This is an optimization exercise on Yosys and OpenROAD, whose aim is small area, not a production implementation.
RTL that was checked went through simulation tests only; none was proved equivalent to the original.
Some runs may be left out. An edit can pass the tests and still lose a function that they never use.
No functional check of the RTL was part of runs 2 to 7.

### Placed cells, one color a class, run 1

The bar under the picture is 50 um long.
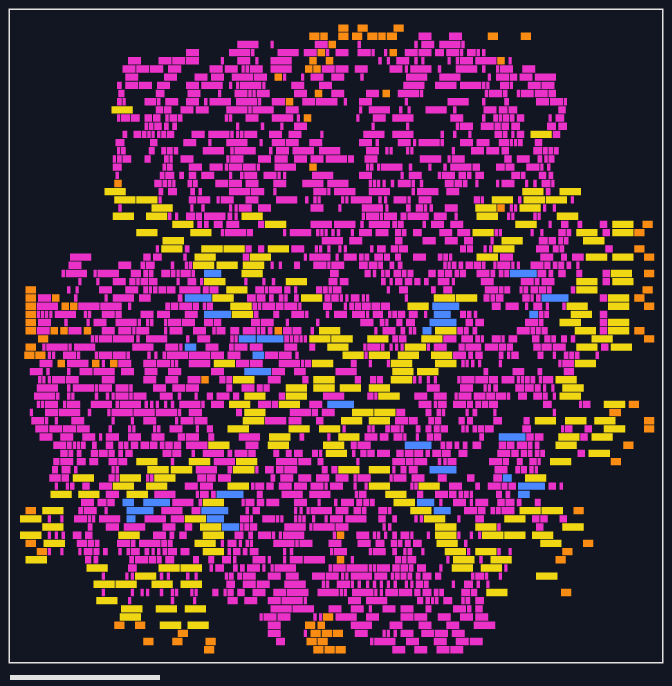
### Ports around the boundary, run 1

The bar under the picture is 50 um long. Pins as bars across the die edge, other pins in gray.
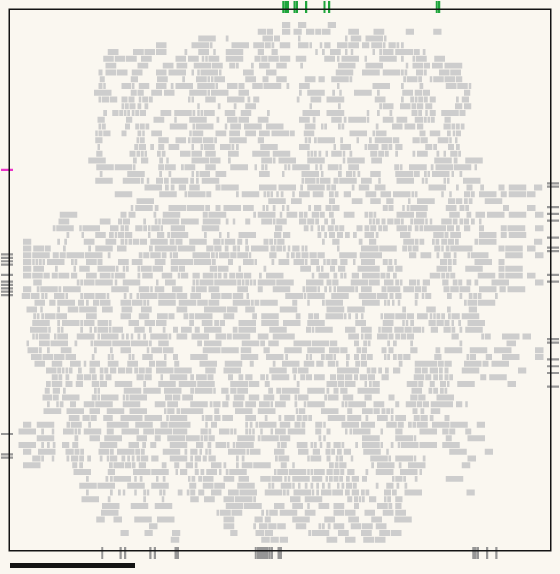
### Top view of the die, run 1

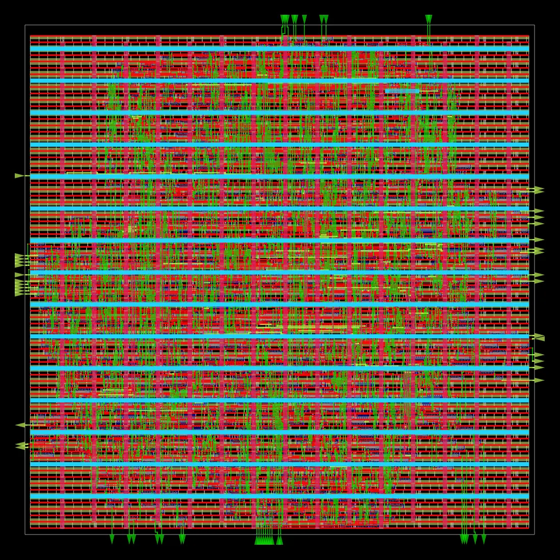
--- design/flow/config.mk ---
export PLATFORM = sky130hd
export DESIGN_NAME = rgb2ycrcb
export DESIGN_NICKNAME = rgb2ycrcb
export VERILOG_FILES = /design/flow/design.v
export SDC_FILE = /design/flow/constraint.sdc
export NUM_CORES = 4
export LEC_CHECK = 0
export CAP_MARGIN = 20
export CORE_MARGIN = 2
export CORE_UTILIZATION = 40
export SLEW_MARGIN = 20
--- design/flow/constraint.sdc ---
create_clock -name core_clock -period 6.0 [get_ports {clk}]
set_input_delay 1.2000 -clock core_clock [delete_from_list [all_inputs] [get_ports {clk}]]
set_output_delay 1.2000 -clock core_clock [all_outputs]
set_load 0.01 [all_outputs]
--- design/flow/design.v ---
`timescale 1ns/10ps
module rgb2ycrcb(clk, rst, r, g, b, y, cr, cb);
	input        clk;
	input        rst;
	input  [9:0] r, g, b;
	output reg [9:0] y, cr, cb;
	reg [21:0] y1, cr1, cb1;
	reg [19:0] yr, yg, yb;
	always@(posedge clk)
		if (rst) begin
			yr <= 0;
			yb <= 0;
			yg <= 0;
			y1 <= 0;
		end else begin
			yr <= 10'h132 * r;
			yg <= 10'h259 * g;		
			yb <= 10'h074 * b;
			y1 <= yr + yg + yb;
		end
	reg [19:0] crr, crg, crb;
	always@(posedge clk)
		if (rst) begin
			crr <= 0;
			crg <= 0;
			crb <= 0;
			cr1 <= 0;
		end else begin
			crr <= r << 9;
			crg <= 10'h1ad * g;		
			crb <= 10'h053 * b;
			cr1 <= crr - crg - crb;
		end
	reg [19:0] cbr, cbg, cbb;
	always@(posedge clk)
		if (rst) begin
			cbr <= 0;
			cbg <= 0;
			cbb <= 0;
			cb1 <= 0;
		end else begin
			cbr <= 10'h0ad * r;
			cbg <= 10'h153 * g;		
			cbb <= b << 9;
			cb1 <= cbb - cbr - cbg;
		end
	always@(posedge clk)
		if (rst) begin
			y <= 0;
			cr <= 0;
			cb <= 0;
		end else begin
			y <= (y1[19:10] & {10{!y1[21]}}) | {10{(!y1[21] && y1[20])}};
			cr <= (cr1[19:10] & {10{!cr1[21]}}) | {10{(!cr1[21] && cr1[20])}};
			cb <= (cb1[19:10] & {10{!cb1[21]}}) | {10{(!cb1[21] && cb1[20])}};
		end
	endmodule
--- design/flow/run.sh ---
#!/bin/bash
# synth_recipe.tcl (not shown) runs the flow's synth.tcl, then flattens the netlist and writes it again
# the make line also repeats each setting of config.mk as NAME=value (left out here)
make -C /OpenROAD-flow-scripts/flow DESIGN_CONFIG=/design/flow/config.mk WORK_HOME=/design/flow/orfs CLKGATE_MAP_FILE= SYNTH_SCRIPT=/design/flow/synth_recipe.tcl finish
==> results_dict.tcl, run 1 <==
set metrics [dict create \
    ff_latch_area_um2 4000 \
    cts_setup_buffers 0 \
    crit_type "input pin to flop" \
    ant_nets 0 \
    cp-end-kind "flop" \
    status "timing/DRC/antenna clean" \
    grt_pass1_wl_um 66500 \
    yosysSeqAreaShare_pct 22.1 \
    synth.area.top_cells "ha_1, dfxtp_1, fa_1, inv_1, nor2_1" \
    cp_data_required_time_ns 6.33 \
    vias 13080 \
    ctsHoldBuffers 0 \
    ys_warn_count 1 \
    cts_root_buf "clkbuf_16" \
    tightest_slew_ns 0.980 \
    finalCriticalPeriod_ns 5.46 \
    rsz0062_at_grt "no" \
    r2r.worst_path.cells 13 \
    timing.final.ws_setup_ns 0.543 \
    syn_area_per_cell_um2 9.28 \
    cp_slowest_cell "clkdlybuf4s50_1" \
    finalSetupViolCount 0 \
    cp_max_fo 6 \
    cpPeakStageDelay_ns 0.66 \
    synth_commonest_cells "ha_1, inv_1, dfxtp_1" \
    skew_ns 0.0212 \
    wl_per_cell_um 15.4 \
    postSynth.asyncResetShare_pct 0 \
    n_antenna_cell 0 \
    max_cap_viol_count 0 \
    synth_area_um2 18100 \
    clkLatencyLatePin_ns 0.45 \
    multi_input_area_um2 12700 \
    cp_cell_sequence "clkdlybuf4s50_1, ha_1, inv_1, fa_1, inv_1, fa_1, fa_1, ha_1, or3_1, o211a_1, a41o_1, o41ai_1, buf_4, o21ai_1, mux2_2" \
    timing.final.hold_violations 0 \
    fillers 4354 \
    grt_pass1_vias 13305 \
    grt_use_total_pct 17.8 \
    ctsResizeCount 0 \
    grt_max_degree 78 \
    finalCritPeriodShare_pct 90.9 \
    tritoncts "yes" \
    detail_route.vias_per_cell 4.95 \
    synth_flop_cell "dfxtp_1" \
    crit_path_start_kind "input pin" \
    syn_inst 1953 \
    place_ws_ns 0.170 \
    drive_above_1_share_pct 3.95 \
    critPathMostFrequentCell "fa_1" \
    synth_edf_count 0 \
    dr.pass1.iters 5 \
    synth-seq-cells 200 \
    place.detailed.hpwl_um 34900 \
    synth_cell_type_count 64 \
    fin_tns_setup_ns 0 \
    drv_slew 0 \
    routabilityCongestion 0.858 \
    worstPathArrival_ns 5.79 \
    clkSinkCount 200 \
    grt_overflow 0 \
    yosysMostFrequentCell "ha_1" \
    antenna_found_initial 1 \
    numCtsBuffers 17 \
    drtIter0Drc 557 \
    post-place-cells 2613 \
    syn_to_final_growth_pct 11.7 \
    hold_depth 1 \
    synth_top_area_share_pct 26.9 \
    start_util_pct 40.8 \
    htree_num_levels 4 \
    relSlewSlack_pct 34.6 \
    drc_errors 0 \
    path_clk_slew_ns 0.09 \
    cts.path.max_buffers 2 \
    nets 2595 \
    yosysTopAreaCell "ha_1" \
    timing.fmax_mhz 183 \
]
Notes on 'Placed cells, one color a class' above:
[orange] remaining buffers and delay cells | cells: 93 | share of their area: 4.4%
[blue] clock drivers and dummy loads | cells: 32 | share of their area: 3.2%
[magenta] combinational and other logic | cells: 1,728 | share of their area: 72%
[yellow] sequential cells | cells: 200 | share of their area: 21%
Finished Cell Area: 20,200 um^2
Core Region: 44,400 um^2
Core Util, Final: 45.6%

Notes on 'Ports around the boundary' above:
[green] g | pins: 10 | direction: input | edge: north
[magenta] clk | pins: 1 | direction: input | edge: west
Die Wd: 217 um
die height: 217 um
port bufs: 61

Notes on 'Top view of the die' above:
DRT Wirelength: 40,800 um
total die area: 47,000 um^2
row count: 77
num ports: 62
fin cells: 2,645

## run 1: layer usage
layer / vias up / routed length (um) / track usage (%)
met1: 6232 / 19300 / 23.4
li1: 6644 / - / -
met2: 159 / 19500 / 30.7
met4: 2 / 1020 / 5.14
met3: 43 / 986 / 2.29
met5: - / 12 / 0
## run 1: per-stage QoR
step | utilization (%) | hold WS, ns | instance area [um^2]
final | 45.6 | 0.424 | 20200
after global routing | 45.6 | 0.453 | 20200
after CTS | 45.6 | 0.430 | 20200
after detailed placement | 44.2 | 0.411 | 19600
after global placement | 44.2 | 0.413 | 19600
after floorplan | - | 0.405 | 18100
## run 1: final timing paths
kind	startpoint	end	slack, ns
setup / recovery	r[0]	cbr[17]$_SDFF_PP0_	0.54
hold / removal	cb1[10]$_SDFF_PP0_	cb[0]$_SDFF_PP0_	0.42
setup reg to reg	crr[10]$_SDFF_PP0_	cr1[19]$_SDFF_PP0_	2.06
hold reg to reg	cb1[10]$_SDFF_PP0_	cb[0]$_SDFF_PP0_	0.42
## run 1: logic make-up after synthesis
family	Yosys count	share of synthesized area, %
xor+xnor	108	5.22
fa+ha+maj	523	41.7
simple gates	443	12.0
compound gates	286	10.6
buf+inv	386	8.00
flops	200	22.1
mux	7	0.414
## run 1: worst max-delay path, delay by kind of cell
kind	cells	cell delay (ns)
adder cells (fa/ha/maj)	5	2.10
AND/OR/NAND/NOR	1	0.36
buffers and inverters	4	0.97
AO/OA/AOI/OAI	4	0.86
multiplexers	1	0.29
## run 1: cells in the final DEF, fill, tap and decap left out, types with 13 or more instances in the layout
cell type	count
or3_1	13
and3_1	19
nand2_1	52
buf_4	32
clkdlybuf4s50_1	60
nand3_1	18
nor2b_1	54
o21ai_0	29
inv_1	361
nor3_1	59
clkbuf_16	17
xnor2_1	58
o21ai_1	22
xor2_1	50
ha_1	389
o21a_1	46
nor2_1	167
a21o_1	35
a21oi_1	69
nand2b_1	16
dfxtp_1	200
fa_1	134
## run 1: cell type report
cell class | count | area share, %
clock buffers | 17 | 2.10
clock inverters | 15 | 0.958
inverters | 361 | 6.70
multi-input cells | 1367 | 62.6
flip-flops and latches | 200 | 19.8
well taps | 592 | 3.66
repair buffers | 93 | 4.21
## run 1: sequential cells by signal, summed over array words and instances (netlist names), 11 cells and up
register and count:
crb 16, cbr 16, crg 17, y1 11, cbg 18, cb1 12
yg 20, yr 15, cr1 12, yb 13
==> run 2: a larger rewrite; changed files in full <==
==> design/flow/design.v <==
`timescale 1ns/10ps
module rgb2ycrcb(clk, rst, r, g, b, y, cr, cb);
	input        clk;
	input        rst;
	input  [9:0] r, g, b;
	output reg [9:0] y, cr, cb;
	reg [9:0] ga;
	reg [10:0] d1a;
	reg [10:0] d2a;
	reg [9:0] yb;
	reg [10:0] d1b;
	reg [10:0] d2b;
	reg rst1, rst2;
	wire kill = rst | rst1 | rst2;
	wire i1;
	assign i1 = ~g[0];
	wire i2;
	assign i2 = ~g[1];
	wire i3;
	assign i3 = ~g[2];
	wire i4;
	assign i4 = ~g[3];
	wire i5;
	assign i5 = ~g[4];
	wire i6;
	assign i6 = ~g[5];
	wire i7;
	assign i7 = ~g[6];
	wire i8;
	assign i8 = ~g[7];
	wire i9;
	assign i9 = ~g[8];
	wire i10;
	assign i10 = ~g[9];
	wire s11;
	wire c12;
	ha us11 (.a(r[0]), .b(i1), .s(s11), .co(c12));
	wire s13;
	wire c14;
	fa us13 (.a(r[1]), .b(i2), .c(c12), .s(s13), .co(c14));
	wire s15;
	wire c16;
	fa us15 (.a(r[2]), .b(i3), .c(c14), .s(s15), .co(c16));
	wire s17;
	wire c18;
	fa us17 (.a(r[3]), .b(i4), .c(c16), .s(s17), .co(c18));
	wire s19;
	wire c20;
	fa us19 (.a(r[4]), .b(i5), .c(c18), .s(s19), .co(c20));
	wire s21;
	wire c22;
	fa us21 (.a(r[5]), .b(i6), .c(c20), .s(s21), .co(c22));
	wire s23;
	wire c24;
	fa us23 (.a(r[6]), .b(i7), .c(c22), .s(s23), .co(c24));
	wire s25;
	wire c26;
	fa us25 (.a(r[7]), .b(i8), .c(c24), .s(s25), .co(c26));
	wire s27;
	wire c28;
	fa us27 (.a(r[8]), .b(i9), .c(c26), .s(s27), .co(c28));
	wire s29;
	wire c30;
	fa us29 (.a(r[9]), .b(i10), .c(c28), .s(s29), .co(c30));
	wire s31;
	wire c32;
	ha us31 (.a(b[0]), .b(i1), .s(s31), .co(c32));
	wire s33;
	wire c34;
	fa us33 (.a(b[1]), .b(i2), .c(c32), .s(s33), .co(c34));
	wire s35;
	wire c36;
	fa us35 (.a(b[2]), .b(i3), .c(c34), .s(s35), .co(c36));
	wire s37;
	wire c38;
	fa us37 (.a(b[3]), .b(i4), .c(c36), .s(s37), .co(c38));
	wire s39;
	wire c40;
	fa us39 (.a(b[4]), .b(i5), .c(c38), .s(s39), .co(c40));
	wire s41;
	wire c42;
	fa us41 (.a(b[5]), .b(i6), .c(c40), .s(s41), .co(c42));
	wire s43;
	wire c44;
	fa us43 (.a(b[6]), .b(i7), .c(c42), .s(s43), .co(c44));
	wire s45;
	wire c46;
	fa us45 (.a(b[7]), .b(i8), .c(c44), .s(s45), .co(c46));
	wire s47;
	wire c48;
	fa us47 (.a(b[8]), .b(i9), .c(c46), .s(s47), .co(c48));
	wire s49;
	wire c50;
	fa us49 (.a(b[9]), .b(i10), .c(c48), .s(s49), .co(c50));
	wire i51;
	assign i51 = ~ga[0];
	wire i52;
	assign i52 = ~ga[1];
	wire i53;
	assign i53 = ~ga[2];
	wire i54;
	assign i54 = ~ga[3];
	wire i55;
	assign i55 = ~ga[4];
	wire i56;
	assign i56 = ~ga[5];
	wire i57;
	assign i57 = ~ga[6];
	wire i58;
	assign i58 = ~ga[7];
	wire i59;
	assign i59 = ~ga[8];
	wire i60;
	assign i60 = ~ga[9];
	wire i61;
	assign i61 = ~d1a[0];
	wire i62;
	assign i62 = ~d1a[1];
	wire i63;
	assign i63 = ~d1a[2];
	wire i64;
	assign i64 = ~d1a[3];
	wire i65;
	assign i65 = ~d1a[4];
	wire i66;
	assign i66 = ~d1a[5];
	wire i67;
	assign i67 = ~d1a[6];
	wire i68;
	assign i68 = ~d1a[7];
	wire i69;
	assign i69 = ~d1a[8];
	wire i70;
	assign i70 = ~d1a[9];
	wire i71;
	assign i71 = ~d1a[10];
	wire i72;
	assign i72 = ~d2a[0];
	wire i73;
	assign i73 = ~d2a[1];
	wire i74;
	assign i74 = ~d2a[2];
	wire i75;
	assign i75 = ~d2a[3];
	wire i76;
	assign i76 = ~d2a[4];
	wire i77;
	assign i77 = ~d2a[5];
	wire i78;
	assign i78 = ~d2a[6];
	wire i79;
	assign i79 = ~d2a[7];
	wire i80;
	assign i80 = ~d2a[8];
	wire i81;
	assign i81 = ~d2a[9];
	wire i82;
	assign i82 = ~d2a[10];
	wire s83;
	wire c84;
	assign s83 = ~i51;
	assign c84 = i51;
	wire s85;
	wire c86;
	assign s85 = ~(d1a[0] ^ i52);
	assign c86 = d1a[0] | i52;
	wire s87;
	wire c88;
	ha us87 (.a(c84), .b(s85), .s(s87), .co(c88));
	wire s89;
	wire c90;
	assign s89 = ~(d1a[1] ^ d2a[0]);
	assign c90 = d1a[1] | d2a[0];
	wire s91;
	wire c92;
	fa us91 (.a(i53), .b(s89), .c(c86), .s(s91), .co(c92));
	wire s93;
	wire c94;
	ha us93 (.a(c88), .b(s91), .s(s93), .co(c94));
	wire s95;
	wire c96;
	fa us95 (.a(d1a[2]), .b(d2a[1]), .c(i54), .s(s95), .co(c96));
	wire s97;
	wire c98;
	fa us97 (.a(c90), .b(s95), .c(c92), .s(s97), .co(c98));
	wire s99;
	wire c100;
	ha us99 (.a(c94), .b(s97), .s(s99), .co(c100));
	wire s101;
	wire c102;
	fa us101 (.a(d1a[3]), .b(d2a[2]), .c(i55), .s(s101), .co(c102));
	wire s103;
	wire c104;
	fa us103 (.a(i61), .b(i72), .c(c96), .s(s103), .co(c104));
	wire s105;
	wire c106;
	fa us105 (.a(s101), .b(s103), .c(c98), .s(s105), .co(c106));
	wire s107;
	wire c108;
	ha us107 (.a(c100), .b(s105), .s(s107), .co(c108));
	wire s109;
	wire c110;
	fa us109 (.a(d1a[4]), .b(d2a[3]), .c(i56), .s(s109), .co(c110));
	wire s111;
	wire c112;
	fa us111 (.a(i62), .b(i73), .c(c102), .s(s111), .co(c112));
	wire s113;
	wire c114;
	fa us113 (.a(s109), .b(c104), .c(s111), .s(s113), .co(c114));
	wire s115;
	wire c116;
	fa us115 (.a(s113), .b(c106), .c(c108), .s(s115), .co(c116));
	wire s117;
	wire c118;
	assign s117 = ~(d1a[0] ^ d1a[5]);
	assign c118 = d1a[0] | d1a[5];
	wire s119;
	wire c120;
	fa us119 (.a(d2a[4]), .b(i57), .c(i63), .s(s119), .co(c120));
	wire s121;
	wire c122;
	fa us121 (.a(i74), .b(s117), .c(c110), .s(s121), .co(c122));
	wire s123;
	wire c124;
	fa us123 (.a(s119), .b(c112), .c(s121), .s(s123), .co(c124));
	wire s125;
	wire c126;
	fa us125 (.a(c114), .b(s123), .c(c116), .s(s125), .co(c126));
	wire s127;
	wire c128;
	assign s127 = ~(d1a[1] ^ d1a[6]);
	assign c128 = d1a[1] | d1a[6];
	wire s129;
	wire c130;
	fa us129 (.a(d2a[0]), .b(d2a[5]), .c(i58), .s(s129), .co(c130));
	wire s131;
	wire c132;
	fa us131 (.a(i64), .b(i75), .c(c118), .s(s131), .co(c132));
	wire s133;
	wire c134;
	fa us133 (.a(s127), .b(c120), .c(s129), .s(s133), .co(c134));
	wire s135;
	wire c136;
	fa us135 (.a(s131), .b(c122), .c(s133), .s(s135), .co(c136));
	wire s137;
	wire c138;
	fa us137 (.a(c124), .b(s135), .c(c126), .s(s137), .co(c138));
	wire s139;
	wire c140;
	assign s139 = ~(d1a[0] ^ d1a[2]);
	assign c140 = d1a[0] | d1a[2];
	wire s141;
	wire c142;
	fa us141 (.a(d1a[7]), .b(d2a[1]), .c(d2a[6]), .s(s141), .co(c142));
	wire s143;
	wire c144;
	fa us143 (.a(i59), .b(i65), .c(i76), .s(s143), .co(c144));
	wire s145;
	wire c146;
	fa us145 (.a(c128), .b(s139), .c(s141), .s(s145), .co(c146));
	wire s147;
	wire c148;
	fa us147 (.a(c130), .b(s143), .c(c132), .s(s147), .co(c148));
	wire s149;
	wire c150;
	fa us149 (.a(s145), .b(c134), .c(s147), .s(s149), .co(c150));
	wire s151;
	wire c152;
	fa us151 (.a(c136), .b(s149), .c(c138), .s(s151), .co(c152));
	wire s153;
	wire c154;
	fa us153 (.a(d1a[1]), .b(d1a[3]), .c(d1a[8]), .s(s153), .co(c154));
	wire s155;
	wire c156;
	fa us155 (.a(d2a[2]), .b(d2a[7]), .c(i60), .s(s155), .co(c156));
	wire s157;
	wire c158;
	fa us157 (.a(i66), .b(i77), .c(c140), .s(s157), .co(c158));
	wire s159;
	wire c160;
	fa us159 (.a(c142), .b(s153), .c(c144), .s(s159), .co(c160));
	wire s161;
	wire c162;
	fa us161 (.a(s155), .b(s157), .c(c146), .s(s161), .co(c162));
	wire s163;
	wire c164;
	fa us163 (.a(s159), .b(c148), .c(s161), .s(s163), .co(c164));
	wire s165;
	wire c166;
	fa us165 (.a(c150), .b(s163), .c(c152), .s(s165), .co(c166));
	wire s167;
	wire c168;
	assign s167 = ~(ga[0] ^ d1a[2]);
	assign c168 = ga[0] | d1a[2];
	wire s169;
	wire c170;
	fa us169 (.a(d1a[4]), .b(d1a[9]), .c(d2a[3]), .s(s169), .co(c170));
	wire s171;
	wire c172;
	fa us171 (.a(d2a[8]), .b(i67), .c(i78), .s(s171), .co(c172));
	wire s173;
	wire c174;
	fa us173 (.a(s167), .b(c154), .c(s169), .s(s173), .co(c174));
	wire s175;
	wire c176;
	fa us175 (.a(c156), .b(s171), .c(c158), .s(s175), .co(c176));
	wire s177;
	wire c178;
	fa us177 (.a(c160), .b(s173), .c(s175), .s(s177), .co(c178));
	wire s179;
	wire c180;
	fa us179 (.a(c162), .b(s177), .c(c164), .s(s179), .co(c180));
	wire s181;
	wire c182;
	ha us181 (.a(c166), .b(s179), .s(s181), .co(c182));
	wire s183;
	wire c184;
	fa us183 (.a(ga[1]), .b(d1a[3]), .c(d1a[5]), .s(s183), .co(c184));
	wire s185;
	wire c186;
	fa us185 (.a(d1a[10]), .b(d2a[4]), .c(d2a[9]), .s(s185), .co(c186));
	wire s187;
	wire c188;
	fa us187 (.a(i68), .b(i79), .c(c168), .s(s187), .co(c188));
	wire s189;
	wire c190;
	fa us189 (.a(c170), .b(s183), .c(s185), .s(s189), .co(c190));
	wire s191;
	wire c192;
	fa us191 (.a(c172), .b(s187), .c(c174), .s(s191), .co(c192));
	wire s193;
	wire c194;
	fa us193 (.a(s189), .b(c176), .c(s191), .s(s193), .co(c194));
	wire s195;
	wire c196;
	fa us195 (.a(c178), .b(s193), .c(c180), .s(s195), .co(c196));
	wire s197;
	wire c198;
	ha us197 (.a(c182), .b(s195), .s(s197), .co(c198));
	wire s199;
	wire c200;
	fa us199 (.a(ga[2]), .b(d1a[4]), .c(d1a[6]), .s(s199), .co(c200));
	wire s201;
	wire c202;
	fa us201 (.a(d2a[5]), .b(d2a[10]), .c(i69), .s(s201), .co(c202));
	wire s203;
	wire c204;
	fa us203 (.a(i80), .b(c184), .c(c186), .s(s203), .co(c204));
	wire s205;
	wire c206;
	fa us205 (.a(s199), .b(s201), .c(c188), .s(s205), .co(c206));
	wire s207;
	wire c208;
	fa us207 (.a(c190), .b(s203), .c(s205), .s(s207), .co(c208));
	wire s209;
	wire c210;
	fa us209 (.a(c192), .b(s207), .c(c194), .s(s209), .co(c210));
	wire s211;
	wire c212;
	fa us211 (.a(s209), .b(c196), .c(c198), .s(s211), .co(c212));
	wire s213;
	wire c214;
	assign s213 = ~(ga[3] ^ d1a[5]);
	assign c214 = ga[3] | d1a[5];
	wire s215;
	wire c216;
	fa us215 (.a(d1a[7]), .b(d2a[6]), .c(i70), .s(s215), .co(c216));
	wire s217;
	wire c218;
	fa us217 (.a(i81), .b(s213), .c(c200), .s(s217), .co(c218));
	wire s219;
	wire c220;
	fa us219 (.a(c202), .b(s215), .c(c204), .s(s219), .co(c220));
	wire s221;
	wire c222;
	fa us221 (.a(s217), .b(c206), .c(s219), .s(s221), .co(c222));
	wire s223;
	wire c224;
	fa us223 (.a(c208), .b(s221), .c(c210), .s(s223), .co(c224));
	wire s225;
	wire c226;
	ha us225 (.a(c212), .b(s223), .s(s225), .co(c226));
	wire s227;
	wire c228;
	assign s227 = ~(ga[4] ^ d1a[6]);
	assign c228 = ga[4] | d1a[6];
	wire s229;
	wire c230;
	fa us229 (.a(d1a[8]), .b(d2a[7]), .c(i71), .s(s229), .co(c230));
	wire s231;
	wire c232;
	fa us231 (.a(i82), .b(c214), .c(s227), .s(s231), .co(c232));
	wire s233;
	wire c234;
	fa us233 (.a(c216), .b(s229), .c(s231), .s(s233), .co(c234));
	wire s235;
	wire c236;
	fa us235 (.a(c218), .b(s233), .c(c220), .s(s235), .co(c236));
	wire s237;
	wire c238;
	fa us237 (.a(c222), .b(s235), .c(c224), .s(s237), .co(c238));
	wire s239;
	wire c240;
	ha us239 (.a(c226), .b(s237), .s(s239), .co(c240));
	wire s241;
	wire c242;
	fa us241 (.a(ga[5]), .b(d1a[7]), .c(d1a[9]), .s(s241), .co(c242));
	wire s243;
	wire c244;
	fa us243 (.a(d2a[8]), .b(c228), .c(s241), .s(s243), .co(c244));
	wire s245;
	wire c246;
	fa us245 (.a(c230), .b(c232), .c(s243), .s(s245), .co(c246));
	wire s247;
	wire c248;
	fa us247 (.a(c234), .b(s245), .c(c236), .s(s247), .co(c248));
	wire s249;
	wire c250;
	fa us249 (.a(s247), .b(c238), .c(c240), .s(s249), .co(c250));
	wire s251;
	wire c252;
	fa us251 (.a(ga[6]), .b(d1a[8]), .c(d1a[10]), .s(s251), .co(c252));
	wire s253;
	wire c254;
	fa us253 (.a(d2a[9]), .b(c242), .c(s251), .s(s253), .co(c254));
	wire s255;
	wire c256;
	fa us255 (.a(c244), .b(s253), .c(c246), .s(s255), .co(c256));
	wire s257;
	wire c258;
	fa us257 (.a(s255), .b(c248), .c(c250), .s(s257), .co(c258));
	wire s259;
	wire c260;
	fa us259 (.a(ga[7]), .b(d1a[9]), .c(d2a[10]), .s(s259), .co(c260));
	wire s261;
	wire c262;
	fa us261 (.a(c252), .b(s259), .c(c254), .s(s261), .co(c262));
	wire s263;
	wire c264;
	fa us263 (.a(s261), .b(c256), .c(c258), .s(s263), .co(c264));
	wire s265;
	wire c266;
	fa us265 (.a(ga[8]), .b(d1a[10]), .c(c260), .s(s265), .co(c266));
	wire s267;
	wire c268;
	fa us267 (.a(s265), .b(c262), .c(c264), .s(s267), .co(c268));
	wire s269;
	wire c270;
	assign s269 = ~(ga[9] ^ c266);
	assign c270 = ga[9] | c266;
	wire s271;
	wire c272;
	ha us271 (.a(c268), .b(s269), .s(s271), .co(c272));
	wire i273;
	assign i273 = ~d2b[0];
	wire i274;
	assign i274 = ~d2b[1];
	wire i275;
	assign i275 = ~d2b[2];
	wire i276;
	assign i276 = ~d2b[3];
	wire i277;
	assign i277 = ~d2b[4];
	wire i278;
	assign i278 = ~d2b[5];
	wire i279;
	assign i279 = ~d2b[6];
	wire i280;
	assign i280 = ~d2b[7];
	wire i281;
	assign i281 = ~d2b[8];
	wire i282;
	assign i282 = ~d2b[9];
	wire i283;
	assign i283 = ~d2b[10];
	wire s284;
	wire c285;
	ha us284 (.a(i273), .b(i274), .s(s284), .co(c285));
	wire s286;
	wire c287;
	fa us286 (.a(i274), .b(i275), .c(c285), .s(s286), .co(c287));
	wire s288;
	wire c289;
	fa us288 (.a(i275), .b(i276), .c(c287), .s(s288), .co(c289));
	wire s290;
	wire c291;
	fa us290 (.a(i273), .b(i276), .c(i277), .s(s290), .co(c291));
	wire s292;
	wire c293;
	ha us292 (.a(c289), .b(s290), .s(s292), .co(c293));
	wire s294;
	wire c295;
	fa us294 (.a(i274), .b(i277), .c(i278), .s(s294), .co(c295));
	wire s296;
	wire c297;
	fa us296 (.a(c291), .b(s294), .c(c293), .s(s296), .co(c297));
	wire s298;
	wire c299;
	fa us298 (.a(i273), .b(i275), .c(i278), .s(s298), .co(c299));
	wire s300;
	wire c301;
	fa us300 (.a(i279), .b(c295), .c(s298), .s(s300), .co(c301));
	wire s302;
	wire c303;
	ha us302 (.a(c297), .b(s300), .s(s302), .co(c303));
	wire s304;
	wire c305;
	fa us304 (.a(i274), .b(i276), .c(i279), .s(s304), .co(c305));
	wire s306;
	wire c307;
	fa us306 (.a(i280), .b(c299), .c(s304), .s(s306), .co(c307));
	wire s308;
	wire c309;
	fa us308 (.a(c301), .b(s306), .c(c303), .s(s308), .co(c309));
	wire s310;
	wire c311;
	fa us310 (.a(i275), .b(i277), .c(i280), .s(s310), .co(c311));
	wire s312;
	wire c313;
	fa us312 (.a(i281), .b(c305), .c(s310), .s(s312), .co(c313));
	wire s314;
	wire c315;
	fa us314 (.a(c307), .b(s312), .c(c309), .s(s314), .co(c315));
	wire s316;
	wire c317;
	assign s316 = ~(d1b[0] ^ i276);
	assign c317 = d1b[0] | i276;
	wire s318;
	wire c319;
	fa us318 (.a(i278), .b(i281), .c(i282), .s(s318), .co(c319));
	wire s320;
	wire c321;
	fa us320 (.a(s316), .b(c311), .c(s318), .s(s320), .co(c321));
	wire s322;
	wire c323;
	fa us322 (.a(c313), .b(s320), .c(c315), .s(s322), .co(c323));
	wire s324;
	wire c325;
	assign s324 = ~(d1b[1] ^ i277);
	assign c325 = d1b[1] | i277;
	wire s326;
	wire c327;
	fa us326 (.a(i279), .b(i282), .c(i283), .s(s326), .co(c327));
	wire s328;
	wire c329;
	fa us328 (.a(c317), .b(s324), .c(c319), .s(s328), .co(c329));
	wire s330;
	wire c331;
	fa us330 (.a(s326), .b(c321), .c(s328), .s(s330), .co(c331));
	wire s332;
	wire c333;
	ha us332 (.a(c323), .b(s330), .s(s332), .co(c333));
	wire s334;
	wire c335;
	fa us334 (.a(d1b[2]), .b(i278), .c(i280), .s(s334), .co(c335));
	wire s336;
	wire c337;
	fa us336 (.a(i283), .b(c325), .c(c327), .s(s336), .co(c337));
	wire s338;
	wire c339;
	fa us338 (.a(s334), .b(c329), .c(s336), .s(s338), .co(c339));
	wire s340;
	wire c341;
	fa us340 (.a(c331), .b(s338), .c(c333), .s(s340), .co(c341));
	wire s342;
	wire c343;
	assign s342 = ~(d1b[3] ^ i279);
	assign c343 = d1b[3] | i279;
	wire s344;
	wire c345;
	fa us344 (.a(i281), .b(s342), .c(c335), .s(s344), .co(c345));
	wire s346;
	wire c347;
	fa us346 (.a(c337), .b(s344), .c(c339), .s(s346), .co(c347));
	wire s348;
	wire c349;
	ha us348 (.a(c341), .b(s346), .s(s348), .co(c349));
	wire s350;
	wire c351;
	assign s350 = ~(d1b[4] ^ i280);
	assign c351 = d1b[4] | i280;
	wire s352;
	wire c353;
	fa us352 (.a(i282), .b(c343), .c(s350), .s(s352), .co(c353));
	wire s354;
	wire c355;
	fa us354 (.a(s352), .b(c345), .c(c347), .s(s354), .co(c355));
	wire s356;
	wire c357;
	ha us356 (.a(c349), .b(s354), .s(s356), .co(c357));
	wire s358;
	wire c359;
	fa us358 (.a(d1b[5]), .b(i281), .c(i283), .s(s358), .co(c359));
	wire s360;
	wire c361;
	fa us360 (.a(c351), .b(s358), .c(c353), .s(s360), .co(c361));
	wire s362;
	wire c363;
	fa us362 (.a(s360), .b(c355), .c(c357), .s(s362), .co(c363));
	wire s364;
	wire c365;
	assign s364 = ~(d1b[6] ^ i282);
	assign c365 = d1b[6] | i282;
	wire s366;
	wire c367;
	fa us366 (.a(s364), .b(c359), .c(c361), .s(s366), .co(c367));
	wire s368;
	wire c369;
	ha us368 (.a(c363), .b(s366), .s(s368), .co(c369));
	wire s370;
	wire c371;
	fa us370 (.a(d1b[7]), .b(i283), .c(c365), .s(s370), .co(c371));
	wire s372;
	wire c373;
	fa us372 (.a(s370), .b(c367), .c(c369), .s(s372), .co(c373));
	wire s374;
	wire c375;
	assign s374 = ~(d1b[8] ^ c371);
	assign c375 = d1b[8] | c371;
	wire s376;
	wire c377;
	ha us376 (.a(c373), .b(s374), .s(s376), .co(c377));
	wire s378;
	wire c379;
	assign s378 = ~(d1b[9] ^ c375);
	assign c379 = d1b[9] | c375;
	wire s380;
	wire c381;
	ha us380 (.a(c377), .b(s378), .s(s380), .co(c381));
	wire s382;
	wire c383;
	fa us382 (.a(d1b[10]), .b(c379), .c(c381), .s(s382), .co(c383));
	wire s384;
	wire c385;
	assign s384 = ~c383;
	assign c385 = c383;
	wire i386;
	assign i386 = ~d1b[0];
	wire i387;
	assign i387 = ~d1b[1];
	wire i388;
	assign i388 = ~d1b[2];
	wire i389;
	assign i389 = ~d1b[3];
	wire i390;
	assign i390 = ~d1b[4];
	wire i391;
	assign i391 = ~d1b[5];
	wire i392;
	assign i392 = ~d1b[6];
	wire i393;
	assign i393 = ~d1b[7];
	wire i394;
	assign i394 = ~d1b[8];
	wire i395;
	assign i395 = ~d1b[9];
	wire i396;
	assign i396 = ~d1b[10];
	wire s397;
	wire c398;
	assign s397 = ~d1b[0];
	assign c398 = d1b[0];
	wire s399;
	wire c400;
	assign s399 = ~(d1b[0] ^ d1b[1]);
	assign c400 = d1b[0] | d1b[1];
	wire s401;
	wire c402;
	ha us401 (.a(c398), .b(s399), .s(s401), .co(c402));
	wire s403;
	wire c404;
	fa us403 (.a(d1b[1]), .b(d1b[2]), .c(c400), .s(s403), .co(c404));
	wire s405;
	wire c406;
	ha us405 (.a(c402), .b(s403), .s(s405), .co(c406));
	wire s407;
	wire c408;
	fa us407 (.a(d1b[2]), .b(d1b[3]), .c(c404), .s(s407), .co(c408));
	wire s409;
	wire c410;
	ha us409 (.a(c406), .b(s407), .s(s409), .co(c410));
	wire s411;
	wire c412;
	assign s411 = ~(d1b[0] ^ d1b[3]);
	assign c412 = d1b[0] | d1b[3];
	wire s413;
	wire c414;
	fa us413 (.a(d1b[4]), .b(s411), .c(c408), .s(s413), .co(c414));
	wire s415;
	wire c416;
	ha us415 (.a(c410), .b(s413), .s(s415), .co(c416));
	wire s417;
	wire c418;
	fa us417 (.a(d1b[1]), .b(d1b[4]), .c(d1b[5]), .s(s417), .co(c418));
	wire s419;
	wire c420;
	fa us419 (.a(c412), .b(s417), .c(c414), .s(s419), .co(c420));
	wire s421;
	wire c422;
	ha us421 (.a(c416), .b(s419), .s(s421), .co(c422));
	wire s423;
	wire c424;
	assign s423 = ~(d1b[0] ^ d1b[2]);
	assign c424 = d1b[0] | d1b[2];
	wire s425;
	wire c426;
	fa us425 (.a(d1b[5]), .b(d1b[6]), .c(s423), .s(s425), .co(c426));
	wire s427;
	wire c428;
	fa us427 (.a(c418), .b(s425), .c(c420), .s(s427), .co(c428));
	wire s429;
	wire c430;
	ha us429 (.a(c422), .b(s427), .s(s429), .co(c430));
	wire s431;
	wire c432;
	fa us431 (.a(d1b[1]), .b(d1b[3]), .c(d1b[6]), .s(s431), .co(c432));
	wire s433;
	wire c434;
	fa us433 (.a(d1b[7]), .b(c424), .c(s431), .s(s433), .co(c434));
	wire s435;
	wire c436;
	fa us435 (.a(c426), .b(s433), .c(c428), .s(s435), .co(c436));
	wire s437;
	wire c438;
	ha us437 (.a(c430), .b(s435), .s(s437), .co(c438));
	wire s439;
	wire c440;
	fa us439 (.a(d1b[2]), .b(d1b[4]), .c(d1b[7]), .s(s439), .co(c440));
	wire s441;
	wire c442;
	fa us441 (.a(d1b[8]), .b(i386), .c(c432), .s(s441), .co(c442));
	wire s443;
	wire c444;
	fa us443 (.a(s439), .b(c434), .c(s441), .s(s443), .co(c444));
	wire s445;
	wire c446;
	fa us445 (.a(s443), .b(c436), .c(c438), .s(s445), .co(c446));
	wire s447;
	wire c448;
	assign s447 = ~(d2b[0] ^ d1b[3]);
	assign c448 = d2b[0] | d1b[3];
	wire s449;
	wire c450;
	fa us449 (.a(d1b[5]), .b(d1b[8]), .c(d1b[9]), .s(s449), .co(c450));
	wire s451;
	wire c452;
	fa us451 (.a(i387), .b(s447), .c(c440), .s(s451), .co(c452));
	wire s453;
	wire c454;
	fa us453 (.a(s449), .b(c442), .c(s451), .s(s453), .co(c454));
	wire s455;
	wire c456;
	fa us455 (.a(c444), .b(s453), .c(c446), .s(s455), .co(c456));
	wire s457;
	wire c458;
	assign s457 = ~(d2b[1] ^ d1b[4]);
	assign c458 = d2b[1] | d1b[4];
	wire s459;
	wire c460;
	fa us459 (.a(d1b[6]), .b(d1b[9]), .c(d1b[10]), .s(s459), .co(c460));
	wire s461;
	wire c462;
	fa us461 (.a(i388), .b(c448), .c(s457), .s(s461), .co(c462));
	wire s463;
	wire c464;
	fa us463 (.a(c450), .b(s459), .c(s461), .s(s463), .co(c464));
	wire s465;
	wire c466;
	fa us465 (.a(c452), .b(s463), .c(c454), .s(s465), .co(c466));
	wire s467;
	wire c468;
	ha us467 (.a(c456), .b(s465), .s(s467), .co(c468));
	wire s469;
	wire c470;
	fa us469 (.a(d2b[2]), .b(d1b[5]), .c(d1b[7]), .s(s469), .co(c470));
	wire s471;
	wire c472;
	fa us471 (.a(d1b[10]), .b(i389), .c(c458), .s(s471), .co(c472));
	wire s473;
	wire c474;
	fa us473 (.a(c460), .b(s469), .c(c462), .s(s473), .co(c474));
	wire s475;
	wire c476;
	fa us475 (.a(s471), .b(c464), .c(s473), .s(s475), .co(c476));
	wire s477;
	wire c478;
	fa us477 (.a(s475), .b(c466), .c(c468), .s(s477), .co(c478));
	wire s479;
	wire c480;
	assign s479 = ~(d2b[3] ^ d1b[6]);
	assign c480 = d2b[3] | d1b[6];
	wire s481;
	wire c482;
	fa us481 (.a(d1b[8]), .b(i390), .c(s479), .s(s481), .co(c482));
	wire s483;
	wire c484;
	fa us483 (.a(c470), .b(c472), .c(s481), .s(s483), .co(c484));
	wire s485;
	wire c486;
	fa us485 (.a(c474), .b(s483), .c(c476), .s(s485), .co(c486));
	wire s487;
	wire c488;
	ha us487 (.a(c478), .b(s485), .s(s487), .co(c488));
	wire s489;
	wire c490;
	assign s489 = ~(d2b[4] ^ d1b[7]);
	assign c490 = d2b[4] | d1b[7];
	wire s491;
	wire c492;
	fa us491 (.a(d1b[9]), .b(i391), .c(c480), .s(s491), .co(c492));
	wire s493;
	wire c494;
	fa us493 (.a(s489), .b(c482), .c(s491), .s(s493), .co(c494));
	wire s495;
	wire c496;
	fa us495 (.a(c484), .b(s493), .c(c486), .s(s495), .co(c496));
	wire s497;
	wire c498;
	ha us497 (.a(c488), .b(s495), .s(s497), .co(c498));
	wire s499;
	wire c500;
	fa us499 (.a(d2b[5]), .b(d1b[8]), .c(d1b[10]), .s(s499), .co(c500));
	wire s501;
	wire c502;
	fa us501 (.a(i392), .b(c490), .c(s499), .s(s501), .co(c502));
	wire s503;
	wire c504;
	fa us503 (.a(c492), .b(s501), .c(c494), .s(s503), .co(c504));
	wire s505;
	wire c506;
	fa us505 (.a(s503), .b(c496), .c(c498), .s(s505), .co(c506));
	wire s507;
	wire c508;
	assign s507 = ~(d2b[6] ^ d1b[9]);
	assign c508 = d2b[6] | d1b[9];
	wire s509;
	wire c510;
	fa us509 (.a(i393), .b(s507), .c(c500), .s(s509), .co(c510));
	wire s511;
	wire c512;
	fa us511 (.a(c502), .b(s509), .c(c504), .s(s511), .co(c512));
	wire s513;
	wire c514;
	ha us513 (.a(c506), .b(s511), .s(s513), .co(c514));
	wire s515;
	wire c516;
	fa us515 (.a(d2b[7]), .b(d1b[10]), .c(i394), .s(s515), .co(c516));
	wire s517;
	wire c518;
	fa us517 (.a(c508), .b(s515), .c(c510), .s(s517), .co(c518));
	wire s519;
	wire c520;
	fa us519 (.a(s517), .b(c512), .c(c514), .s(s519), .co(c520));
	wire s521;
	wire c522;
	assign s521 = ~(d2b[8] ^ i395);
	assign c522 = d2b[8] | i395;
	wire s523;
	wire c524;
	fa us523 (.a(s521), .b(c516), .c(c518), .s(s523), .co(c524));
	wire s525;
	wire c526;
	ha us525 (.a(c520), .b(s523), .s(s525), .co(c526));
	wire s527;
	wire c528;
	fa us527 (.a(d2b[9]), .b(i396), .c(c522), .s(s527), .co(c528));
	wire s529;
	wire c530;
	fa us529 (.a(s527), .b(c524), .c(c526), .s(s529), .co(c530));
	wire s531;
	wire c532;
	fa us531 (.a(d2b[10]), .b(c528), .c(c530), .s(s531), .co(c532));
	wire s533;
	wire c534;
	assign s533 = ~c532;
	assign c534 = c532;
	wire [9:0] yn = yb;
	wire [10:0] crn = {s384, s382, s380, s376, s372, s368, s362, s356, s348, s340, s332};
	wire [10:0] cbn = {s533, s531, s529, s525, s519, s513, s505, s497, s487, s477, s467};
	always @(posedge clk) begin
		rst1 <= rst;
		rst2 <= rst1;
		ga <= {g[9], g[8], g[7], g[6], g[5], g[4], g[3], g[2], g[1], g[0]};
		d1a <= {c30, s29, s27, s25, s23, s21, s19, s17, s15, s13, s11};
		d2a <= {c50, s49, s47, s45, s43, s41, s39, s37, s35, s33, s31};
		yb <= {s271, s267, s263, s257, s249, s239, s225, s211, s197, s181};
		d1b <= {d1a[10], d1a[9], d1a[8], d1a[7], d1a[6], d1a[5], d1a[4], d1a[3], d1a[2], d1a[1], d1a[0]};
		d2b <= {d2a[10], d2a[9], d2a[8], d2a[7], d2a[6], d2a[5], d2a[4], d2a[3], d2a[2], d2a[1], d2a[0]};
		y  <= yn & {10{~kill}};
		cr <= crn[9:0] & {10{~(kill | crn[10])}};
		cb <= cbn[9:0] & {10{~(kill | cbn[10])}};
	end
endmodule
module fa(a, b, c, s, co);
	input a, b, c;
	output s, co;
	assign s = a ^ b ^ c;
	assign co = (a & b) | (a & c) | (b & c);
endmodule
module ha(a, b, s, co);
	input a, b;
	output s, co;
	assign s = a ^ b;
	assign co = a & b;
endmodule
==> design/flow/config.mk <==
export PLATFORM = sky130hd
export DESIGN_NAME = rgb2ycrcb
export DESIGN_NICKNAME = rgb2ycrcb
export VERILOG_FILES = /design/flow/design.v
export SDC_FILE = /design/flow/constraint.sdc
export NUM_CORES = 4
export LEC_CHECK = 0
export CAP_MARGIN = 20
export CORE_MARGIN = 2
export CORE_UTILIZATION = 40
export SLEW_MARGIN = 20
export SYNTH_HIERARCHICAL = 1
export SYNTH_MINIMUM_KEEP_SIZE = 0
==> results_dict.tcl, run 2 <==
set metrics [dict create \
    final_cell_area_um2 8590 \
    ant_nets 0 \
    cp_max_fo 5 \
    grt_pass1_vias 4236 \
    so.violations "negative setup slack" \
    synth-seq-cells 96 \
    drtIter0Drc 153 \
    tritoncts "yes" \
    place.detailed.hpwl_um 10800 \
    synth_cell_type_count 10 \
    yosysSeqAreaShare_pct 28.4 \
    syn_to_final_growth_pct 27.0 \
    path_clk_slew_ns 0.06 \
    finalCriticalPeriod_ns 6.65 \
    worstSetupStartpoint "d1b[1]$_DFF_P_" \
    n_antenna_cell 0 \
    coreArea_um2 16600 \
    rsz0062_at_grt "yes" \
    yosysMostFrequentCell "fa_1" \
    max_cap_viol_count 0 \
    yosysTopAreaCell "fa_1" \
    cp_data_required_time_ns 6.24 \
    detail_route.vias_per_cell 4.40 \
    ys_warn_count 7 \
    syn_inst 472 \
    status "failed layout checks" \
    synth_flop_cell "dfxtp_1" \
    antenna_found_initial 0 \
    synth_commonest_cells "fa_1, inv_1, dfxtp_1" \
    skew_ns 0.00741 \
    layout_common_cells "fa_1, inv_1, dfxtp_1" \
    dr.pass1.iters 4 \
    finalSetupViolCount 13 \
    cp-end-kind "flop" \
    crit_type "flop to flop" \
    clkLatencyLatePin_ns 0.34 \
    r2r_start "d1b[1]$_DFF_P_" \
    nets 849 \
    routabilityCongestion 0.840 \
    cts_root_buf "clkbuf_16" \
    timing.final.ws_setup_ns -0.648 \
    portBuffers 61 \
    drive_above_1_share_pct 23.1 \
    relSlewSlack_pct 43.9 \
    tightest_slew_ns 0.838 \
    start_util_pct 40.8 \
    synth_area_um2 6770 \
    timing.final.hold_violations 0 \
    timing.fmax_mhz 150 \
    numCtsBuffers 9 \
    cts.path.max_buffers 2 \
    synth_edf_count 0 \
    grt_overflow 0 \
    grt_max_degree 31 \
    ctsHoldBuffers 0 \
    placed_cell_area_um2 8070 \
    drv_slew 0 \
    clkSinkCount 96 \
    postSynth.asyncResetShare_pct 0 \
    synth_top_area_share_pct 51.5 \
    finalCritPeriodShare_pct 111 \
    drc_errors 0 \
    htree_num_levels 3 \
    crit_path_start_kind "flop" \
    fp-row-count 47 \
    worstPathArrival_ns 6.89 \
    synth.area.top_cells "fa_1, dfxtp_1, ha_1, inv_1, and3_1" \
    syn_area_per_cell_um2 14.3 \
    ioPinCount 62 \
    grt_pass1_wl_um 20800 \
    worstHoldStart "rst1$_DFF_P_" \
    hold_class "flop to flop" \
    grt_use_total_pct 15.3 \
    final_common_cell "fa_1" \
]
run 2: repair_timing:
action	4_1_cts	5_1_grt
pin swaps	15	6
endpoints found under the setup margin	23	23
buffers inserted	1	3
resized for setup	16	22
gates cloned	0	0
run 2: kinds of logic (layout without fill, tap and decap cells):
logic type,Yosys count,count (layout),share of synthesized area [%]
buf+inv,114,234,6.60
fa+ha+maj,230,230,61.8
flops,96,96,28.4
simple gates,31,31,3.01
xor+xnor,1,1,0.129
run 2: worst max-delay path: stages, from the launching register on:
cell	delay (ns)
dfxtp_4	0.35
inv_4	0.06
ha_4	0.12
inv_2	0.03
fa_2	0.34
fa_2	0.40
fa_2	0.37
fa_2	0.35
fa_2	0.35
fa_1	0.45
ha_2	0.19
fa_2	0.33
fa_2	0.36
ha_4	0.17
fa_2	0.35
ha_4	0.18
ha_4	0.15
fa_2	0.34
ha_4	0.17
fa_2	0.35
ha_4	0.17
fa_2	0.33
fa_2	0.37
buf_6	0.14
and3_1	0.14
run 2: worst paths after layout:
| check | to | slack, ns | cells after the start |
|---|---|---|---|
| worst max-delay path | cb[2]$_DFF_P_ | -0.65 | 24 |
| worst min-delay path | rst2$_DFF_P_ | 0.39 | 0 |
| worst min register to register | rst2$_DFF_P_ | 0.39 | 0 |
| worst max register to register | cb[2]$_DFF_P_ | -0.65 | 24 |
run 2: final cells by class:
type / count / area [um^2]
fill: 1444 / 7990
multi-input combinational: 262 / 4710
sequential: 96 / 1930
timing repair buffer: 107 / 963
inverter: 111 / 419
tap: 220 / 275
clock buffer: 10 / 229
clock inverter: 6 / 68.8
run 2: Yosys stat by module, one instance, submodules excluded:
module,copies in the design,flops+latches,cells inside,cell area [um^2]
fa,174,0,1,20.0
ha,32,0,1,12.5
rgb2ycrcb,1,96,266,2880
run 2: layer usage:
metal  GRT usage (%)  vias up  routed length [um]
li1                -     1591                   -
met1            19.1     1901                5040
met2            26.7       66                6700
met3            3.63       14                 457
met4            4.15        0                 187
met5               0        -                   0
run 2: per-stage QoR:
| stage | worst slack, ns | std cells | setup TNS [ns] | hold slack, ns |
|---|---|---|---|---|
| 2_1_floorplan | -0.634 | 472 | -6.57 | 0.331 |
| 6_report | -0.648 | 812 | -7.31 | 0.387 |
| 5_1_grt | -0.811 | 812 | -9.30 | 0.400 |
| 3_3_place_gp | -0.697 | 792 | -9.05 | 0.376 |
| 3_5_place_dp | -0.757 | 792 | -9.69 | 0.380 |
| 4_1_cts | -0.601 | 809 | -6.74 | 0.390 |
### Signal routing as the flow saved it, run 2

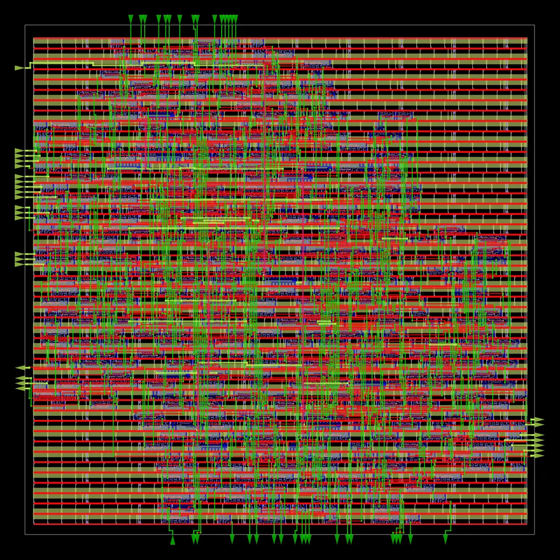
DRT Wirelength: 12,400 um
met2 WL: 6700 um
drt wl/cell: 15.3 um
via count: 3,572

### Top view of the die, run 2

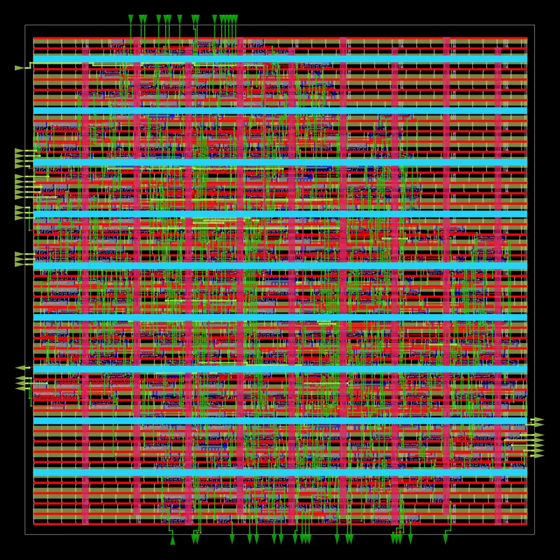
fin cells: 812
Core Util, Final: 51.8%
total die area: 18,000 um^2

### Ports around the boundary, run 2

The bar under the picture is 50 um long. Pins as bars across the die edge, other pins in gray.
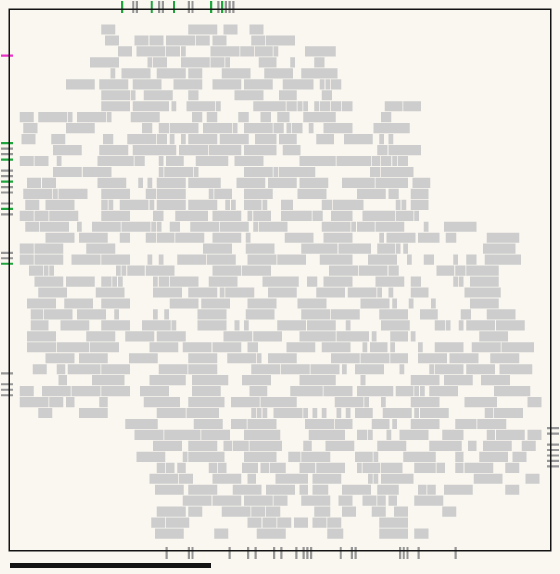
Die Wd: 134 um
die height: 134 um

--- run 3 (changed files replaced; the others as in run 2) ---
==> design/flow/design.v <==
`timescale 1ns/10ps
module rgb2ycrcb(clk, rst, r, g, b, y, cr, cb);
	input        clk;
	input        rst;
	input  [9:0] r, g, b;
	output reg [9:0] y, cr, cb;
	reg [31:0] pa;
	reg [39:0] pb;
	reg rst1, rst2;
	wire kill = rst | rst1 | rst2;
	wire x1;
	assign x1 = r[0] ^ g[0];
	wire c2;
	assign c2 = r[0] & ~g[0];
	wire i3;
	assign i3 = ~g[1];
	wire s4;
	wire c5;
	fa us4 (.a(r[1]), .b(i3), .c(c2), .s(s4), .co(c5));
	wire i6;
	assign i6 = ~g[2];
	wire s7;
	wire c8;
	fa us7 (.a(r[2]), .b(i6), .c(c5), .s(s7), .co(c8));
	wire i9;
	assign i9 = ~g[3];
	wire s10;
	wire c11;
	fa us10 (.a(r[3]), .b(i9), .c(c8), .s(s10), .co(c11));
	wire i12;
	assign i12 = ~g[4];
	wire s13;
	wire c14;
	fa us13 (.a(r[4]), .b(i12), .c(c11), .s(s13), .co(c14));
	wire i15;
	assign i15 = ~g[5];
	wire s16;
	wire c17;
	fa us16 (.a(r[5]), .b(i15), .c(c14), .s(s16), .co(c17));
	wire i18;
	assign i18 = ~g[6];
	wire s19;
	wire c20;
	fa us19 (.a(r[6]), .b(i18), .c(c17), .s(s19), .co(c20));
	wire i21;
	assign i21 = ~g[7];
	wire s22;
	wire c23;
	fa us22 (.a(r[7]), .b(i21), .c(c20), .s(s22), .co(c23));
	wire i24;
	assign i24 = ~g[8];
	wire s25;
	wire c26;
	fa us25 (.a(r[8]), .b(i24), .c(c23), .s(s25), .co(c26));
	wire i27;
	assign i27 = ~g[9];
	wire s28;
	wire c29;
	fa us28 (.a(r[9]), .b(i27), .c(c26), .s(s28), .co(c29));
	wire x30;
	assign x30 = b[0] ^ g[0];
	wire c31;
	assign c31 = b[0] & ~g[0];
	wire s32;
	wire c33;
	fa us32 (.a(b[1]), .b(i3), .c(c31), .s(s32), .co(c33));
	wire s34;
	wire c35;
	fa us34 (.a(b[2]), .b(i6), .c(c33), .s(s34), .co(c35));
	wire s36;
	wire c37;
	fa us36 (.a(b[3]), .b(i9), .c(c35), .s(s36), .co(c37));
	wire s38;
	wire c39;
	fa us38 (.a(b[4]), .b(i12), .c(c37), .s(s38), .co(c39));
	wire s40;
	wire c41;
	fa us40 (.a(b[5]), .b(i15), .c(c39), .s(s40), .co(c41));
	wire s42;
	wire c43;
	fa us42 (.a(b[6]), .b(i18), .c(c41), .s(s42), .co(c43));
	wire s44;
	wire c45;
	fa us44 (.a(b[7]), .b(i21), .c(c43), .s(s44), .co(c45));
	wire s46;
	wire c47;
	fa us46 (.a(b[8]), .b(i24), .c(c45), .s(s46), .co(c47));
	wire s48;
	wire c49;
	fa us48 (.a(b[9]), .b(i27), .c(c47), .s(s48), .co(c49));
	wire x50;
	assign x50 = pa[1] ^ pa[10];
	wire c51;
	assign c51 = ~(pa[1] & pa[10]);
	wire c52;
	assign c52 = ~(pa[0] | x50);
	wire x53;
	assign x53 = pa[2] ^ pa[21];
	wire c54;
	assign c54 = ~(pa[2] & pa[21]);
	wire s55;
	wire c56;
	fa us55 (.a(pa[11]), .b(c51), .c(c52), .s(s55), .co(c56));
	wire c57;
	assign c57 = ~x53 & s55;
	wire s58;
	wire c59;
	fa us58 (.a(pa[12]), .b(pa[22]), .c(c54), .s(s58), .co(c59));
	wire s60;
	wire c61;
	fa us60 (.a(s58), .b(c56), .c(c57), .s(s60), .co(c61));
	wire c62;
	assign c62 = ~pa[3] & s60;
	wire s63;
	wire c64;
	fa us63 (.a(pa[10]), .b(pa[13]), .c(pa[21]), .s(s63), .co(c64));
	wire s65;
	wire c66;
	fa us65 (.a(pa[23]), .b(s63), .c(c59), .s(s65), .co(c66));
	wire s67;
	wire c68;
	fa us67 (.a(s65), .b(c61), .c(c62), .s(s67), .co(c68));
	wire c69;
	assign c69 = ~pa[4] & s67;
	wire s70;
	wire c71;
	fa us70 (.a(pa[5]), .b(pa[11]), .c(pa[22]), .s(s70), .co(c71));
	wire s72;
	wire c73;
	fa us72 (.a(pa[14]), .b(pa[24]), .c(c64), .s(s72), .co(c73));
	wire s74;
	wire c75;
	fa us74 (.a(s72), .b(c66), .c(c68), .s(s74), .co(c75));
	wire i76;
	assign i76 = ~s70;
	wire c77;
	assign c77 = (i76 & c69) | (i76 & s74) | (c69 & s74);
	wire x78;
	assign x78 = pa[6] ^ pa[10];
	wire c79;
	assign c79 = ~(pa[6] & pa[10]);
	wire s80;
	wire c81;
	fa us80 (.a(pa[12]), .b(pa[23]), .c(x78), .s(s80), .co(c81));
	wire s82;
	wire c83;
	fa us82 (.a(pa[15]), .b(pa[25]), .c(c73), .s(s82), .co(c83));
	wire i84;
	assign i84 = ~s82;
	wire s85;
	wire c86;
	fa us85 (.a(c71), .b(s80), .c(i84), .s(s85), .co(c86));
	wire i87;
	assign i87 = ~s85;
	wire c88;
	assign c88 = (i87 & c75) | (i87 & c77) | (c75 & c77);
	wire x89;
	assign x89 = pa[7] ^ pa[13];
	wire c90;
	assign c90 = ~(pa[7] & pa[13]);
	wire s91;
	wire c92;
	fa us91 (.a(pa[11]), .b(pa[16]), .c(pa[26]), .s(s91), .co(c92));
	wire s93;
	wire c94;
	fa us93 (.a(pa[21]), .b(pa[24]), .c(x89), .s(s93), .co(c94));
	wire s95;
	wire c96;
	fa us95 (.a(c79), .b(s91), .c(c83), .s(s95), .co(c96));
	wire s97;
	wire c98;
	fa us97 (.a(c81), .b(s93), .c(c86), .s(s97), .co(c98));
	wire i99;
	assign i99 = ~s97;
	wire c100;
	assign c100 = (s95 & i99) | (s95 & c88) | (i99 & c88);
	wire x101;
	assign x101 = pa[8] ^ pa[10];
	wire c102;
	assign c102 = ~(pa[8] & pa[10]);
	wire s103;
	wire c104;
	fa us103 (.a(pa[12]), .b(pa[17]), .c(pa[22]), .s(s103), .co(c104));
	wire s105;
	wire c106;
	fa us105 (.a(pa[14]), .b(pa[25]), .c(x101), .s(s105), .co(c106));
	wire s107;
	wire c108;
	fa us107 (.a(pa[27]), .b(c90), .c(c92), .s(s107), .co(c108));
	wire s109;
	wire c110;
	fa us109 (.a(s103), .b(s107), .c(c96), .s(s109), .co(c110));
	wire s111;
	wire c112;
	fa us111 (.a(c94), .b(s105), .c(c98), .s(s111), .co(c112));
	wire i113;
	assign i113 = ~s111;
	wire c114;
	assign c114 = (s109 & i113) | (s109 & c100) | (i113 & c100);
	wire s115;
	wire c116;
	fa us115 (.a(pa[11]), .b(pa[13]), .c(pa[18]), .s(s115), .co(c116));
	wire s117;
	wire c118;
	fa us117 (.a(pa[9]), .b(pa[15]), .c(pa[26]), .s(s117), .co(c118));
	wire s119;
	wire c120;
	fa us119 (.a(pa[23]), .b(pa[28]), .c(c102), .s(s119), .co(c120));
	wire s121;
	wire c122;
	fa us121 (.a(c104), .b(s115), .c(s119), .s(s121), .co(c122));
	wire s123;
	wire c124;
	fa us123 (.a(c108), .b(s121), .c(c110), .s(s123), .co(c124));
	wire s125;
	wire c126;
	fa us125 (.a(s117), .b(c106), .c(c112), .s(s125), .co(c126));
	wire i127;
	assign i127 = ~s125;
	wire c128;
	assign c128 = (s123 & i127) | (s123 & c114) | (i127 & c114);
	wire x129;
	assign x129 = pa[0] ^ pa[12];
	wire c130;
	assign c130 = ~(pa[0] | pa[12]);
	wire s131;
	wire c132;
	fa us131 (.a(pa[14]), .b(pa[19]), .c(pa[24]), .s(s131), .co(c132));
	wire s133;
	wire c134;
	fa us133 (.a(pa[16]), .b(pa[27]), .c(x129), .s(s133), .co(c134));
	wire s135;
	wire c136;
	fa us135 (.a(pa[29]), .b(c116), .c(s131), .s(s135), .co(c136));
	wire s137;
	wire c138;
	fa us137 (.a(c120), .b(s135), .c(c122), .s(s137), .co(c138));
	wire i139;
	assign i139 = ~s137;
	wire s140;
	wire c141;
	fa us140 (.a(c118), .b(s133), .c(i139), .s(s140), .co(c141));
	wire i142;
	assign i142 = ~c124;
	wire s143;
	wire c144;
	fa us143 (.a(s140), .b(i142), .c(c126), .s(s143), .co(c144));
	wire x145;
	assign x145 = s143 ^ c128;
	wire c146;
	assign c146 = ~s143 & c128;
	wire s147;
	wire c148;
	fa us147 (.a(pa[1]), .b(pa[13]), .c(pa[15]), .s(s147), .co(c148));
	wire s149;
	wire c150;
	fa us149 (.a(pa[20]), .b(pa[25]), .c(pa[30]), .s(s149), .co(c150));
	wire s151;
	wire c152;
	fa us151 (.a(pa[17]), .b(pa[28]), .c(c130), .s(s151), .co(c152));
	wire s153;
	wire c154;
	fa us153 (.a(c132), .b(s147), .c(s149), .s(s153), .co(c154));
	wire s155;
	wire c156;
	fa us155 (.a(c136), .b(s153), .c(c138), .s(s155), .co(c156));
	wire s157;
	wire c158;
	fa us157 (.a(c134), .b(s151), .c(c141), .s(s157), .co(c158));
	wire i159;
	assign i159 = ~s155;
	wire s160;
	wire c161;
	fa us160 (.a(i159), .b(s157), .c(c144), .s(s160), .co(c161));
	wire x162;
	assign x162 = s160 ^ c146;
	wire c163;
	assign c163 = ~s160 & c146;
	wire i164;
	assign i164 = ~c152;
	wire s165;
	wire c166;
	fa us165 (.a(c148), .b(c150), .c(i164), .s(s165), .co(c166));
	wire s167;
	wire c168;
	fa us167 (.a(c154), .b(s165), .c(c156), .s(s167), .co(c168));
	wire i169;
	assign i169 = ~s167;
	wire s170;
	wire c171;
	fa us170 (.a(i169), .b(c158), .c(c161), .s(s170), .co(c171));
	wire i172;
	assign i172 = ~c171;
	wire s173;
	wire c174;
	fa us173 (.a(c166), .b(c168), .c(i172), .s(s173), .co(c174));
	wire s175;
	wire c176;
	fa us175 (.a(pb[0]), .b(pb[1]), .c(pb[2]), .s(s175), .co(c176));
	wire s177;
	wire c178;
	fa us177 (.a(pb[4]), .b(pb[6]), .c(pb[7]), .s(s177), .co(c178));
	wire s179;
	wire c180;
	fa us179 (.a(pb[3]), .b(pb[5]), .c(pb[8]), .s(s179), .co(c180));
	wire i181;
	assign i181 = ~s179;
	wire s182;
	wire c183;
	fa us182 (.a(s175), .b(s177), .c(i181), .s(s182), .co(c183));
	wire x184;
	assign x184 = pb[9] ^ pb[10];
	wire c185;
	assign c185 = ~(pb[9] | pb[10]);
	wire s186;
	wire c187;
	fa us186 (.a(pb[11]), .b(pb[13]), .c(pb[15]), .s(s186), .co(c187));
	wire s188;
	wire c189;
	fa us188 (.a(pb[12]), .b(pb[14]), .c(x184), .s(s188), .co(c189));
	wire s190;
	wire c191;
	fa us190 (.a(c176), .b(c178), .c(s186), .s(s190), .co(c191));
	wire i192;
	assign i192 = ~c180;
	wire s193;
	wire c194;
	fa us193 (.a(i192), .b(c183), .c(s190), .s(s193), .co(c194));
	wire x195;
	assign x195 = s188 ^ s193;
	wire c196;
	assign c196 = ~s188 & s193;
	wire x197;
	assign x197 = pb[16] ^ pb[2];
	wire c198;
	assign c198 = ~(pb[16] | pb[2]);
	wire s199;
	wire c200;
	fa us199 (.a(pb[3]), .b(pb[18]), .c(pb[19]), .s(s199), .co(c200));
	wire s201;
	wire c202;
	fa us201 (.a(pb[17]), .b(pb[6]), .c(c185), .s(s201), .co(c202));
	wire s203;
	wire c204;
	fa us203 (.a(x197), .b(c189), .c(s201), .s(s203), .co(c204));
	wire s205;
	wire c206;
	fa us205 (.a(c187), .b(s199), .c(c191), .s(s205), .co(c206));
	wire s207;
	wire c208;
	fa us207 (.a(c194), .b(s205), .c(c196), .s(s207), .co(c208));
	wire x209;
	assign x209 = s203 ^ s207;
	wire c210;
	assign c210 = ~s203 & s207;
	wire s211;
	wire c212;
	fa us211 (.a(pb[20]), .b(pb[11]), .c(pb[12]), .s(s211), .co(c212));
	wire s213;
	wire c214;
	fa us213 (.a(pb[5]), .b(c200), .c(s211), .s(s213), .co(c214));
	wire s215;
	wire c216;
	fa us215 (.a(c198), .b(c202), .c(c204), .s(s215), .co(c216));
	wire s217;
	wire c218;
	fa us217 (.a(s213), .b(c206), .c(c208), .s(s217), .co(c218));
	wire i219;
	assign i219 = ~s215;
	wire s220;
	wire c221;
	fa us220 (.a(i219), .b(c210), .c(s217), .s(s220), .co(c221));
	wire s222;
	wire c223;
	fa us222 (.a(pb[21]), .b(pb[3]), .c(pb[17]), .s(s222), .co(c223));
	wire s224;
	wire c225;
	fa us224 (.a(pb[14]), .b(c212), .c(s222), .s(s224), .co(c225));
	wire s226;
	wire c227;
	fa us226 (.a(c214), .b(s224), .c(c218), .s(s226), .co(c227));
	wire i228;
	assign i228 = ~c216;
	wire s229;
	wire c230;
	fa us229 (.a(i228), .b(c221), .c(s226), .s(s229), .co(c230));
	wire s231;
	wire c232;
	fa us231 (.a(pb[22]), .b(pb[12]), .c(pb[6]), .s(s231), .co(c232));
	wire s233;
	wire c234;
	fa us233 (.a(c223), .b(s231), .c(c225), .s(s233), .co(c234));
	wire s235;
	wire c236;
	fa us235 (.a(s233), .b(c227), .c(c230), .s(s235), .co(c236));
	wire s237;
	wire c238;
	fa us237 (.a(pb[23]), .b(pb[17]), .c(c232), .s(s237), .co(c238));
	wire s239;
	wire c240;
	fa us239 (.a(s237), .b(c234), .c(c236), .s(s239), .co(c240));
	wire x241;
	assign x241 = pb[24] ^ c238;
	wire x242;
	assign x242 = x241 ^ c240;
	wire c243;
	assign c243 = pa[21] & ~pa[22];
	wire i244;
	assign i244 = ~c243;
	wire c245;
	assign c245 = (pa[22] & pa[23]) | (pa[22] & i244) | (pa[23] & i244);
	wire c246;
	assign c246 = (pa[23] & pa[24]) | (pa[23] & c245) | (pa[24] & c245);
	wire s247;
	wire c248;
	fa us247 (.a(pa[24]), .b(pa[25]), .c(c246), .s(s247), .co(c248));
	wire c249;
	assign c249 = pa[21] & ~s247;
	wire s250;
	wire c251;
	fa us250 (.a(pa[22]), .b(pa[25]), .c(pa[26]), .s(s250), .co(c251));
	wire i252;
	assign i252 = ~c249;
	wire c253;
	assign c253 = (s250 & c248) | (s250 & i252) | (c248 & i252);
	wire s254;
	wire c255;
	fa us254 (.a(pa[23]), .b(pa[26]), .c(pa[27]), .s(s254), .co(c255));
	wire i256;
	assign i256 = ~pa[21];
	wire s257;
	wire c258;
	fa us257 (.a(i256), .b(c251), .c(s254), .s(s257), .co(c258));
	wire c259;
	assign c259 = ~(s257 | c253);
	wire s260;
	wire c261;
	fa us260 (.a(pa[22]), .b(pa[24]), .c(pa[27]), .s(s260), .co(c261));
	wire s262;
	wire c263;
	fa us262 (.a(pa[28]), .b(c255), .c(s260), .s(s262), .co(c263));
	wire i264;
	assign i264 = ~c259;
	wire c265;
	assign c265 = (c258 & s262) | (c258 & i264) | (s262 & i264);
	wire s266;
	wire c267;
	fa us266 (.a(pa[23]), .b(pa[25]), .c(pa[28]), .s(s266), .co(c267));
	wire s268;
	wire c269;
	fa us268 (.a(pa[29]), .b(c261), .c(s266), .s(s268), .co(c269));
	wire c270;
	assign c270 = (c263 & s268) | (c263 & c265) | (s268 & c265);
	wire x271;
	assign x271 = pa[10] ^ pa[24];
	wire c272;
	assign c272 = ~(pa[10] & pa[24]);
	wire s273;
	wire c274;
	fa us273 (.a(pa[26]), .b(pa[29]), .c(pa[30]), .s(s273), .co(c274));
	wire s275;
	wire c276;
	fa us275 (.a(x271), .b(c267), .c(s273), .s(s275), .co(c276));
	wire c277;
	assign c277 = (c269 & s275) | (c269 & c270) | (s275 & c270);
	wire x278;
	assign x278 = pa[25] ^ pa[27];
	wire c279;
	assign c279 = ~(pa[25] & pa[27]);
	wire s280;
	wire c281;
	fa us280 (.a(pa[30]), .b(pa[31]), .c(x278), .s(s280), .co(c281));
	wire s282;
	wire c283;
	fa us282 (.a(c274), .b(s280), .c(c276), .s(s282), .co(c283));
	wire i284;
	assign i284 = ~s282;
	wire s285;
	wire c286;
	fa us285 (.a(pa[11]), .b(c272), .c(i284), .s(s285), .co(c286));
	wire x287;
	assign x287 = s285 ^ c277;
	wire c288;
	assign c288 = s285 & ~c277;
	wire s289;
	wire c290;
	fa us289 (.a(pa[26]), .b(pa[28]), .c(pa[31]), .s(s289), .co(c290));
	wire s291;
	wire c292;
	fa us291 (.a(s289), .b(c281), .c(c283), .s(s291), .co(c292));
	wire s293;
	wire c294;
	fa us293 (.a(pa[12]), .b(c279), .c(c286), .s(s293), .co(c294));
	wire i295;
	assign i295 = ~s291;
	wire s296;
	wire c297;
	fa us296 (.a(i295), .b(s293), .c(c288), .s(s296), .co(c297));
	wire i298;
	assign i298 = ~c294;
	wire s299;
	wire c300;
	fa us299 (.a(c290), .b(c292), .c(i298), .s(s299), .co(c300));
	wire x301;
	assign x301 = pb[27] ^ pb[28];
	wire c302;
	assign c302 = ~(pb[27] | pb[28]);
	wire s303;
	wire c304;
	fa us303 (.a(pb[13]), .b(pb[5]), .c(pb[29]), .s(s303), .co(c304));
	wire x305;
	assign x305 = x301 ^ s303;
	wire c306;
	assign c306 = ~(x301 | s303);
	wire x307;
	assign x307 = pb[18] ^ pb[14];
	wire c308;
	assign c308 = ~(pb[18] & pb[14]);
	wire s309;
	wire c310;
	fa us309 (.a(pb[30]), .b(c302), .c(x307), .s(s309), .co(c310));
	wire i311;
	assign i311 = ~c304;
	wire s312;
	wire c313;
	fa us312 (.a(pb[1]), .b(i311), .c(c306), .s(s312), .co(c313));
	wire x314;
	assign x314 = s309 ^ s312;
	wire c315;
	assign c315 = ~s309 & s312;
	wire s316;
	wire c317;
	fa us316 (.a(pb[5]), .b(pb[6]), .c(c310), .s(s316), .co(c317));
	wire s318;
	wire c319;
	fa us318 (.a(pb[10]), .b(c308), .c(c313), .s(s318), .co(c319));
	wire i320;
	assign i320 = ~s316;
	wire s321;
	wire c322;
	fa us321 (.a(i320), .b(c315), .c(s318), .s(s321), .co(c322));
	wire x323;
	assign x323 = pb[2] ^ pb[14];
	wire c324;
	assign c324 = pb[2] | ~pb[14];
	wire s325;
	wire c326;
	fa us325 (.a(x323), .b(c319), .c(c322), .s(s325), .co(c326));
	wire x327;
	assign x327 = c317 ^ s325;
	wire c328;
	assign c328 = ~c317 & s325;
	wire i329;
	assign i329 = ~pb[6];
	wire s330;
	wire c331;
	fa us330 (.a(pb[11]), .b(i329), .c(c324), .s(s330), .co(c331));
	wire s332;
	wire c333;
	fa us332 (.a(s330), .b(c326), .c(c328), .s(s332), .co(c333));
	wire x334;
	assign x334 = pb[3] ^ c331;
	wire c335;
	assign c335 = ~(pb[3] | c331);
	wire x336;
	assign x336 = x334 ^ c333;
	wire c337;
	assign c337 = ~x334 & c333;
	wire x338;
	assign x338 = pb[12] ^ c335;
	wire c339;
	assign c339 = pb[12] | ~c335;
	wire x340;
	assign x340 = x338 ^ c337;
	wire c341;
	assign c341 = ~(x338 & c337);
	wire i342;
	assign i342 = ~c341;
	wire s343;
	wire c344;
	fa us343 (.a(pb[17]), .b(c339), .c(i342), .s(s343), .co(c344));
	wire x345;
	assign x345 = pa[10] ^ pa[10];
	wire c346;
	assign c346 = ~(pa[10] & pa[10]);
	wire c347;
	assign c347 = pa[11] & ~x345;
	wire s348;
	wire c349;
	fa us348 (.a(pa[11]), .b(pa[12]), .c(c346), .s(s348), .co(c349));
	wire c350;
	assign c350 = ~(c347 & s348);
	wire s351;
	wire c352;
	fa us351 (.a(pa[12]), .b(pa[13]), .c(c349), .s(s351), .co(c352));
	wire c353;
	assign c353 = ~c350 & s351;
	wire x354;
	assign x354 = pa[13] ^ pa[14];
	wire c355;
	assign c355 = ~(pa[13] | pa[14]);
	wire i356;
	assign i356 = ~c352;
	wire s357;
	wire c358;
	fa us357 (.a(pa[10]), .b(x354), .c(i356), .s(s357), .co(c358));
	wire c359;
	assign c359 = c353 & ~s357;
	wire s360;
	wire c361;
	fa us360 (.a(pa[11]), .b(pa[14]), .c(pa[15]), .s(s360), .co(c361));
	wire i362;
	assign i362 = ~s360;
	wire s363;
	wire c364;
	fa us363 (.a(c355), .b(i362), .c(c358), .s(s363), .co(c364));
	wire c365;
	assign c365 = c359 & ~s363;
	wire x366;
	assign x366 = pa[12] ^ pa[15];
	wire c367;
	assign c367 = ~(pa[12] | pa[15]);
	wire i368;
	assign i368 = ~pa[16];
	wire s369;
	wire c370;
	fa us369 (.a(pa[10]), .b(i368), .c(x366), .s(s369), .co(c370));
	wire i371;
	assign i371 = ~c361;
	wire s372;
	wire c373;
	fa us372 (.a(i371), .b(s369), .c(c364), .s(s372), .co(c373));
	wire c374;
	assign c374 = c365 & ~s372;
	wire s375;
	wire c376;
	fa us375 (.a(pa[11]), .b(pa[13]), .c(pa[16]), .s(s375), .co(c376));
	wire i377;
	assign i377 = ~c367;
	wire s378;
	wire c379;
	fa us378 (.a(pa[17]), .b(i377), .c(s375), .s(s378), .co(c379));
	wire i380;
	assign i380 = ~s378;
	wire s381;
	wire c382;
	fa us381 (.a(c370), .b(i380), .c(c373), .s(s381), .co(c382));
	wire c383;
	assign c383 = c374 & ~s381;
	wire s384;
	wire c385;
	fa us384 (.a(pa[10]), .b(pa[12]), .c(pa[14]), .s(s384), .co(c385));
	wire s386;
	wire c387;
	fa us386 (.a(pa[17]), .b(pa[18]), .c(c376), .s(s386), .co(c387));
	wire s388;
	wire c389;
	fa us388 (.a(s384), .b(s386), .c(c379), .s(s388), .co(c389));
	wire i390;
	assign i390 = ~c382;
	wire c391;
	assign c391 = (s388 & i390) | (s388 & c383) | (i390 & c383);
	wire x392;
	assign x392 = pa[21] ^ pa[11];
	wire c393;
	assign c393 = ~(pa[21] & pa[11]);
	wire s394;
	wire c395;
	fa us394 (.a(pa[13]), .b(pa[15]), .c(pa[18]), .s(s394), .co(c395));
	wire s396;
	wire c397;
	fa us396 (.a(pa[19]), .b(c385), .c(s394), .s(s396), .co(c397));
	wire s398;
	wire c399;
	fa us398 (.a(c387), .b(s396), .c(c389), .s(s398), .co(c399));
	wire i400;
	assign i400 = ~x392;
	wire c401;
	assign c401 = (i400 & s398) | (i400 & c391) | (s398 & c391);
	wire x402;
	assign x402 = pa[22] ^ pa[14];
	wire c403;
	assign c403 = ~(pa[22] | pa[14]);
	wire s404;
	wire c405;
	fa us404 (.a(pa[16]), .b(pa[19]), .c(pa[20]), .s(s404), .co(c405));
	wire s406;
	wire c407;
	fa us406 (.a(c393), .b(c395), .c(s404), .s(s406), .co(c407));
	wire s408;
	wire c409;
	fa us408 (.a(c397), .b(s406), .c(c399), .s(s408), .co(c409));
	wire i410;
	assign i410 = ~s408;
	wire s411;
	wire c412;
	fa us411 (.a(pa[12]), .b(x402), .c(i410), .s(s411), .co(c412));
	wire x413;
	assign x413 = s411 ^ c401;
	wire c414;
	assign c414 = ~s411 & c401;
	wire s415;
	wire c416;
	fa us415 (.a(pa[23]), .b(pa[15]), .c(pa[17]), .s(s415), .co(c416));
	wire s417;
	wire c418;
	fa us417 (.a(pa[20]), .b(c405), .c(s415), .s(s417), .co(c418));
	wire s419;
	wire c420;
	fa us419 (.a(c407), .b(s417), .c(c409), .s(s419), .co(c420));
	wire s421;
	wire c422;
	fa us421 (.a(pa[13]), .b(c403), .c(c412), .s(s421), .co(c422));
	wire i423;
	assign i423 = ~s421;
	wire s424;
	wire c425;
	fa us424 (.a(s419), .b(i423), .c(c414), .s(s424), .co(c425));
	wire x426;
	assign x426 = pa[24] ^ pa[16];
	wire c427;
	assign c427 = ~(pa[24] | pa[16]);
	wire s428;
	wire c429;
	fa us428 (.a(pa[18]), .b(c416), .c(c418), .s(s428), .co(c429));
	wire i430;
	assign i430 = ~s428;
	wire s431;
	wire c432;
	fa us431 (.a(pa[14]), .b(x426), .c(i430), .s(s431), .co(c432));
	wire i433;
	assign i433 = ~c420;
	wire s434;
	wire c435;
	fa us434 (.a(s431), .b(i433), .c(c422), .s(s434), .co(c435));
	wire x436;
	assign x436 = s434 ^ c425;
	wire c437;
	assign c437 = ~s434 & c425;
	wire i438;
	assign i438 = ~c429;
	wire s439;
	wire c440;
	fa us439 (.a(c427), .b(i438), .c(c432), .s(s439), .co(c440));
	wire i441;
	assign i441 = ~c437;
	wire s442;
	wire c443;
	fa us442 (.a(s439), .b(c435), .c(i441), .s(s442), .co(c443));
	wire x444;
	assign x444 = pb[33] ^ pb[11];
	wire c445;
	assign c445 = ~(pb[33] | pb[11]);
	wire s446;
	wire c447;
	fa us446 (.a(pb[10]), .b(pb[34]), .c(x444), .s(s446), .co(c447));
	wire x448;
	assign x448 = pb[12] ^ s446;
	wire c449;
	assign c449 = pb[12] & ~s446;
	wire s450;
	wire c451;
	fa us450 (.a(pb[4]), .b(pb[3]), .c(pb[17]), .s(s450), .co(c451));
	wire s452;
	wire c453;
	fa us452 (.a(pb[2]), .b(pb[35]), .c(pb[36]), .s(s452), .co(c453));
	wire s454;
	wire c455;
	fa us454 (.a(c445), .b(s452), .c(c447), .s(s454), .co(c455));
	wire i456;
	assign i456 = ~s454;
	wire s457;
	wire c458;
	fa us457 (.a(s450), .b(c449), .c(i456), .s(s457), .co(c458));
	wire x459;
	assign x459 = pb[13] ^ pb[12];
	wire c460;
	assign c460 = ~(pb[13] | pb[12]);
	wire s461;
	wire c462;
	fa us461 (.a(pb[11]), .b(x459), .c(c453), .s(s461), .co(c462));
	wire i463;
	assign i463 = ~c451;
	wire s464;
	wire c465;
	fa us464 (.a(i463), .b(s461), .c(c455), .s(s464), .co(c465));
	wire x466;
	assign x466 = s464 ^ c458;
	wire c467;
	assign c467 = ~s464 & c458;
	wire s468;
	wire c469;
	fa us468 (.a(pb[3]), .b(c460), .c(c462), .s(s468), .co(c469));
	wire s470;
	wire c471;
	fa us470 (.a(pb[18]), .b(pb[17]), .c(c467), .s(s470), .co(c471));
	wire i472;
	assign i472 = ~s470;
	wire s473;
	wire c474;
	fa us473 (.a(s468), .b(c465), .c(i472), .s(s473), .co(c474));
	wire x475;
	assign x475 = pb[5] ^ pb[12];
	wire c476;
	assign c476 = pb[5] | ~pb[12];
	wire i477;
	assign i477 = ~c469;
	wire s478;
	wire c479;
	fa us478 (.a(x475), .b(i477), .c(c471), .s(s478), .co(c479));
	wire x480;
	assign x480 = s478 ^ c474;
	wire c481;
	assign c481 = s478 & ~c474;
	wire i482;
	assign i482 = ~pb[17];
	wire s483;
	wire c484;
	fa us483 (.a(pb[14]), .b(i482), .c(c476), .s(s483), .co(c484));
	wire s485;
	wire c486;
	fa us485 (.a(s483), .b(c479), .c(c481), .s(s485), .co(c486));
	wire s487;
	wire c488;
	fa us487 (.a(pb[6]), .b(c484), .c(c486), .s(s487), .co(c488));
	wire [9:0] yn = {~x242, s239, s235, s229, s220, ~x209, ~x195, s182, ~pb[26], ~pb[25]};
	wire [10:0] crn = {~c344, s343, x340, ~x336, s332, ~x327, s321, ~x314, x305, pb[32], ~pb[31]};
	wire [10:0] cbn = {~c488, s487, s485, ~x480, ~s473, ~x466, s457, ~x448, ~pb[39], pb[38], ~pb[37]};
	always @(posedge clk) begin
		rst1 <= rst;
		rst2 <= rst1;
		pa <= {c49, s48, s46, s44, s42, s40, s38, s36, s34, s32, x30, c29, s28, s25, s22, s19, s16, s13, s10, s7, s4, x1, g[9], g[8], g[7], g[6], g[5], g[4], g[3], g[2], g[1], g[0]};
		pb <= {x436, s424, x413, c443, c440, s442, pa[25], s296, x287, c300, s299, c297, pa[13], x162, x145, pa[9], pa[8], pa[7], pa[6], pa[5], c174, pa[28], pa[20], pa[4], s173, pa[30], pa[27], pa[19], pa[17], pa[15], pa[3], s170, c163, pa[31], pa[29], pa[26], pa[18], pa[16], pa[14], pa[2]};
		y  <= yn & {10{~kill}};
		cr <= crn[9:0] & {10{~(kill | crn[10])}};
		cb <= cbn[9:0] & {10{~(kill | cbn[10])}};
	end
endmodule
module fa(a, b, c, s, co);
	input a, b, c;
	output s, co;
	assign s = a ^ b ^ c;
	assign co = (a & b) | (a & c) | (b & c);
endmodule
==> results_dict.tcl, run 3 <==
set metrics [dict create \
    status "timing/DRC/antenna clean" \
    fp.dieArea_um2 17700 \
    drive_above_1_share_pct 6.57 \
    synth-seq-cells 104 \
    wirelength_um 12100 \
    syn_to_final_growth_pct 18.9 \
    yosysSeqAreaShare_pct 31.3 \
    ant_nets 0 \
    timing.final.ws_setup_ns 0.672 \
    synth.area.top_cells "fa_1, dfxtp_1, ha_1, inv_1, and3_2" \
    die_w_um 133 \
    htree_num_levels 3 \
    cts_setup_buffers 0 \
    nets 791 \
    cts_root_buf "clkbuf_16" \
    numCtsBuffers 9 \
    coreArea_um2 16400 \
    use_met1_pct 20.0 \
    place.detailed.hpwl_um 10500 \
    grt-busiest-layer "met2" \
    syn_area_per_cell_um2 13.8 \
    grt_pass1_wl_um 21200 \
    ff2ff_setup_slack_ns 0.77 \
    synth_commonest_cells "fa_1, inv_1, dfxtp_1" \
    crit_path_start_kind "input pin" \
    grt_max_degree 26 \
    largest_register "pb" \
    ys_warn_count 7 \
    hold_depth 1 \
    crit_type "input pin to flop" \
    synth_edf_count 0 \
    r2r_start "pa[10]$_DFF_P_" \
    finalCriticalPeriod_ns 5.33 \
    layout_common_cells "fa_1, inv_1, dfxtp_1" \
    post-place-cells 767 \
    tightest_slew_ns 0.806 \
    cts.path.max_buffers 2 \
    synth_flop_cell "dfxtp_1" \
    path_clk_slew_ns 0.07 \
    drtIter0Drc 92 \
    hold_class "flop to flop" \
    finalSetupViolCount 0 \
    clkLatencyLatePin_ns 0.35 \
    fin_cells 783 \
    finalCritPeriodShare_pct 88.8 \
    yosysMostFrequentCell "fa_1" \
    ctsHoldBuffers 0 \
    place_ws_ns 0.283 \
    synth_top_area_share_pct 48.4 \
    relSlewSlack_pct 46.2 \
    routabilityCongestion 0.833 \
    reg_top3 "pb: 40 flops, pa: 32 flops" \
    die_h_um 133 \
    max_cap_viol_count 0 \
    antenna_found_initial 0 \
    cp-end-kind "flop" \
    ff_latch_area_um2 2080 \
    grt.met2_usage_pct 27.6 \
    cp_data_required_time_ns 6.23 \
    fp-row-count 47 \
    portBuffers 61 \
    ctsResizeCount 0 \
    yosysTopAreaCell "fa_1" \
    rr_endpoint "pb[15]$_DFF_P_" \
    worstSetupStartpoint "g[0]" \
    fin_tns_setup_ns 0 \
    drc_errors 0 \
    grt_overflow 0 \
    timing.final.hold_violations 0 \
    tritoncts "yes" \
    start_util_pct 40.6 \
    grt_pass1_vias 4125 \
    detail_route.vias_per_cell 4.35 \
    ioPinCount 62 \
    cp_max_fo 2 \
    multi_input_area_um2 4160 \
    endpoint "pa[19]$_DFF_P_" \
    largest_reg_flops 40 \
    clkSinkCount 104 \
    syn_inst 483 \
    fillers 1411 \
    synth_area_um2 6660 \
    rsz0062_at_grt "no" \
    synth_cell_type_count 29 \
    r2r.worst_path.cells 13 \
    skew_ns 0.00616 \
    gr-usage-met3_pct 2.84 \
    n_antenna_cell 0 \
    postSynth.asyncResetShare_pct 0 \
    worstPathArrival_ns 5.56 \
    drv_slew 0 \
    timing.fmax_mhz 188 \
    final_common_cell "fa_1" \
    dr.pass1.iters 4 \
]
-- run 3: changes by cell type after synthesis, moves of 3 or more --
cell,change
nor2b_1,+3
dfxtp_1,+8
fa_1,-13
nor2_1,+10
a21oi_1,+4
nand2_1,+5
and2_1,-3
and3_2,+11
and3_1,-14
ha_1,-16
-- run 3: layer usage --
| metal | wire length [um] | vias to the layer above |
|---|---|---|
| met3 | 406 | 13 |
| met1 | 5350 | 1742 |
| met5 | 0 | - |
| met4 | 199 | 0 |
| li1 | - | 1585 |
| met2 | 6150 | 67 |
-- run 3: final cells by class --
class                           count  area share [%]
Tap cell                          220            3.48
Multi-Input combinational cell    267            52.6
Sequential cell                   104            26.3
Timing Repair Buffer               66            8.18
Clock inverter                      5            1.09
Inverter                          110            5.21
Clock buffer                       11            3.19
-- run 3: worst min path at each step --
stage,endpoint,startpoint,slack [ns]
floorplan,pb[9]$_DFF_P_,pa[3]$_DFF_P_,0.33
global placement,rst2$_DFF_P_,rst1$_DFF_P_,0.36
detailed placement,rst2$_DFF_P_,rst1$_DFF_P_,0.37
CTS,rst2$_DFF_P_,rst1$_DFF_P_,0.38
global route,y[1]$_DFF_P_,pb[26]$_DFF_P_,0.39
finish,y[1]$_DFF_P_,pb[26]$_DFF_P_,0.38
-- run 3: metrics by stage --
| stage | hold WS, ns | instance area [um^2] | utilization [%] |
|---|---|---|---|
| CTS | 0.377 | 7910 | 48.2 |
| global placement | 0.364 | 7570 | 46.2 |
| detailed placement | 0.369 | 7570 | 46.2 |
| finish | 0.382 | 7920 | 48.3 |
| floorplan | 0.331 | 6660 | - |
| global route | 0.392 | 7920 | 48.3 |
-- run 3: critical path, cell delays in order --
cell and delay, ns:
clkdlybuf4s50_1 0.48, inv_1 0.07, ha_1 0.20, fa_1 0.39, fa_1 0.39, fa_1 0.39, fa_1 0.39, fa_1 0.40
fa_1 0.39, fa_1 0.42, fa_1 0.40, fa_1 0.43
-- run 3: Yosys stat by module (local to each module, per instance) --
module	cell area (um^2)	cells
rgb2ycrcb	3440	322
fa	20.0	1
-- run 3: logic make-up after synthesis --
group	after synthesis	share of synthesized area (%)
fa+ha+maj	204	56.4
buf+inv	112	6.33
flops	104	31.3
simple gates	48	4.40
compound gates	13	1.37
xor+xnor	2	0.263
### Wire density map, run 3

The bar under the picture is 50 um long. The die is cut into 27 by 27 equal tiles; black is low, pale yellow is high, scaled to the fullest tile. Values are wire area over tile area, all layers added.
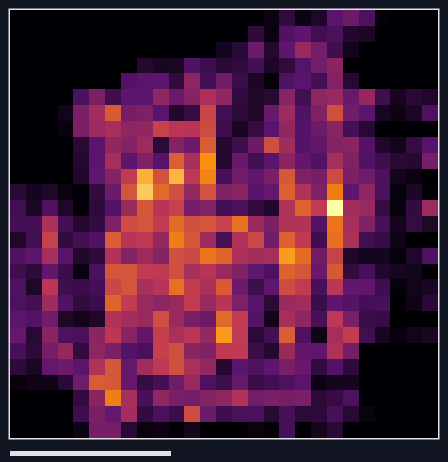
densest ninth of the die: center
tiles over half the peak: 12%
nearly empty tiles: 24%
mean over tiles: 0.11

### Signal routing as the flow saved it, run 3

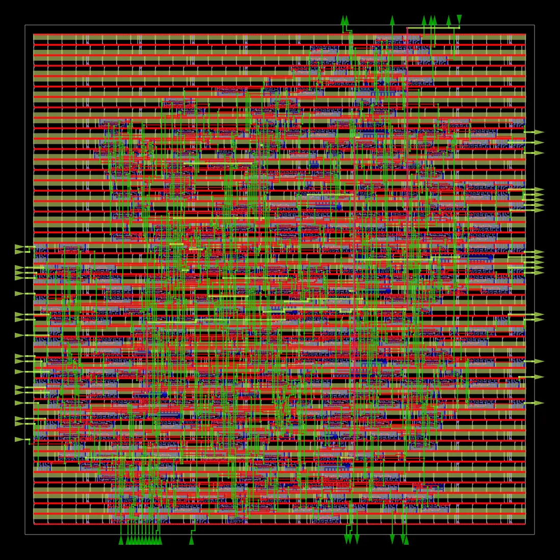
WL met1: 5350 um
GRT Total Usage: 15.9%
via count: 3,407
drt wl/cell: 15.5 um
met2 WL: 6150 um

### Placed cells, one color a class, run 3

The bar under the picture is 50 um long.
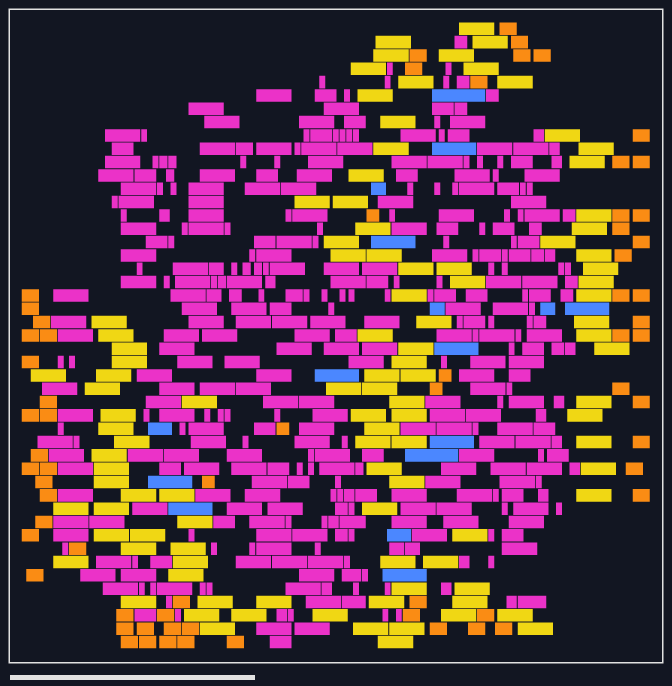
[yellow] sequential cells | cells: 104 | share of their area: 27%
[blue] clock drivers and dummy loads | cells: 16 | share of their area: 4.4%
[magenta] combinational and other logic | cells: 377 | share of their area: 60%
[orange] remaining buffers and delay cells | cells: 66 | share of their area: 8.5%

## Run 4: large edit since run 3, in outline
design/flow/design.v: 844 -> 865 lines; modules unchanged: 1
  rgb2ycrcb: edited, 837 -> 847 lines
  ha: new, 6 lines
  gx2: new, 5 lines
==> module ha as of run 4 <==
module ha(a, b, s, co);
	input a, b;
	output s, co;
	assign s = a ^ b;
	assign co = a & b;
endmodule
==> module gx2 as of run 4 <==
module gx2(a, b, y);
	input a, b;
	output y;
	assign y = a ^ b;
endmodule
==> design/flow/flow/run.sh (new file) <==
#!/bin/bash
# Standard ORFS layout with two changes: small port buffers, and a clock tree of small
# buffers without dummy loads.
set -euo pipefail
bash standard.sh \
  "BUFFER_PORTS_ARGS=-buffer_cell sky130_fd_sc_hd__buf_1" \
  "CTS_ARGS=-sink_clustering_enable -repair_clock_nets -buf_list sky130_fd_sc_hd__clkbuf_8 -dont_use_dummy_load" \
  finish > make_finish.log 2>&1
==> design/flow/standard.sh (new file) <==
#!/bin/bash
# synth_recipe.tcl (not shown) runs the flow's synth.tcl, then flattens the netlist and writes it again
# the make line also repeats each setting of config.mk as NAME=value (left out here)
make -C /OpenROAD-flow-scripts/flow DESIGN_CONFIG=/design/flow/config.mk WORK_HOME=/design/flow/orfs CLKGATE_MAP_FILE= SYNTH_SCRIPT=/design/flow/synth_recipe.tcl "${@:-finish}"
--- a/design/flow/config.mk
+++ b/design/flow/config.mk
@@ -8,5 +8,5 @@
 export CAP_MARGIN = 20
 export CORE_MARGIN = 2
-export CORE_UTILIZATION = 40
+export CORE_UTILIZATION = 80
 export SLEW_MARGIN = 20
 export SYNTH_HIERARCHICAL = 1
removed: design/flow/run.sh
==> results_dict.tcl, run 4 <==
set metrics [dict create \
    yosysSeqAreaShare_pct 31.3 \
    reg_top3 "pa: 37 flops, pb: 32 flops" \
    start_util_pct 83.1 \
    clkLatencyLatePin_ns 0.37 \
    drc_errors 0 \
    worstPathArrival_ns 6.07 \
    r2r.worst_path.cells 15 \
    grt_max_degree 25 \
    syn_area_per_cell_um2 14.0 \
    drive_above_1_share_pct 8.00 \
    ys_warn_count 7 \
    synth_commonest_cells "fa_1, dfxtp_1, inv_1" \
    numCtsBuffers 9 \
    synth_flop_cell "dfxtp_1" \
    layout_common_cells "fa_1, dfxtp_1, buf_1" \
    timing.final.hold_violations 0 \
    drtIter0Drc 364 \
    cp_data_required_time_ns 6.22 \
    n_antenna_cell 0 \
    routabilityCongestion 0.954 \
    ctsResizeCount 0 \
    hold_class "flop to flop" \
    hold_depth 1 \
    synth-seq-cells 101 \
    vias 4091 \
    final_common_cell "fa_1" \
    rsz0062_at_grt "no" \
    synth.area.top_cells "fa_1, dfxtp_1, xor2_1, inv_1, ha_1" \
    placed_cell_area_um2 6960 \
    largest_register "pa" \
    synth_edf_count 0 \
    detail_route.vias_per_cell 6.27 \
    synth_cell_type_count 31 \
    ctsHoldBuffers 0 \
    largest_reg_flops 37 \
    timing.fmax_mhz 171 \
    yosysMostFrequentCell "fa_1" \
    status "timing/DRC/antenna clean" \
    antenna_found_initial 0 \
    portBuffers 61 \
    grt_overflow 0 \
    relSlewSlack_pct 45.2 \
    crit_path_start_kind "flop" \
    yosysTopAreaCell "fa_1" \
    htree_num_levels 3 \
    clkSinkCount 101 \
    synth_top_area_share_pct 50.0 \
    nets 753 \
    finalCritPeriodShare_pct 97.6 \
    drv_slew 0 \
    cts_root_buf "clkbuf_8" \
    ant_nets 0 \
    dr.pass1.iters 6 \
    tritoncts "yes" \
    path_clk_slew_ns 0.10 \
    synth_area_um2 6450 \
    max_cap_viol_count 0 \
    ioPinCount 62 \
    place.detailed.hpwl_um 12600 \
    tightest_slew_ns 0.820 \
    cts_setup_buffers 0 \
    wl_per_cell_um 24.5 \
    finalCriticalPeriod_ns 5.85 \
    syn_inst 461 \
    fin_tns_setup_ns 0 \
    skew_ns 0.0329 \
    cts.path.max_buffers 2 \
    grt_pass1_wl_um 25000 \
    cp_max_fo 2 \
    finalSetupViolCount 0 \
    crit_type "flop to flop" \
    grt_pass1_vias 4656 \
    syn_to_final_growth_pct 10.1 \
    postSynth.asyncResetShare_pct 0 \
    cp-end-kind "flop" \
]
-- run 4: metal layers --
metal / track usage, % / share of wire [%] / routed length (um)
met1: 51.5 / 34 / 5520
met2: 67.4 / 51 / 8100
met3: 8.35 / 9.2 / 1480
met4: 19.1 / 5.6 / 895
met5: 0 / 0 / 0
-- run 4: kinds of logic (layout without fill, tap and decap cells) --
| group | Yosys count | after routing | share of synthesized area [%] |
|---|---|---|---|
| flops | 101 | 101 | 31.3 |
| buf+inv | 60 | 149 | 3.49 |
| fa+ha+maj | 174 | 174 | 52.4 |
| xor+xnor | 35 | 35 | 4.75 |
| compound gates | 15 | 15 | 1.69 |
| simple gates | 76 | 76 | 6.36 |
-- run 4: metrics by stage --
step	hold WS [ns]	worst slack [ns]	std cells
2_1_floorplan	0.368	0.0977	461
3_5_place_dp	0.385	0.0920	643
3_3_place_gp	0.373	0.303	643
5_1_grt	0.398	0.0228	652
6_report	0.387	0.146	652
4_1_cts	0.392	0.0173	652
-- run 4: area by class of cell --
class,count,area [um^2]
Timing Repair Buffer,82,390
Fill cell,277,664
Tap cell,102,128
Multi-Input combinational cell,300,4220
Sequential cell,101,2020
Inverter,58,218
Clock buffer,9,124
-- run 4: worst max-delay path, stage by stage (launching register included) --
cell and delay [ns]:
dfxtp_1 0.34, fa_1 0.44, fa_1 0.48, fa_2 0.40, fa_1 0.43, fa_1 0.41
fa_1 0.45, ha_1 0.23, fa_1 0.38, ha_1 0.19, ha_1 0.21, fa_2 0.35
fa_1 0.39, fa_1 0.40, fa_1 0.41, xor2_1 0.18
-- run 4: worst paths after layout --
path                  start            end  slack [ns]
min reg2reg  pb[14]$_DFF_P_  cr[3]$_DFF_P_        0.39
max          pa[11]$_DFF_P_  pb[9]$_DFF_P_        0.15
min          pb[14]$_DFF_P_  cr[3]$_DFF_P_        0.39
max reg2reg  pa[11]$_DFF_P_  pb[9]$_DFF_P_        0.15
-- run 4: modules after synthesis (local to each module, per instance) --
| module | cells | times used | area, um^2 |
|---|---|---|---|
| rgb2ycrcb | 257 | 1 | 2820 |
| fa | 1 | 161 | 20.0 |
| ha | 1 | 8 | 12.5 |
| gx2 | 1 | 35 | 8.76 |
### Top view of the die, run 4

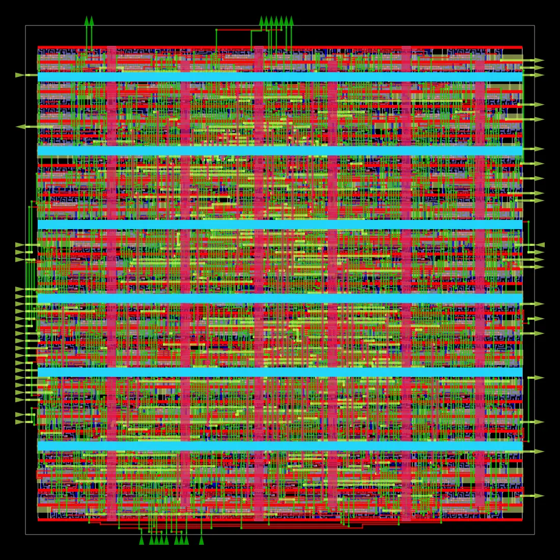
die height: 93.8 um
Core Util, Final: 91.4%
total die area: 8800 um^2
Die Wd: 93.8 um

### Signal routing as the flow saved it, run 4

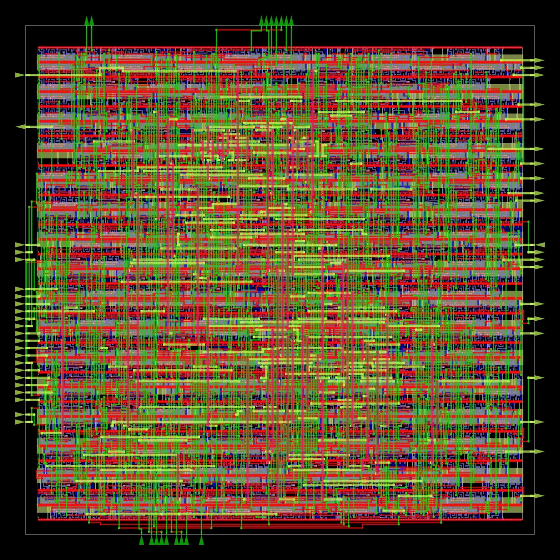
DRT Wirelength: 16,000 um
WL met1: 5520 um
GRT Total Usage: 40.4%

### Placed cells, one color a class, run 4

The bar under the picture is 20 um long.
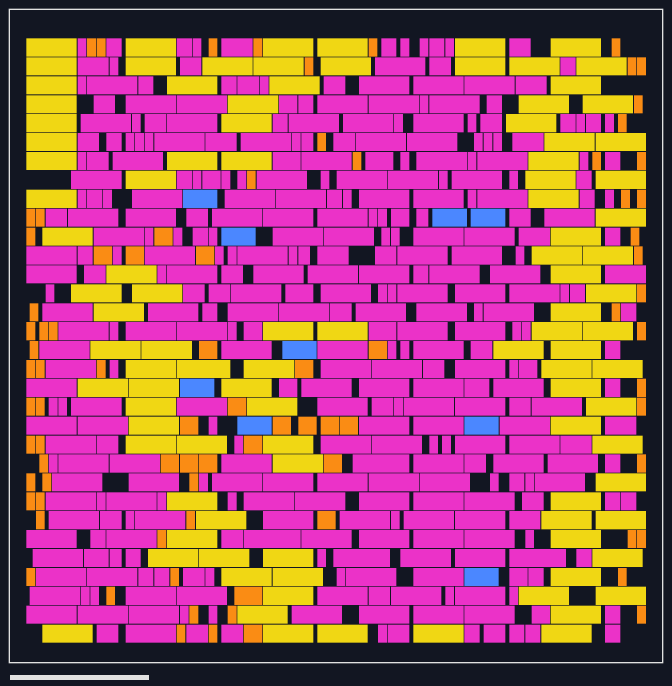
Core Region: 7770 um^2
Finished Cell Area: 7100 um^2
row count: 32

==> inputs of run 5 (changes only) <==
--- a/design/flow/config.mk
+++ b/design/flow/config.mk
@@ -8,5 +8,5 @@
 export CAP_MARGIN = 20
 export CORE_MARGIN = 2
-export CORE_UTILIZATION = 80
+export CORE_UTILIZATION = 88
 export SLEW_MARGIN = 20
 export SYNTH_HIERARCHICAL = 1
==> results_dict.tcl, run 5 <==
set metrics [dict create \
    syn_inst 461 \
    status "stopped before the end" \
    die_h_um 89.6 \
    postSynth.asyncResetShare_pct 0 \
    yosysSeqAreaShare_pct 31.3 \
    synth.area.top_cells "fa_1, dfxtp_1, xor2_1, inv_1, ha_1" \
    synth_top_area_share_pct 50.0 \
    synth-seq-cells 101 \
    synth_edf_count 0 \
    die_w_um 89.6 \
    routabilityCongestion 1.06 \
    yosysTopAreaCell "fa_1" \
    lastStage "detailed placement" \
    syn_area_per_cell_um2 14.0 \
    yosysMostFrequentCell "fa_1" \
    synth_commonest_cells "fa_1, dfxtp_1, inv_1" \
    portBuffers 61 \
    synth_cell_type_count 31 \
    ioPinCount 62 \
    ys_warn_count 7 \
    start_util_pct 89.9 \
    synth_flop_cell "dfxtp_1" \
    fp-row-count 31 \
    synth_area_um2 6450 \
    tool.error "[ERROR DPL-0033] detailed placement checks failed during check placement." \
    place.detailed.hpwl_um 14600 \
]
==> run 5: how the worst max path moves through the flow <==
stage	start	depth (start not counted)	endpoint	slack, ns
after global placement	pa[11]$_DFF_P_	15	pb[9]$_DFF_P_	0.31
after floorplan	pa[16]$_DFF_P_	15	pb[9]$_DFF_P_	0.1
==> run 5: Yosys stat by module, one instance, submodules excluded <==
| module | flip-flops and latches | cell area, um^2 | cells inside | times used |
|---|---|---|---|---|
| fa | 0 | 20.0 | 1 | 161 |
| gx2 | 0 | 8.76 | 1 | 35 |
| rgb2ycrcb | 101 | 2820 | 257 | 1 |
| ha | 0 | 12.5 | 1 | 8 |
==> run 5: cells by family after synthesis <==
kind of cell               synth area share (%)
AOI/OAI and AO/OA                          1.69
xor gates and xnor gates                   4.75
buffers and inverters                      3.49
adders and majority gates                  52.4
DFF                                        31.3
and+or+nand+nor                            6.36
==> run 5: through the flow <==
stage / worst slack (ns) / instances
global placement: 0.315 / 638
floorplan: 0.0977 / 461
--- run 6: outline of the changes from run 5 ---
design/flow/design.v: 865 -> 832 lines; modules unchanged: 3
  rgb2ycrcb: edited, 847 -> 809 lines
  gxn: new, 5 lines
==> module gxn as of run 6 <==
module gxn(a, b, y);
	input a, b;
	output y;
	assign y = ~(a ^ b);
endmodule
--- a/design/flow/config.mk
+++ b/design/flow/config.mk
@@ -8,5 +8,5 @@
 export CAP_MARGIN = 20
 export CORE_MARGIN = 2
-export CORE_UTILIZATION = 88
+export CORE_UTILIZATION = 70
 export SLEW_MARGIN = 20
 export SYNTH_HIERARCHICAL = 1
==> results_dict.tcl, run 6 <==
set metrics [dict create \
    finalSetupViolCount 0 \
    synth_area_um2 6400 \
    cts_setup_buffers 0 \
    synth-seq-cells 103 \
    tightest_slew_ns 0.748 \
    yosysMostFrequentCell "fa_1" \
    numCtsBuffers 9 \
    fin_tns_setup_ns 0 \
    synth_top_area_share_pct 49.7 \
    clkSinkCount 103 \
    synth.area.top_cells "fa_1, dfxtp_1, xor2_1, inv_1, nor2_1" \
    cp_max_fo 10 \
    synth_flop_cell "dfxtp_1" \
    routabilityCongestion 0.909 \
    clkLatencyLatePin_ns 0.37 \
    rsz0062_at_grt "no" \
    skew_ns 0.0318 \
    layout_common_cells "fa_1, dfxtp_1, buf_1" \
    timing.fmax_mhz 180 \
    hold_class "flop to flop" \
    synth_compound_area_share_pct 2.23 \
    synth-adder-area-share_pct 50.7 \
    grt_use_total_pct 26.4 \
    synth_cell_type_count 34 \
    ctsResizeCount 0 \
    fin_cells 639 \
    cts.path.max_buffers 2 \
    synth.mux.area_fraction_pct 0 \
    final_common_cell "fa_1" \
    fp-row-count 34 \
    fp.dieArea_um2 9920 \
    ant_nets 0 \
    drc_errors 0 \
    ys_warn_count 7 \
    yosysSeqAreaShare_pct 32.2 \
    max_cap_viol_count 0 \
    synth_commonest_cells "fa_1, dfxtp_1, inv_1" \
    portBuffers 59 \
    grt_pass1_wl_um 19200 \
    path_clk_slew_ns 0.10 \
    ioPinCount 62 \
    post-place-cells 630 \
    grt_max_degree 20 \
    grt_overflow 0 \
    crit_type "flop to flop" \
    start_util_pct 72.7 \
    placed_cell_area_um2 6780 \
    die_w_um 99.6 \
    crit_path_start_kind "flop" \
    cp_data_required_time_ns 6.27 \
    drive_above_1_share_pct 3.58 \
    finalCritPeriodShare_pct 92.8 \
    detail_route.vias_per_cell 5.41 \
    vias 3458 \
    relSlewSlack_pct 50.1 \
    worstPathArrival_ns 5.84 \
    syn_area_per_cell_um2 13.9 \
    coreArea_um2 8810 \
    tritoncts "yes" \
    n_antenna_cell 0 \
    ctsHoldBuffers 0 \
    cp-end-kind "flop" \
    grt_pass1_vias 3934 \
    cts_root_buf "clkbuf_8" \
    antenna_found_initial 0 \
    largest_register "pb" \
    place.detailed.hpwl_um 9600 \
    hold_depth 1 \
    reg_top3 "pb: 41 flops, pa: 32 flops, y: 10 flops" \
    synth_xor_area_share_pct 6.16 \
    syn_to_final_growth_pct 7.90 \
    syn_inst 460 \
    postSynth.asyncResetShare_pct 0 \
    die_h_um 99.6 \
    fillers 553 \
    finalCriticalPeriod_ns 5.57 \
    yosysTopAreaCell "fa_1" \
    r2r.worst_path.cells 18 \
    largest_reg_flops 41 \
    status "timing/DRC/antenna clean" \
    synth_top_family_by_area "adder cells" \
    nets 726 \
    dr.pass1.iters 4 \
    wl_per_cell_um 17.8 \
]
## run 6: cell types whose count changed after synthesis, sizes merged, moves of 3 or more
| cell | delta |
|---|---|
| xnor2 | +15 |
| buf | +3 |
| inv | -18 |
| ha | -6 |
| and3 | -12 |
| xor2 | -5 |
| nor2 | +23 |
## run 6: modules after synthesis, one instance, submodules excluded
| module | flops+latches | times used | cells | area, um^2 |
|---|---|---|---|---|
| rgb2ycrcb | 103 | 1 | 254 | 2800 |
| fa | 0 | 159 | 1 | 20.0 |
| ha | 0 | 2 | 1 | 12.5 |
| gx2 | 0 | 30 | 1 | 8.76 |
| gxn | 0 | 15 | 1 | 8.76 |
## run 6: final timing paths
path	startpoint	to	slack, ns
max	pa[10]$_DFF_P_	pb[40]$_DFF_P_	0.43
min reg2reg	pb[25]$_DFF_P_	y[0]$_DFF_P_	0.39
max reg2reg	pa[10]$_DFF_P_	pb[40]$_DFF_P_	0.43
min	pb[25]$_DFF_P_	y[0]$_DFF_P_	0.39
## run 6: final cells by class
type | count | area, um^2 | area share, %
clock buffers | 9 | 124 | 1.79
inverters | 40 | 150 | 2.17
flip-flops and latches | 103 | 2060 | 29.9
repair buffers | 65 | 267 | 3.86
well taps | 108 | 135 | 1.96
multi-input cells | 314 | 4170 | 60.4
## run 6: kinds of logic (layout without fill, tap and decap cells)
family	count (synthesis)	after routing
simple gates	83	83
fa+ha+maj	164	164
buf+inv	44	114
compound gates	20	20
other cells	1	2
flops	103	103
xor+xnor	45	45
## run 6: per-stage QoR
stage	hold WS, ns	setup WS (ns)	utilization [%]
after floorplan	0.346	0.558	-
after global placement	0.353	0.553	77.0
after detailed placement	0.366	0.406	77.0
after CTS	0.388	0.426	78.4
after global routing	0.384	0.153	78.4
final	0.389	0.434	78.4
## run 6: per-layer routing
| metal | track usage (%) | vias to the layer above | part of all wire (%) |
|---|---|---|---|
| met4 | 10.1 | 0 | 2.6 |
| met2 | 46.0 | 125 | 52 |
| met3 | 3.94 | 25 | 4.7 |
| met1 | 33.9 | 1778 | 41 |
| met5 | 0 | - | 0 |
| li1 | - | 1530 | - |
## run 6: critical path, stage by stage, from the launching register on
cell     delay (ns)
dfxtp_1        0.63
xor2_1         0.19
nor2_1         0.07
fa_1           0.38
fa_1           0.40
fa_1           0.49
nand3_1        0.07
a21oi_1        0.15
fa_1           0.43
o21a_1         0.13
fa_1           0.47
nor2b_1        0.15
fa_1           0.43
o21a_1         0.12
maj3_2         0.30
maj3_2         0.31
ha_1           0.20
fa_1           0.40
xnor2_1        0.14
### Top view of the die, run 6

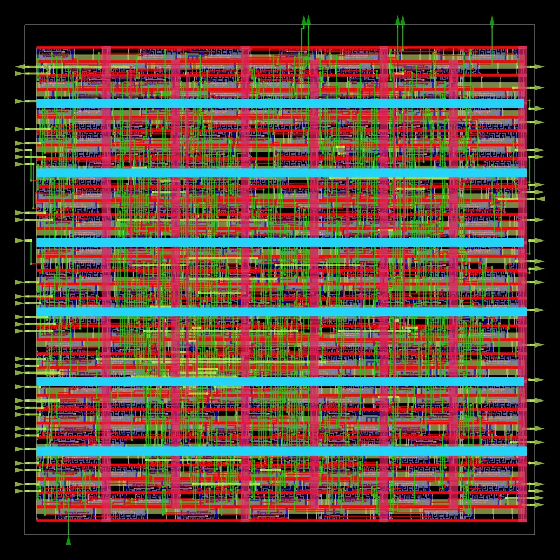
Finished Cell Area: 6910 um^2
DRT Wirelength: 11,400 um

### Cell area per tile, run 6

The bar under the picture is 20 um long. The die is cut into 10 by 10 equal tiles; black is low, pale yellow is high, 0 to 100% covered.
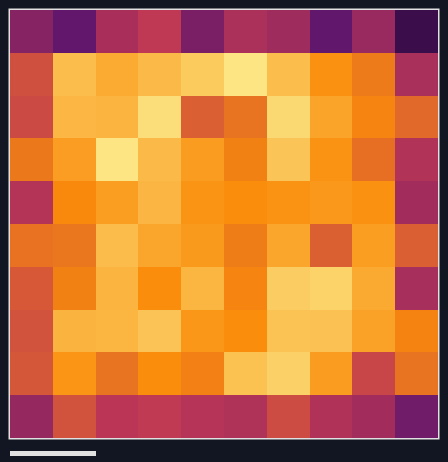
fullest tile: 94%
tiles over 75% full: 49%
emptiest ninth of the die: north-east
mean over tiles: 68%

### Wire density map, run 6

The bar under the picture is 20 um long. The die is cut into 20 by 20 equal tiles; black is low, pale yellow is high, scaled to the fullest tile. Values are wire area over tile area, all layers added.
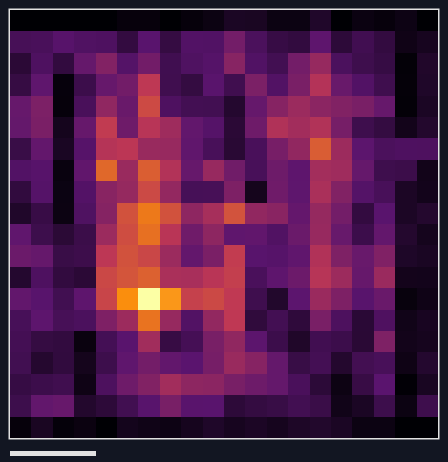
densest ninth of the die: center
fullest tile: 0.76
nearly empty tiles: 5.8%
tiles over half the peak: 7.2%
emptiest ninth of the die: south-east
mean over tiles: 0.18

==> run 7: too many edits to list; what changed since run 6 <==
design/flow/design.v: 832 -> 827 lines; modules unchanged: 4
  rgb2ycrcb: edited, 809 -> 804 lines
==> results_dict.tcl, run 7 <==
set metrics [dict create \
    fin_tns_setup_ns 0 \
    clkSinkCount 98 \
    grt_overflow 0 \
    synth-simple-area-share_pct 6.25 \
    crit_path_start_kind "flop" \
    relSlewSlack_pct 42.9 \
    cpPeakStageDelay_ns 0.62 \
    synth_xor_area_share_pct 5.83 \
    yosysTopAreaCell "fa_1" \
    yosysSeqAreaShare_pct 31.1 \
    synth_flop_cell "dfxtp_1" \
    tritoncts "yes" \
    largest_register "pb" \
    layout_common_cells "fa_1, dfxtp_1, buf_1" \
    syn_inst 448 \
    synth_top_family_by_area "adder cells" \
    skew_ns 0.0395 \
    tightest_slew_ns 0.855 \
    rsz0062_at_grt "no" \
    cp_data_required_time_ns 6.24 \
    timing.final.hold_violations 0 \
    cp-end-kind "flop" \
    htree_num_levels 3 \
    hold_class "flop to flop" \
    syn_to_final_growth_pct 8.07 \
    synth_commonest_cells "fa_1, dfxtp_1, inv_1" \
    ctsResizeCount 0 \
    coreArea_um2 8720 \
    ant_nets 0 \
    reg_top3 "pb: 36 flops, pa: 32 flops, y: 10 flops" \
    ioPinCount 62 \
    ys_warn_count 7 \
    synth.area.top_cells "fa_1, dfxtp_1, xor2_1, inv_1, xnor2_1" \
    cts_root_buf "clkbuf_8" \
    status "timing/DRC/antenna clean" \
    synth_edf_count 0 \
    dr.max_layer_used "met4" \
    path_clk_slew_ns 0.10 \
    numCtsBuffers 9 \
    synth_top_area_share_pct 50.5 \
    yosysMostFrequentCell "fa_1" \
    synth_area_um2 6310 \
    routabilityCongestion 0.860 \
    max_cap_viol_count 0 \
    dr.pass1.iters 4 \
    detail_route.vias_per_cell 5.53 \
    drv_slew 0 \
    synth_compound_area_share_pct 2.26 \
    place.detailed.hpwl_um 9930 \
    wl_met2_um 6040 \
    synth-adder-area-share_pct 52.0 \
    grt_pass1_wl_um 20500 \
    finalCriticalPeriod_ns 5.70 \
    n_antenna_cell 0 \
    postSynth.asyncResetShare_pct 0 \
    synth_cell_type_count 35 \
    synth.mux.area_fraction_pct 0 \
    cp_slowest_cell "dfxtp_1" \
    synth-seq-cells 98 \
    crit_type "flop to flop" \
    drtIter0Drc 147 \
    ctsHoldBuffers 0 \
    cts.path.max_buffers 2 \
    drc_errors 0 \
    cts_setup_buffers 0 \
    fp-row-count 34 \
    final_common_cell "fa_1" \
    cpLargestDelayFamily "adder cells" \
    die_h_um 98.9 \
    finalCritPeriodShare_pct 95.0 \
    cp_cell_sequence "fa_1, fa_1, fa_1, fa_1, ha_1, fa_1, inv_1, fa_1, fa_1, fa_1, inv_1, fa_1, xnor2_1, nor2_4, and2_1" \
    nets 718 \
    worstPathArrival_ns 5.93 \
    start_util_pct 72.3 \
    largest_reg_flops 36 \
    antenna_found_initial 0 \
    syn_area_per_cell_um2 14.1 \
    grt_max_degree 18 \
    cp_max_fo 7 \
    fp.dieArea_um2 9790 \
    cp.buffers_inverters 2 \
    finalSetupViolCount 0 \
    timing.fmax_mhz 176 \
    critPathMostFrequentCell "fa_1" \
    wl_met1_um 4870 \
    die_w_um 98.9 \
    drive_above_1_share_pct 4.04 \
    portBuffers 59 \
    clkLatencyLatePin_ns 0.37 \
    grt_pass1_vias 4094 \
]
## run 7: metal layers
layer	GRT usage, %	vias to the layer above
met2	47.4	121
met5	0	-
li1	-	1499
met4	7.59	0
met1	38.0	1831
met3	5.89	23
## run 7: final cells by class
class / instances / area (um^2)
multi-input combinational: 311 / 4190
sequential: 98 / 1960
fill: 540 / 1900
timing repair buffer: 65 / 267
inverter: 37 / 139
tap: 108 / 135
clock buffer: 9 / 124
## run 7: path summary, 6_finish.rpt
path              cells after the start             to           from  slack, ns
setup / recovery                     15  cb[0]$_DFF_P_  pb[8]$_DFF_P_       0.30
setup reg to reg                     15  cb[0]$_DFF_P_  pb[8]$_DFF_P_       0.30
hold / removal                        0   rst2$_DFF_P_   rst1$_DFF_P_       0.37
hold reg to reg                       0   rst2$_DFF_P_   rst1$_DFF_P_       0.37
## run 7: modules after synthesis, one instance, submodules excluded
| module | cell area, um^2 | flip-flops and latches |
|---|---|---|
| ha | 12.5 | 0 |
| gxn | 8.76 | 0 |
| rgb2ycrcb | 2700 | 98 |
| fa | 20.0 | 0 |
| gx2 | 8.76 | 0 |
## run 7: kinds of logic (layout without fill, tap and decap cells)
kind of cell,count (synthesis),in the layout
AND/OR/NAND/NOR,80,80
other,1,2
adder cells (fa/ha/maj),167,167
buffers and inverters,40,111
XOR/XNOR,42,42
flip-flops,98,98
AO/OA/AOI/OAI,20,20
## run 7: per-stage QoR
step | instances | instance area [um^2] | worst slack [ns] | hold slack (ns)
6_report | 628 | 6820 | 0.303 | 0.369
5_1_grt | 628 | 6820 | 0.0360 | 0.390
4_1_cts | 628 | 6820 | 0.264 | 0.369
3_5_place_dp | 619 | 6690 | 0.343 | 0.358
3_3_place_gp | 619 | 6690 | 0.504 | 0.351
2_1_floorplan | 449 | 6310 | 0.557 | 0.346
### Signal routing as the flow saved it, run 7

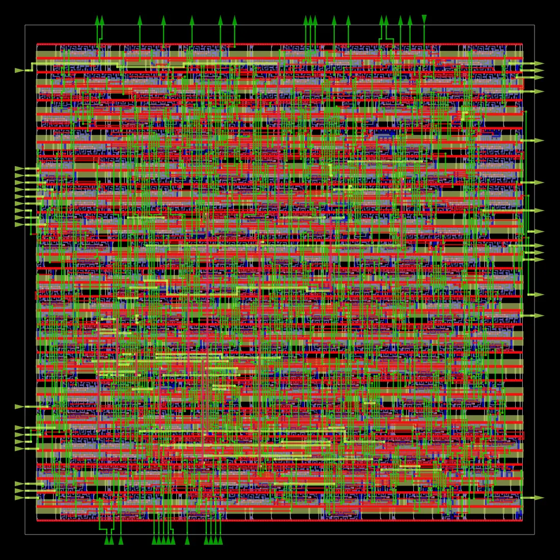
DRT Wirelength: 11,700 um
met3 wire length: 582 um

### Top view of the die, run 7

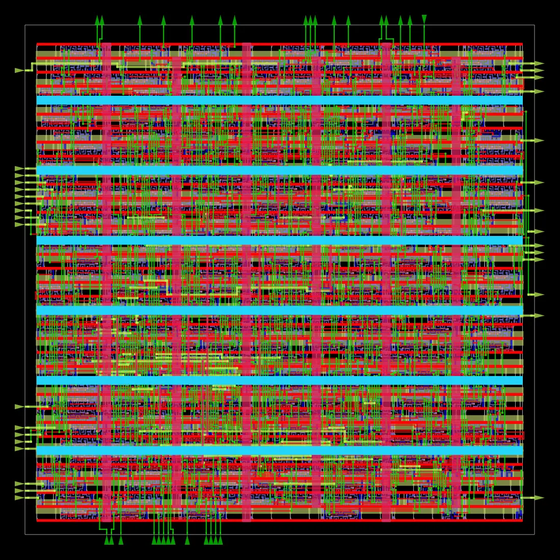
Core Util, Final: 78.2%
fin cells: 628
Finished Cell Area: 6820 um^2

### Wire density map, run 7

The bar under the picture is 20 um long. The die is cut into 20 by 20 equal tiles; black is low, pale yellow is high, scaled to the fullest tile. Values are wire area over tile area, all layers added.
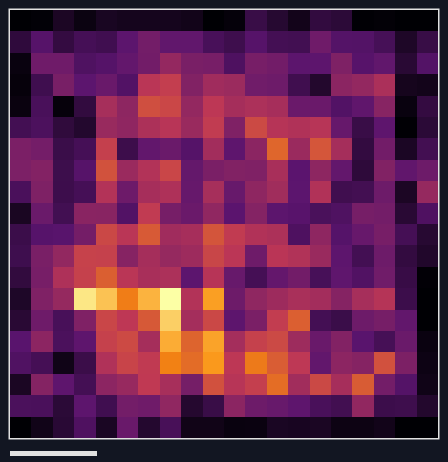
nearly empty tiles: 4.3%
mean over tiles: 0.19
tiles over half the peak: 14%
via count: 3,474
GRT Total Usage: 28.1%
drt wl/cell: 18.7 um


==> screenshots <==
Cell area per tile.
panel A
The bar under the picture is 50 um long. The die is cut into 22 by 22 equal tiles; black is low, pale yellow is high, 0 to 100% covered.
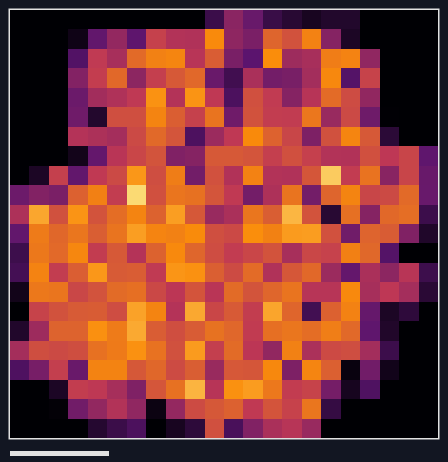
panel B
The bar under the picture is 50 um long. The die is cut into 13 by 13 equal tiles; black is low, pale yellow is high, 0 to 100% covered.
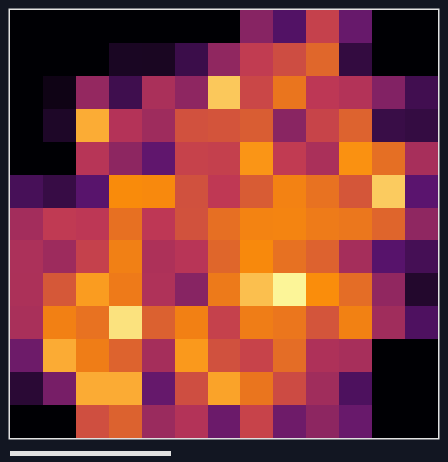
panel C
The bar under the picture is 20 um long. The die is cut into 9 by 9 equal tiles; black is low, pale yellow is high, 0 to 100% covered.
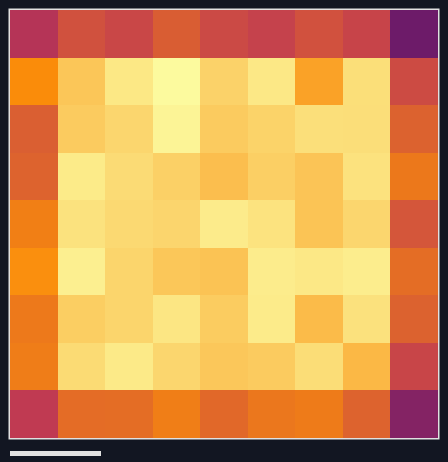
panel D
The bar under the picture is 50 um long. The die is cut into 13 by 13 equal tiles; black is low, pale yellow is high, 0 to 100% covered.
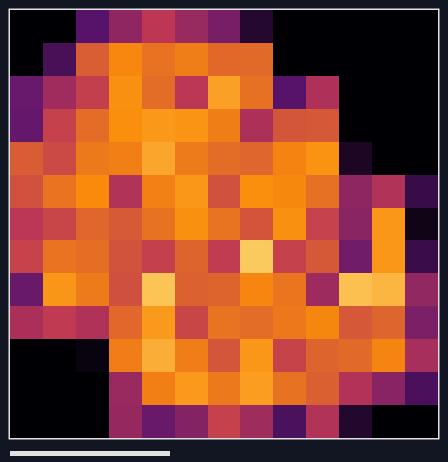
panel E
The bar under the picture is 20 um long. The die is cut into 10 by 10 equal tiles; black is low, pale yellow is high, 0 to 100% covered.
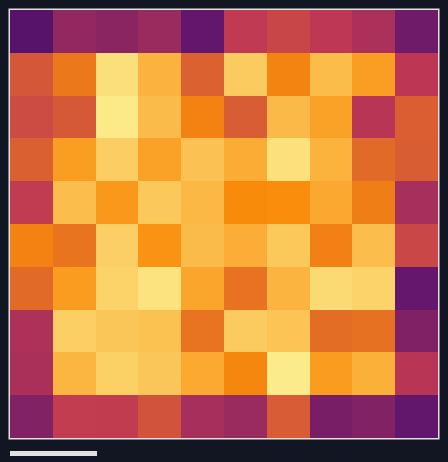
Panel E comes from run 7.
Panel D comes from run 2.
Panel A comes from run 1.
Panel C comes from run 4.
Panel B comes from run 3.
The one with the highest utilization is panel C.
The one with the largest die is panel A.

Key to panel D:
tiles over 75% full: 14%
densest ninth of the die: center
mean over tiles: 46%


==> layout pictures side by side <==
Ports around the boundary.
(a)
The bar under the picture is 20 um long. Pins as bars across the die edge, other pins in gray.
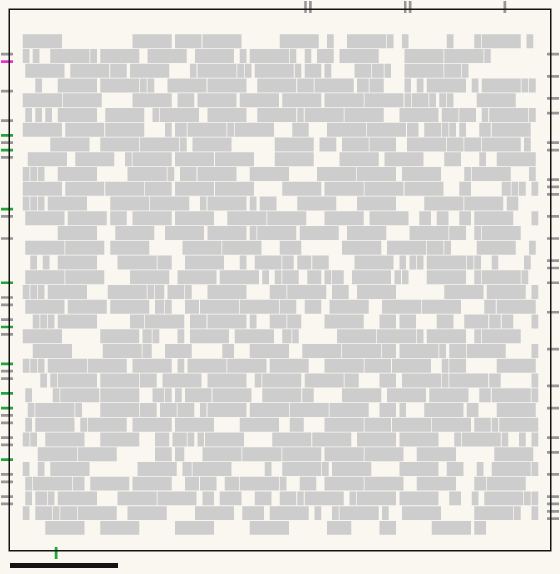
(b)
The bar under the picture is 50 um long. Pins as bars across the die edge, other pins in gray.
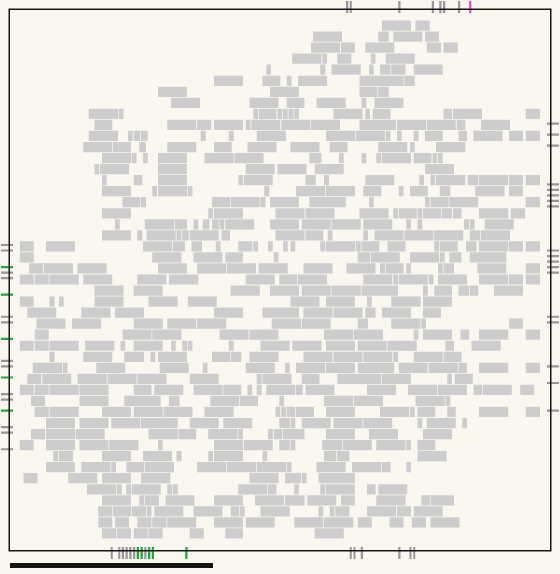
(c)
The bar under the picture is 20 um long. Pins as bars across the die edge, other pins in gray.
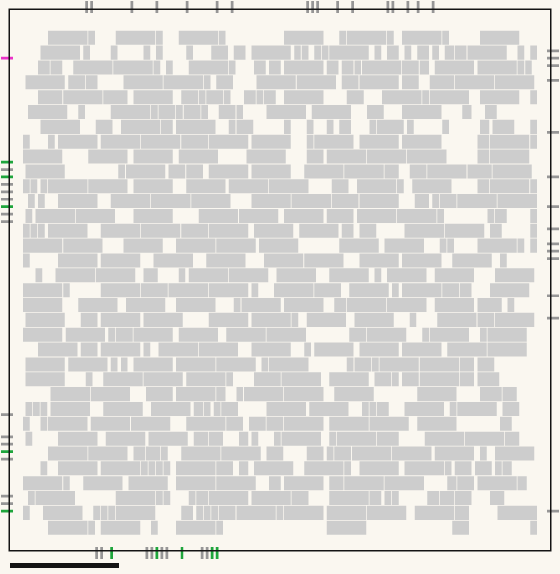
Run 3 is (b).
Run 6 is (a).
Run 7 is (c).
Of these, largest die: (b)

Key to (c):
[green] g | pins: 10 | direction: input | edge: 5 south, 5 west
[magenta] clk | pins: 1 | direction: input | edge: west
all pins by edge: 18 west, 17 north, 14 east, 13 south

-- static timing again, ports no longer ideal --
How much do the figures lean on ideal ports? The routed layouts below were timed once more, with nothing changed but the port constraints. Step 1: set_driving_cell puts a clkbuf_16 on clk and a buf_2 on each other input, an assumption about the parent block. Step 2 times the ports against the registers' clock, not the clock port: input delays grow and output delays shrink by t, the midpoint of the rising clock arrivals with the driver on. Slacks: no drivers / after step 1 / after step 2; pairs: no drivers / after step 1.
run | t (ns) | slack for setup (ns) | worst setup path at the end | latest minus earliest clock arrival (ns) | slew at the worst register clock pin (ns)
run 1 | 0.492 | 0.543 / 0.568 / 0.076 | input to register | 0.023 / 0.023 | 0.09 / 0.09
run 2 | 0.384 | -0.648 / -0.648 / -0.648 | register to register | 0.009 / 0.009 | 0.07 / 0.07
run 3 | 0.392 | 0.672 / 0.694 / 0.303 | input to register | 0.009 / 0.009 | 0.07 / 0.07
run 4 | 0.387 | 0.146 / 0.146 / 0.146 | register to register | 0.033 / 0.033 | 0.10 / 0.10
run 6 | 0.391 | 0.434 / 0.434 / 0.434 | register to register | 0.032 / 0.032 | 0.10 / 0.10
run 7 | 0.378 | 0.303 / 0.303 / 0.303 | register to register | 0.040 / 0.039 | 0.11 / 0.11
For run 1, which loses most, drivers alone change the setup slack by +0.025 ns; drivers and shift together by -0.467 ns.
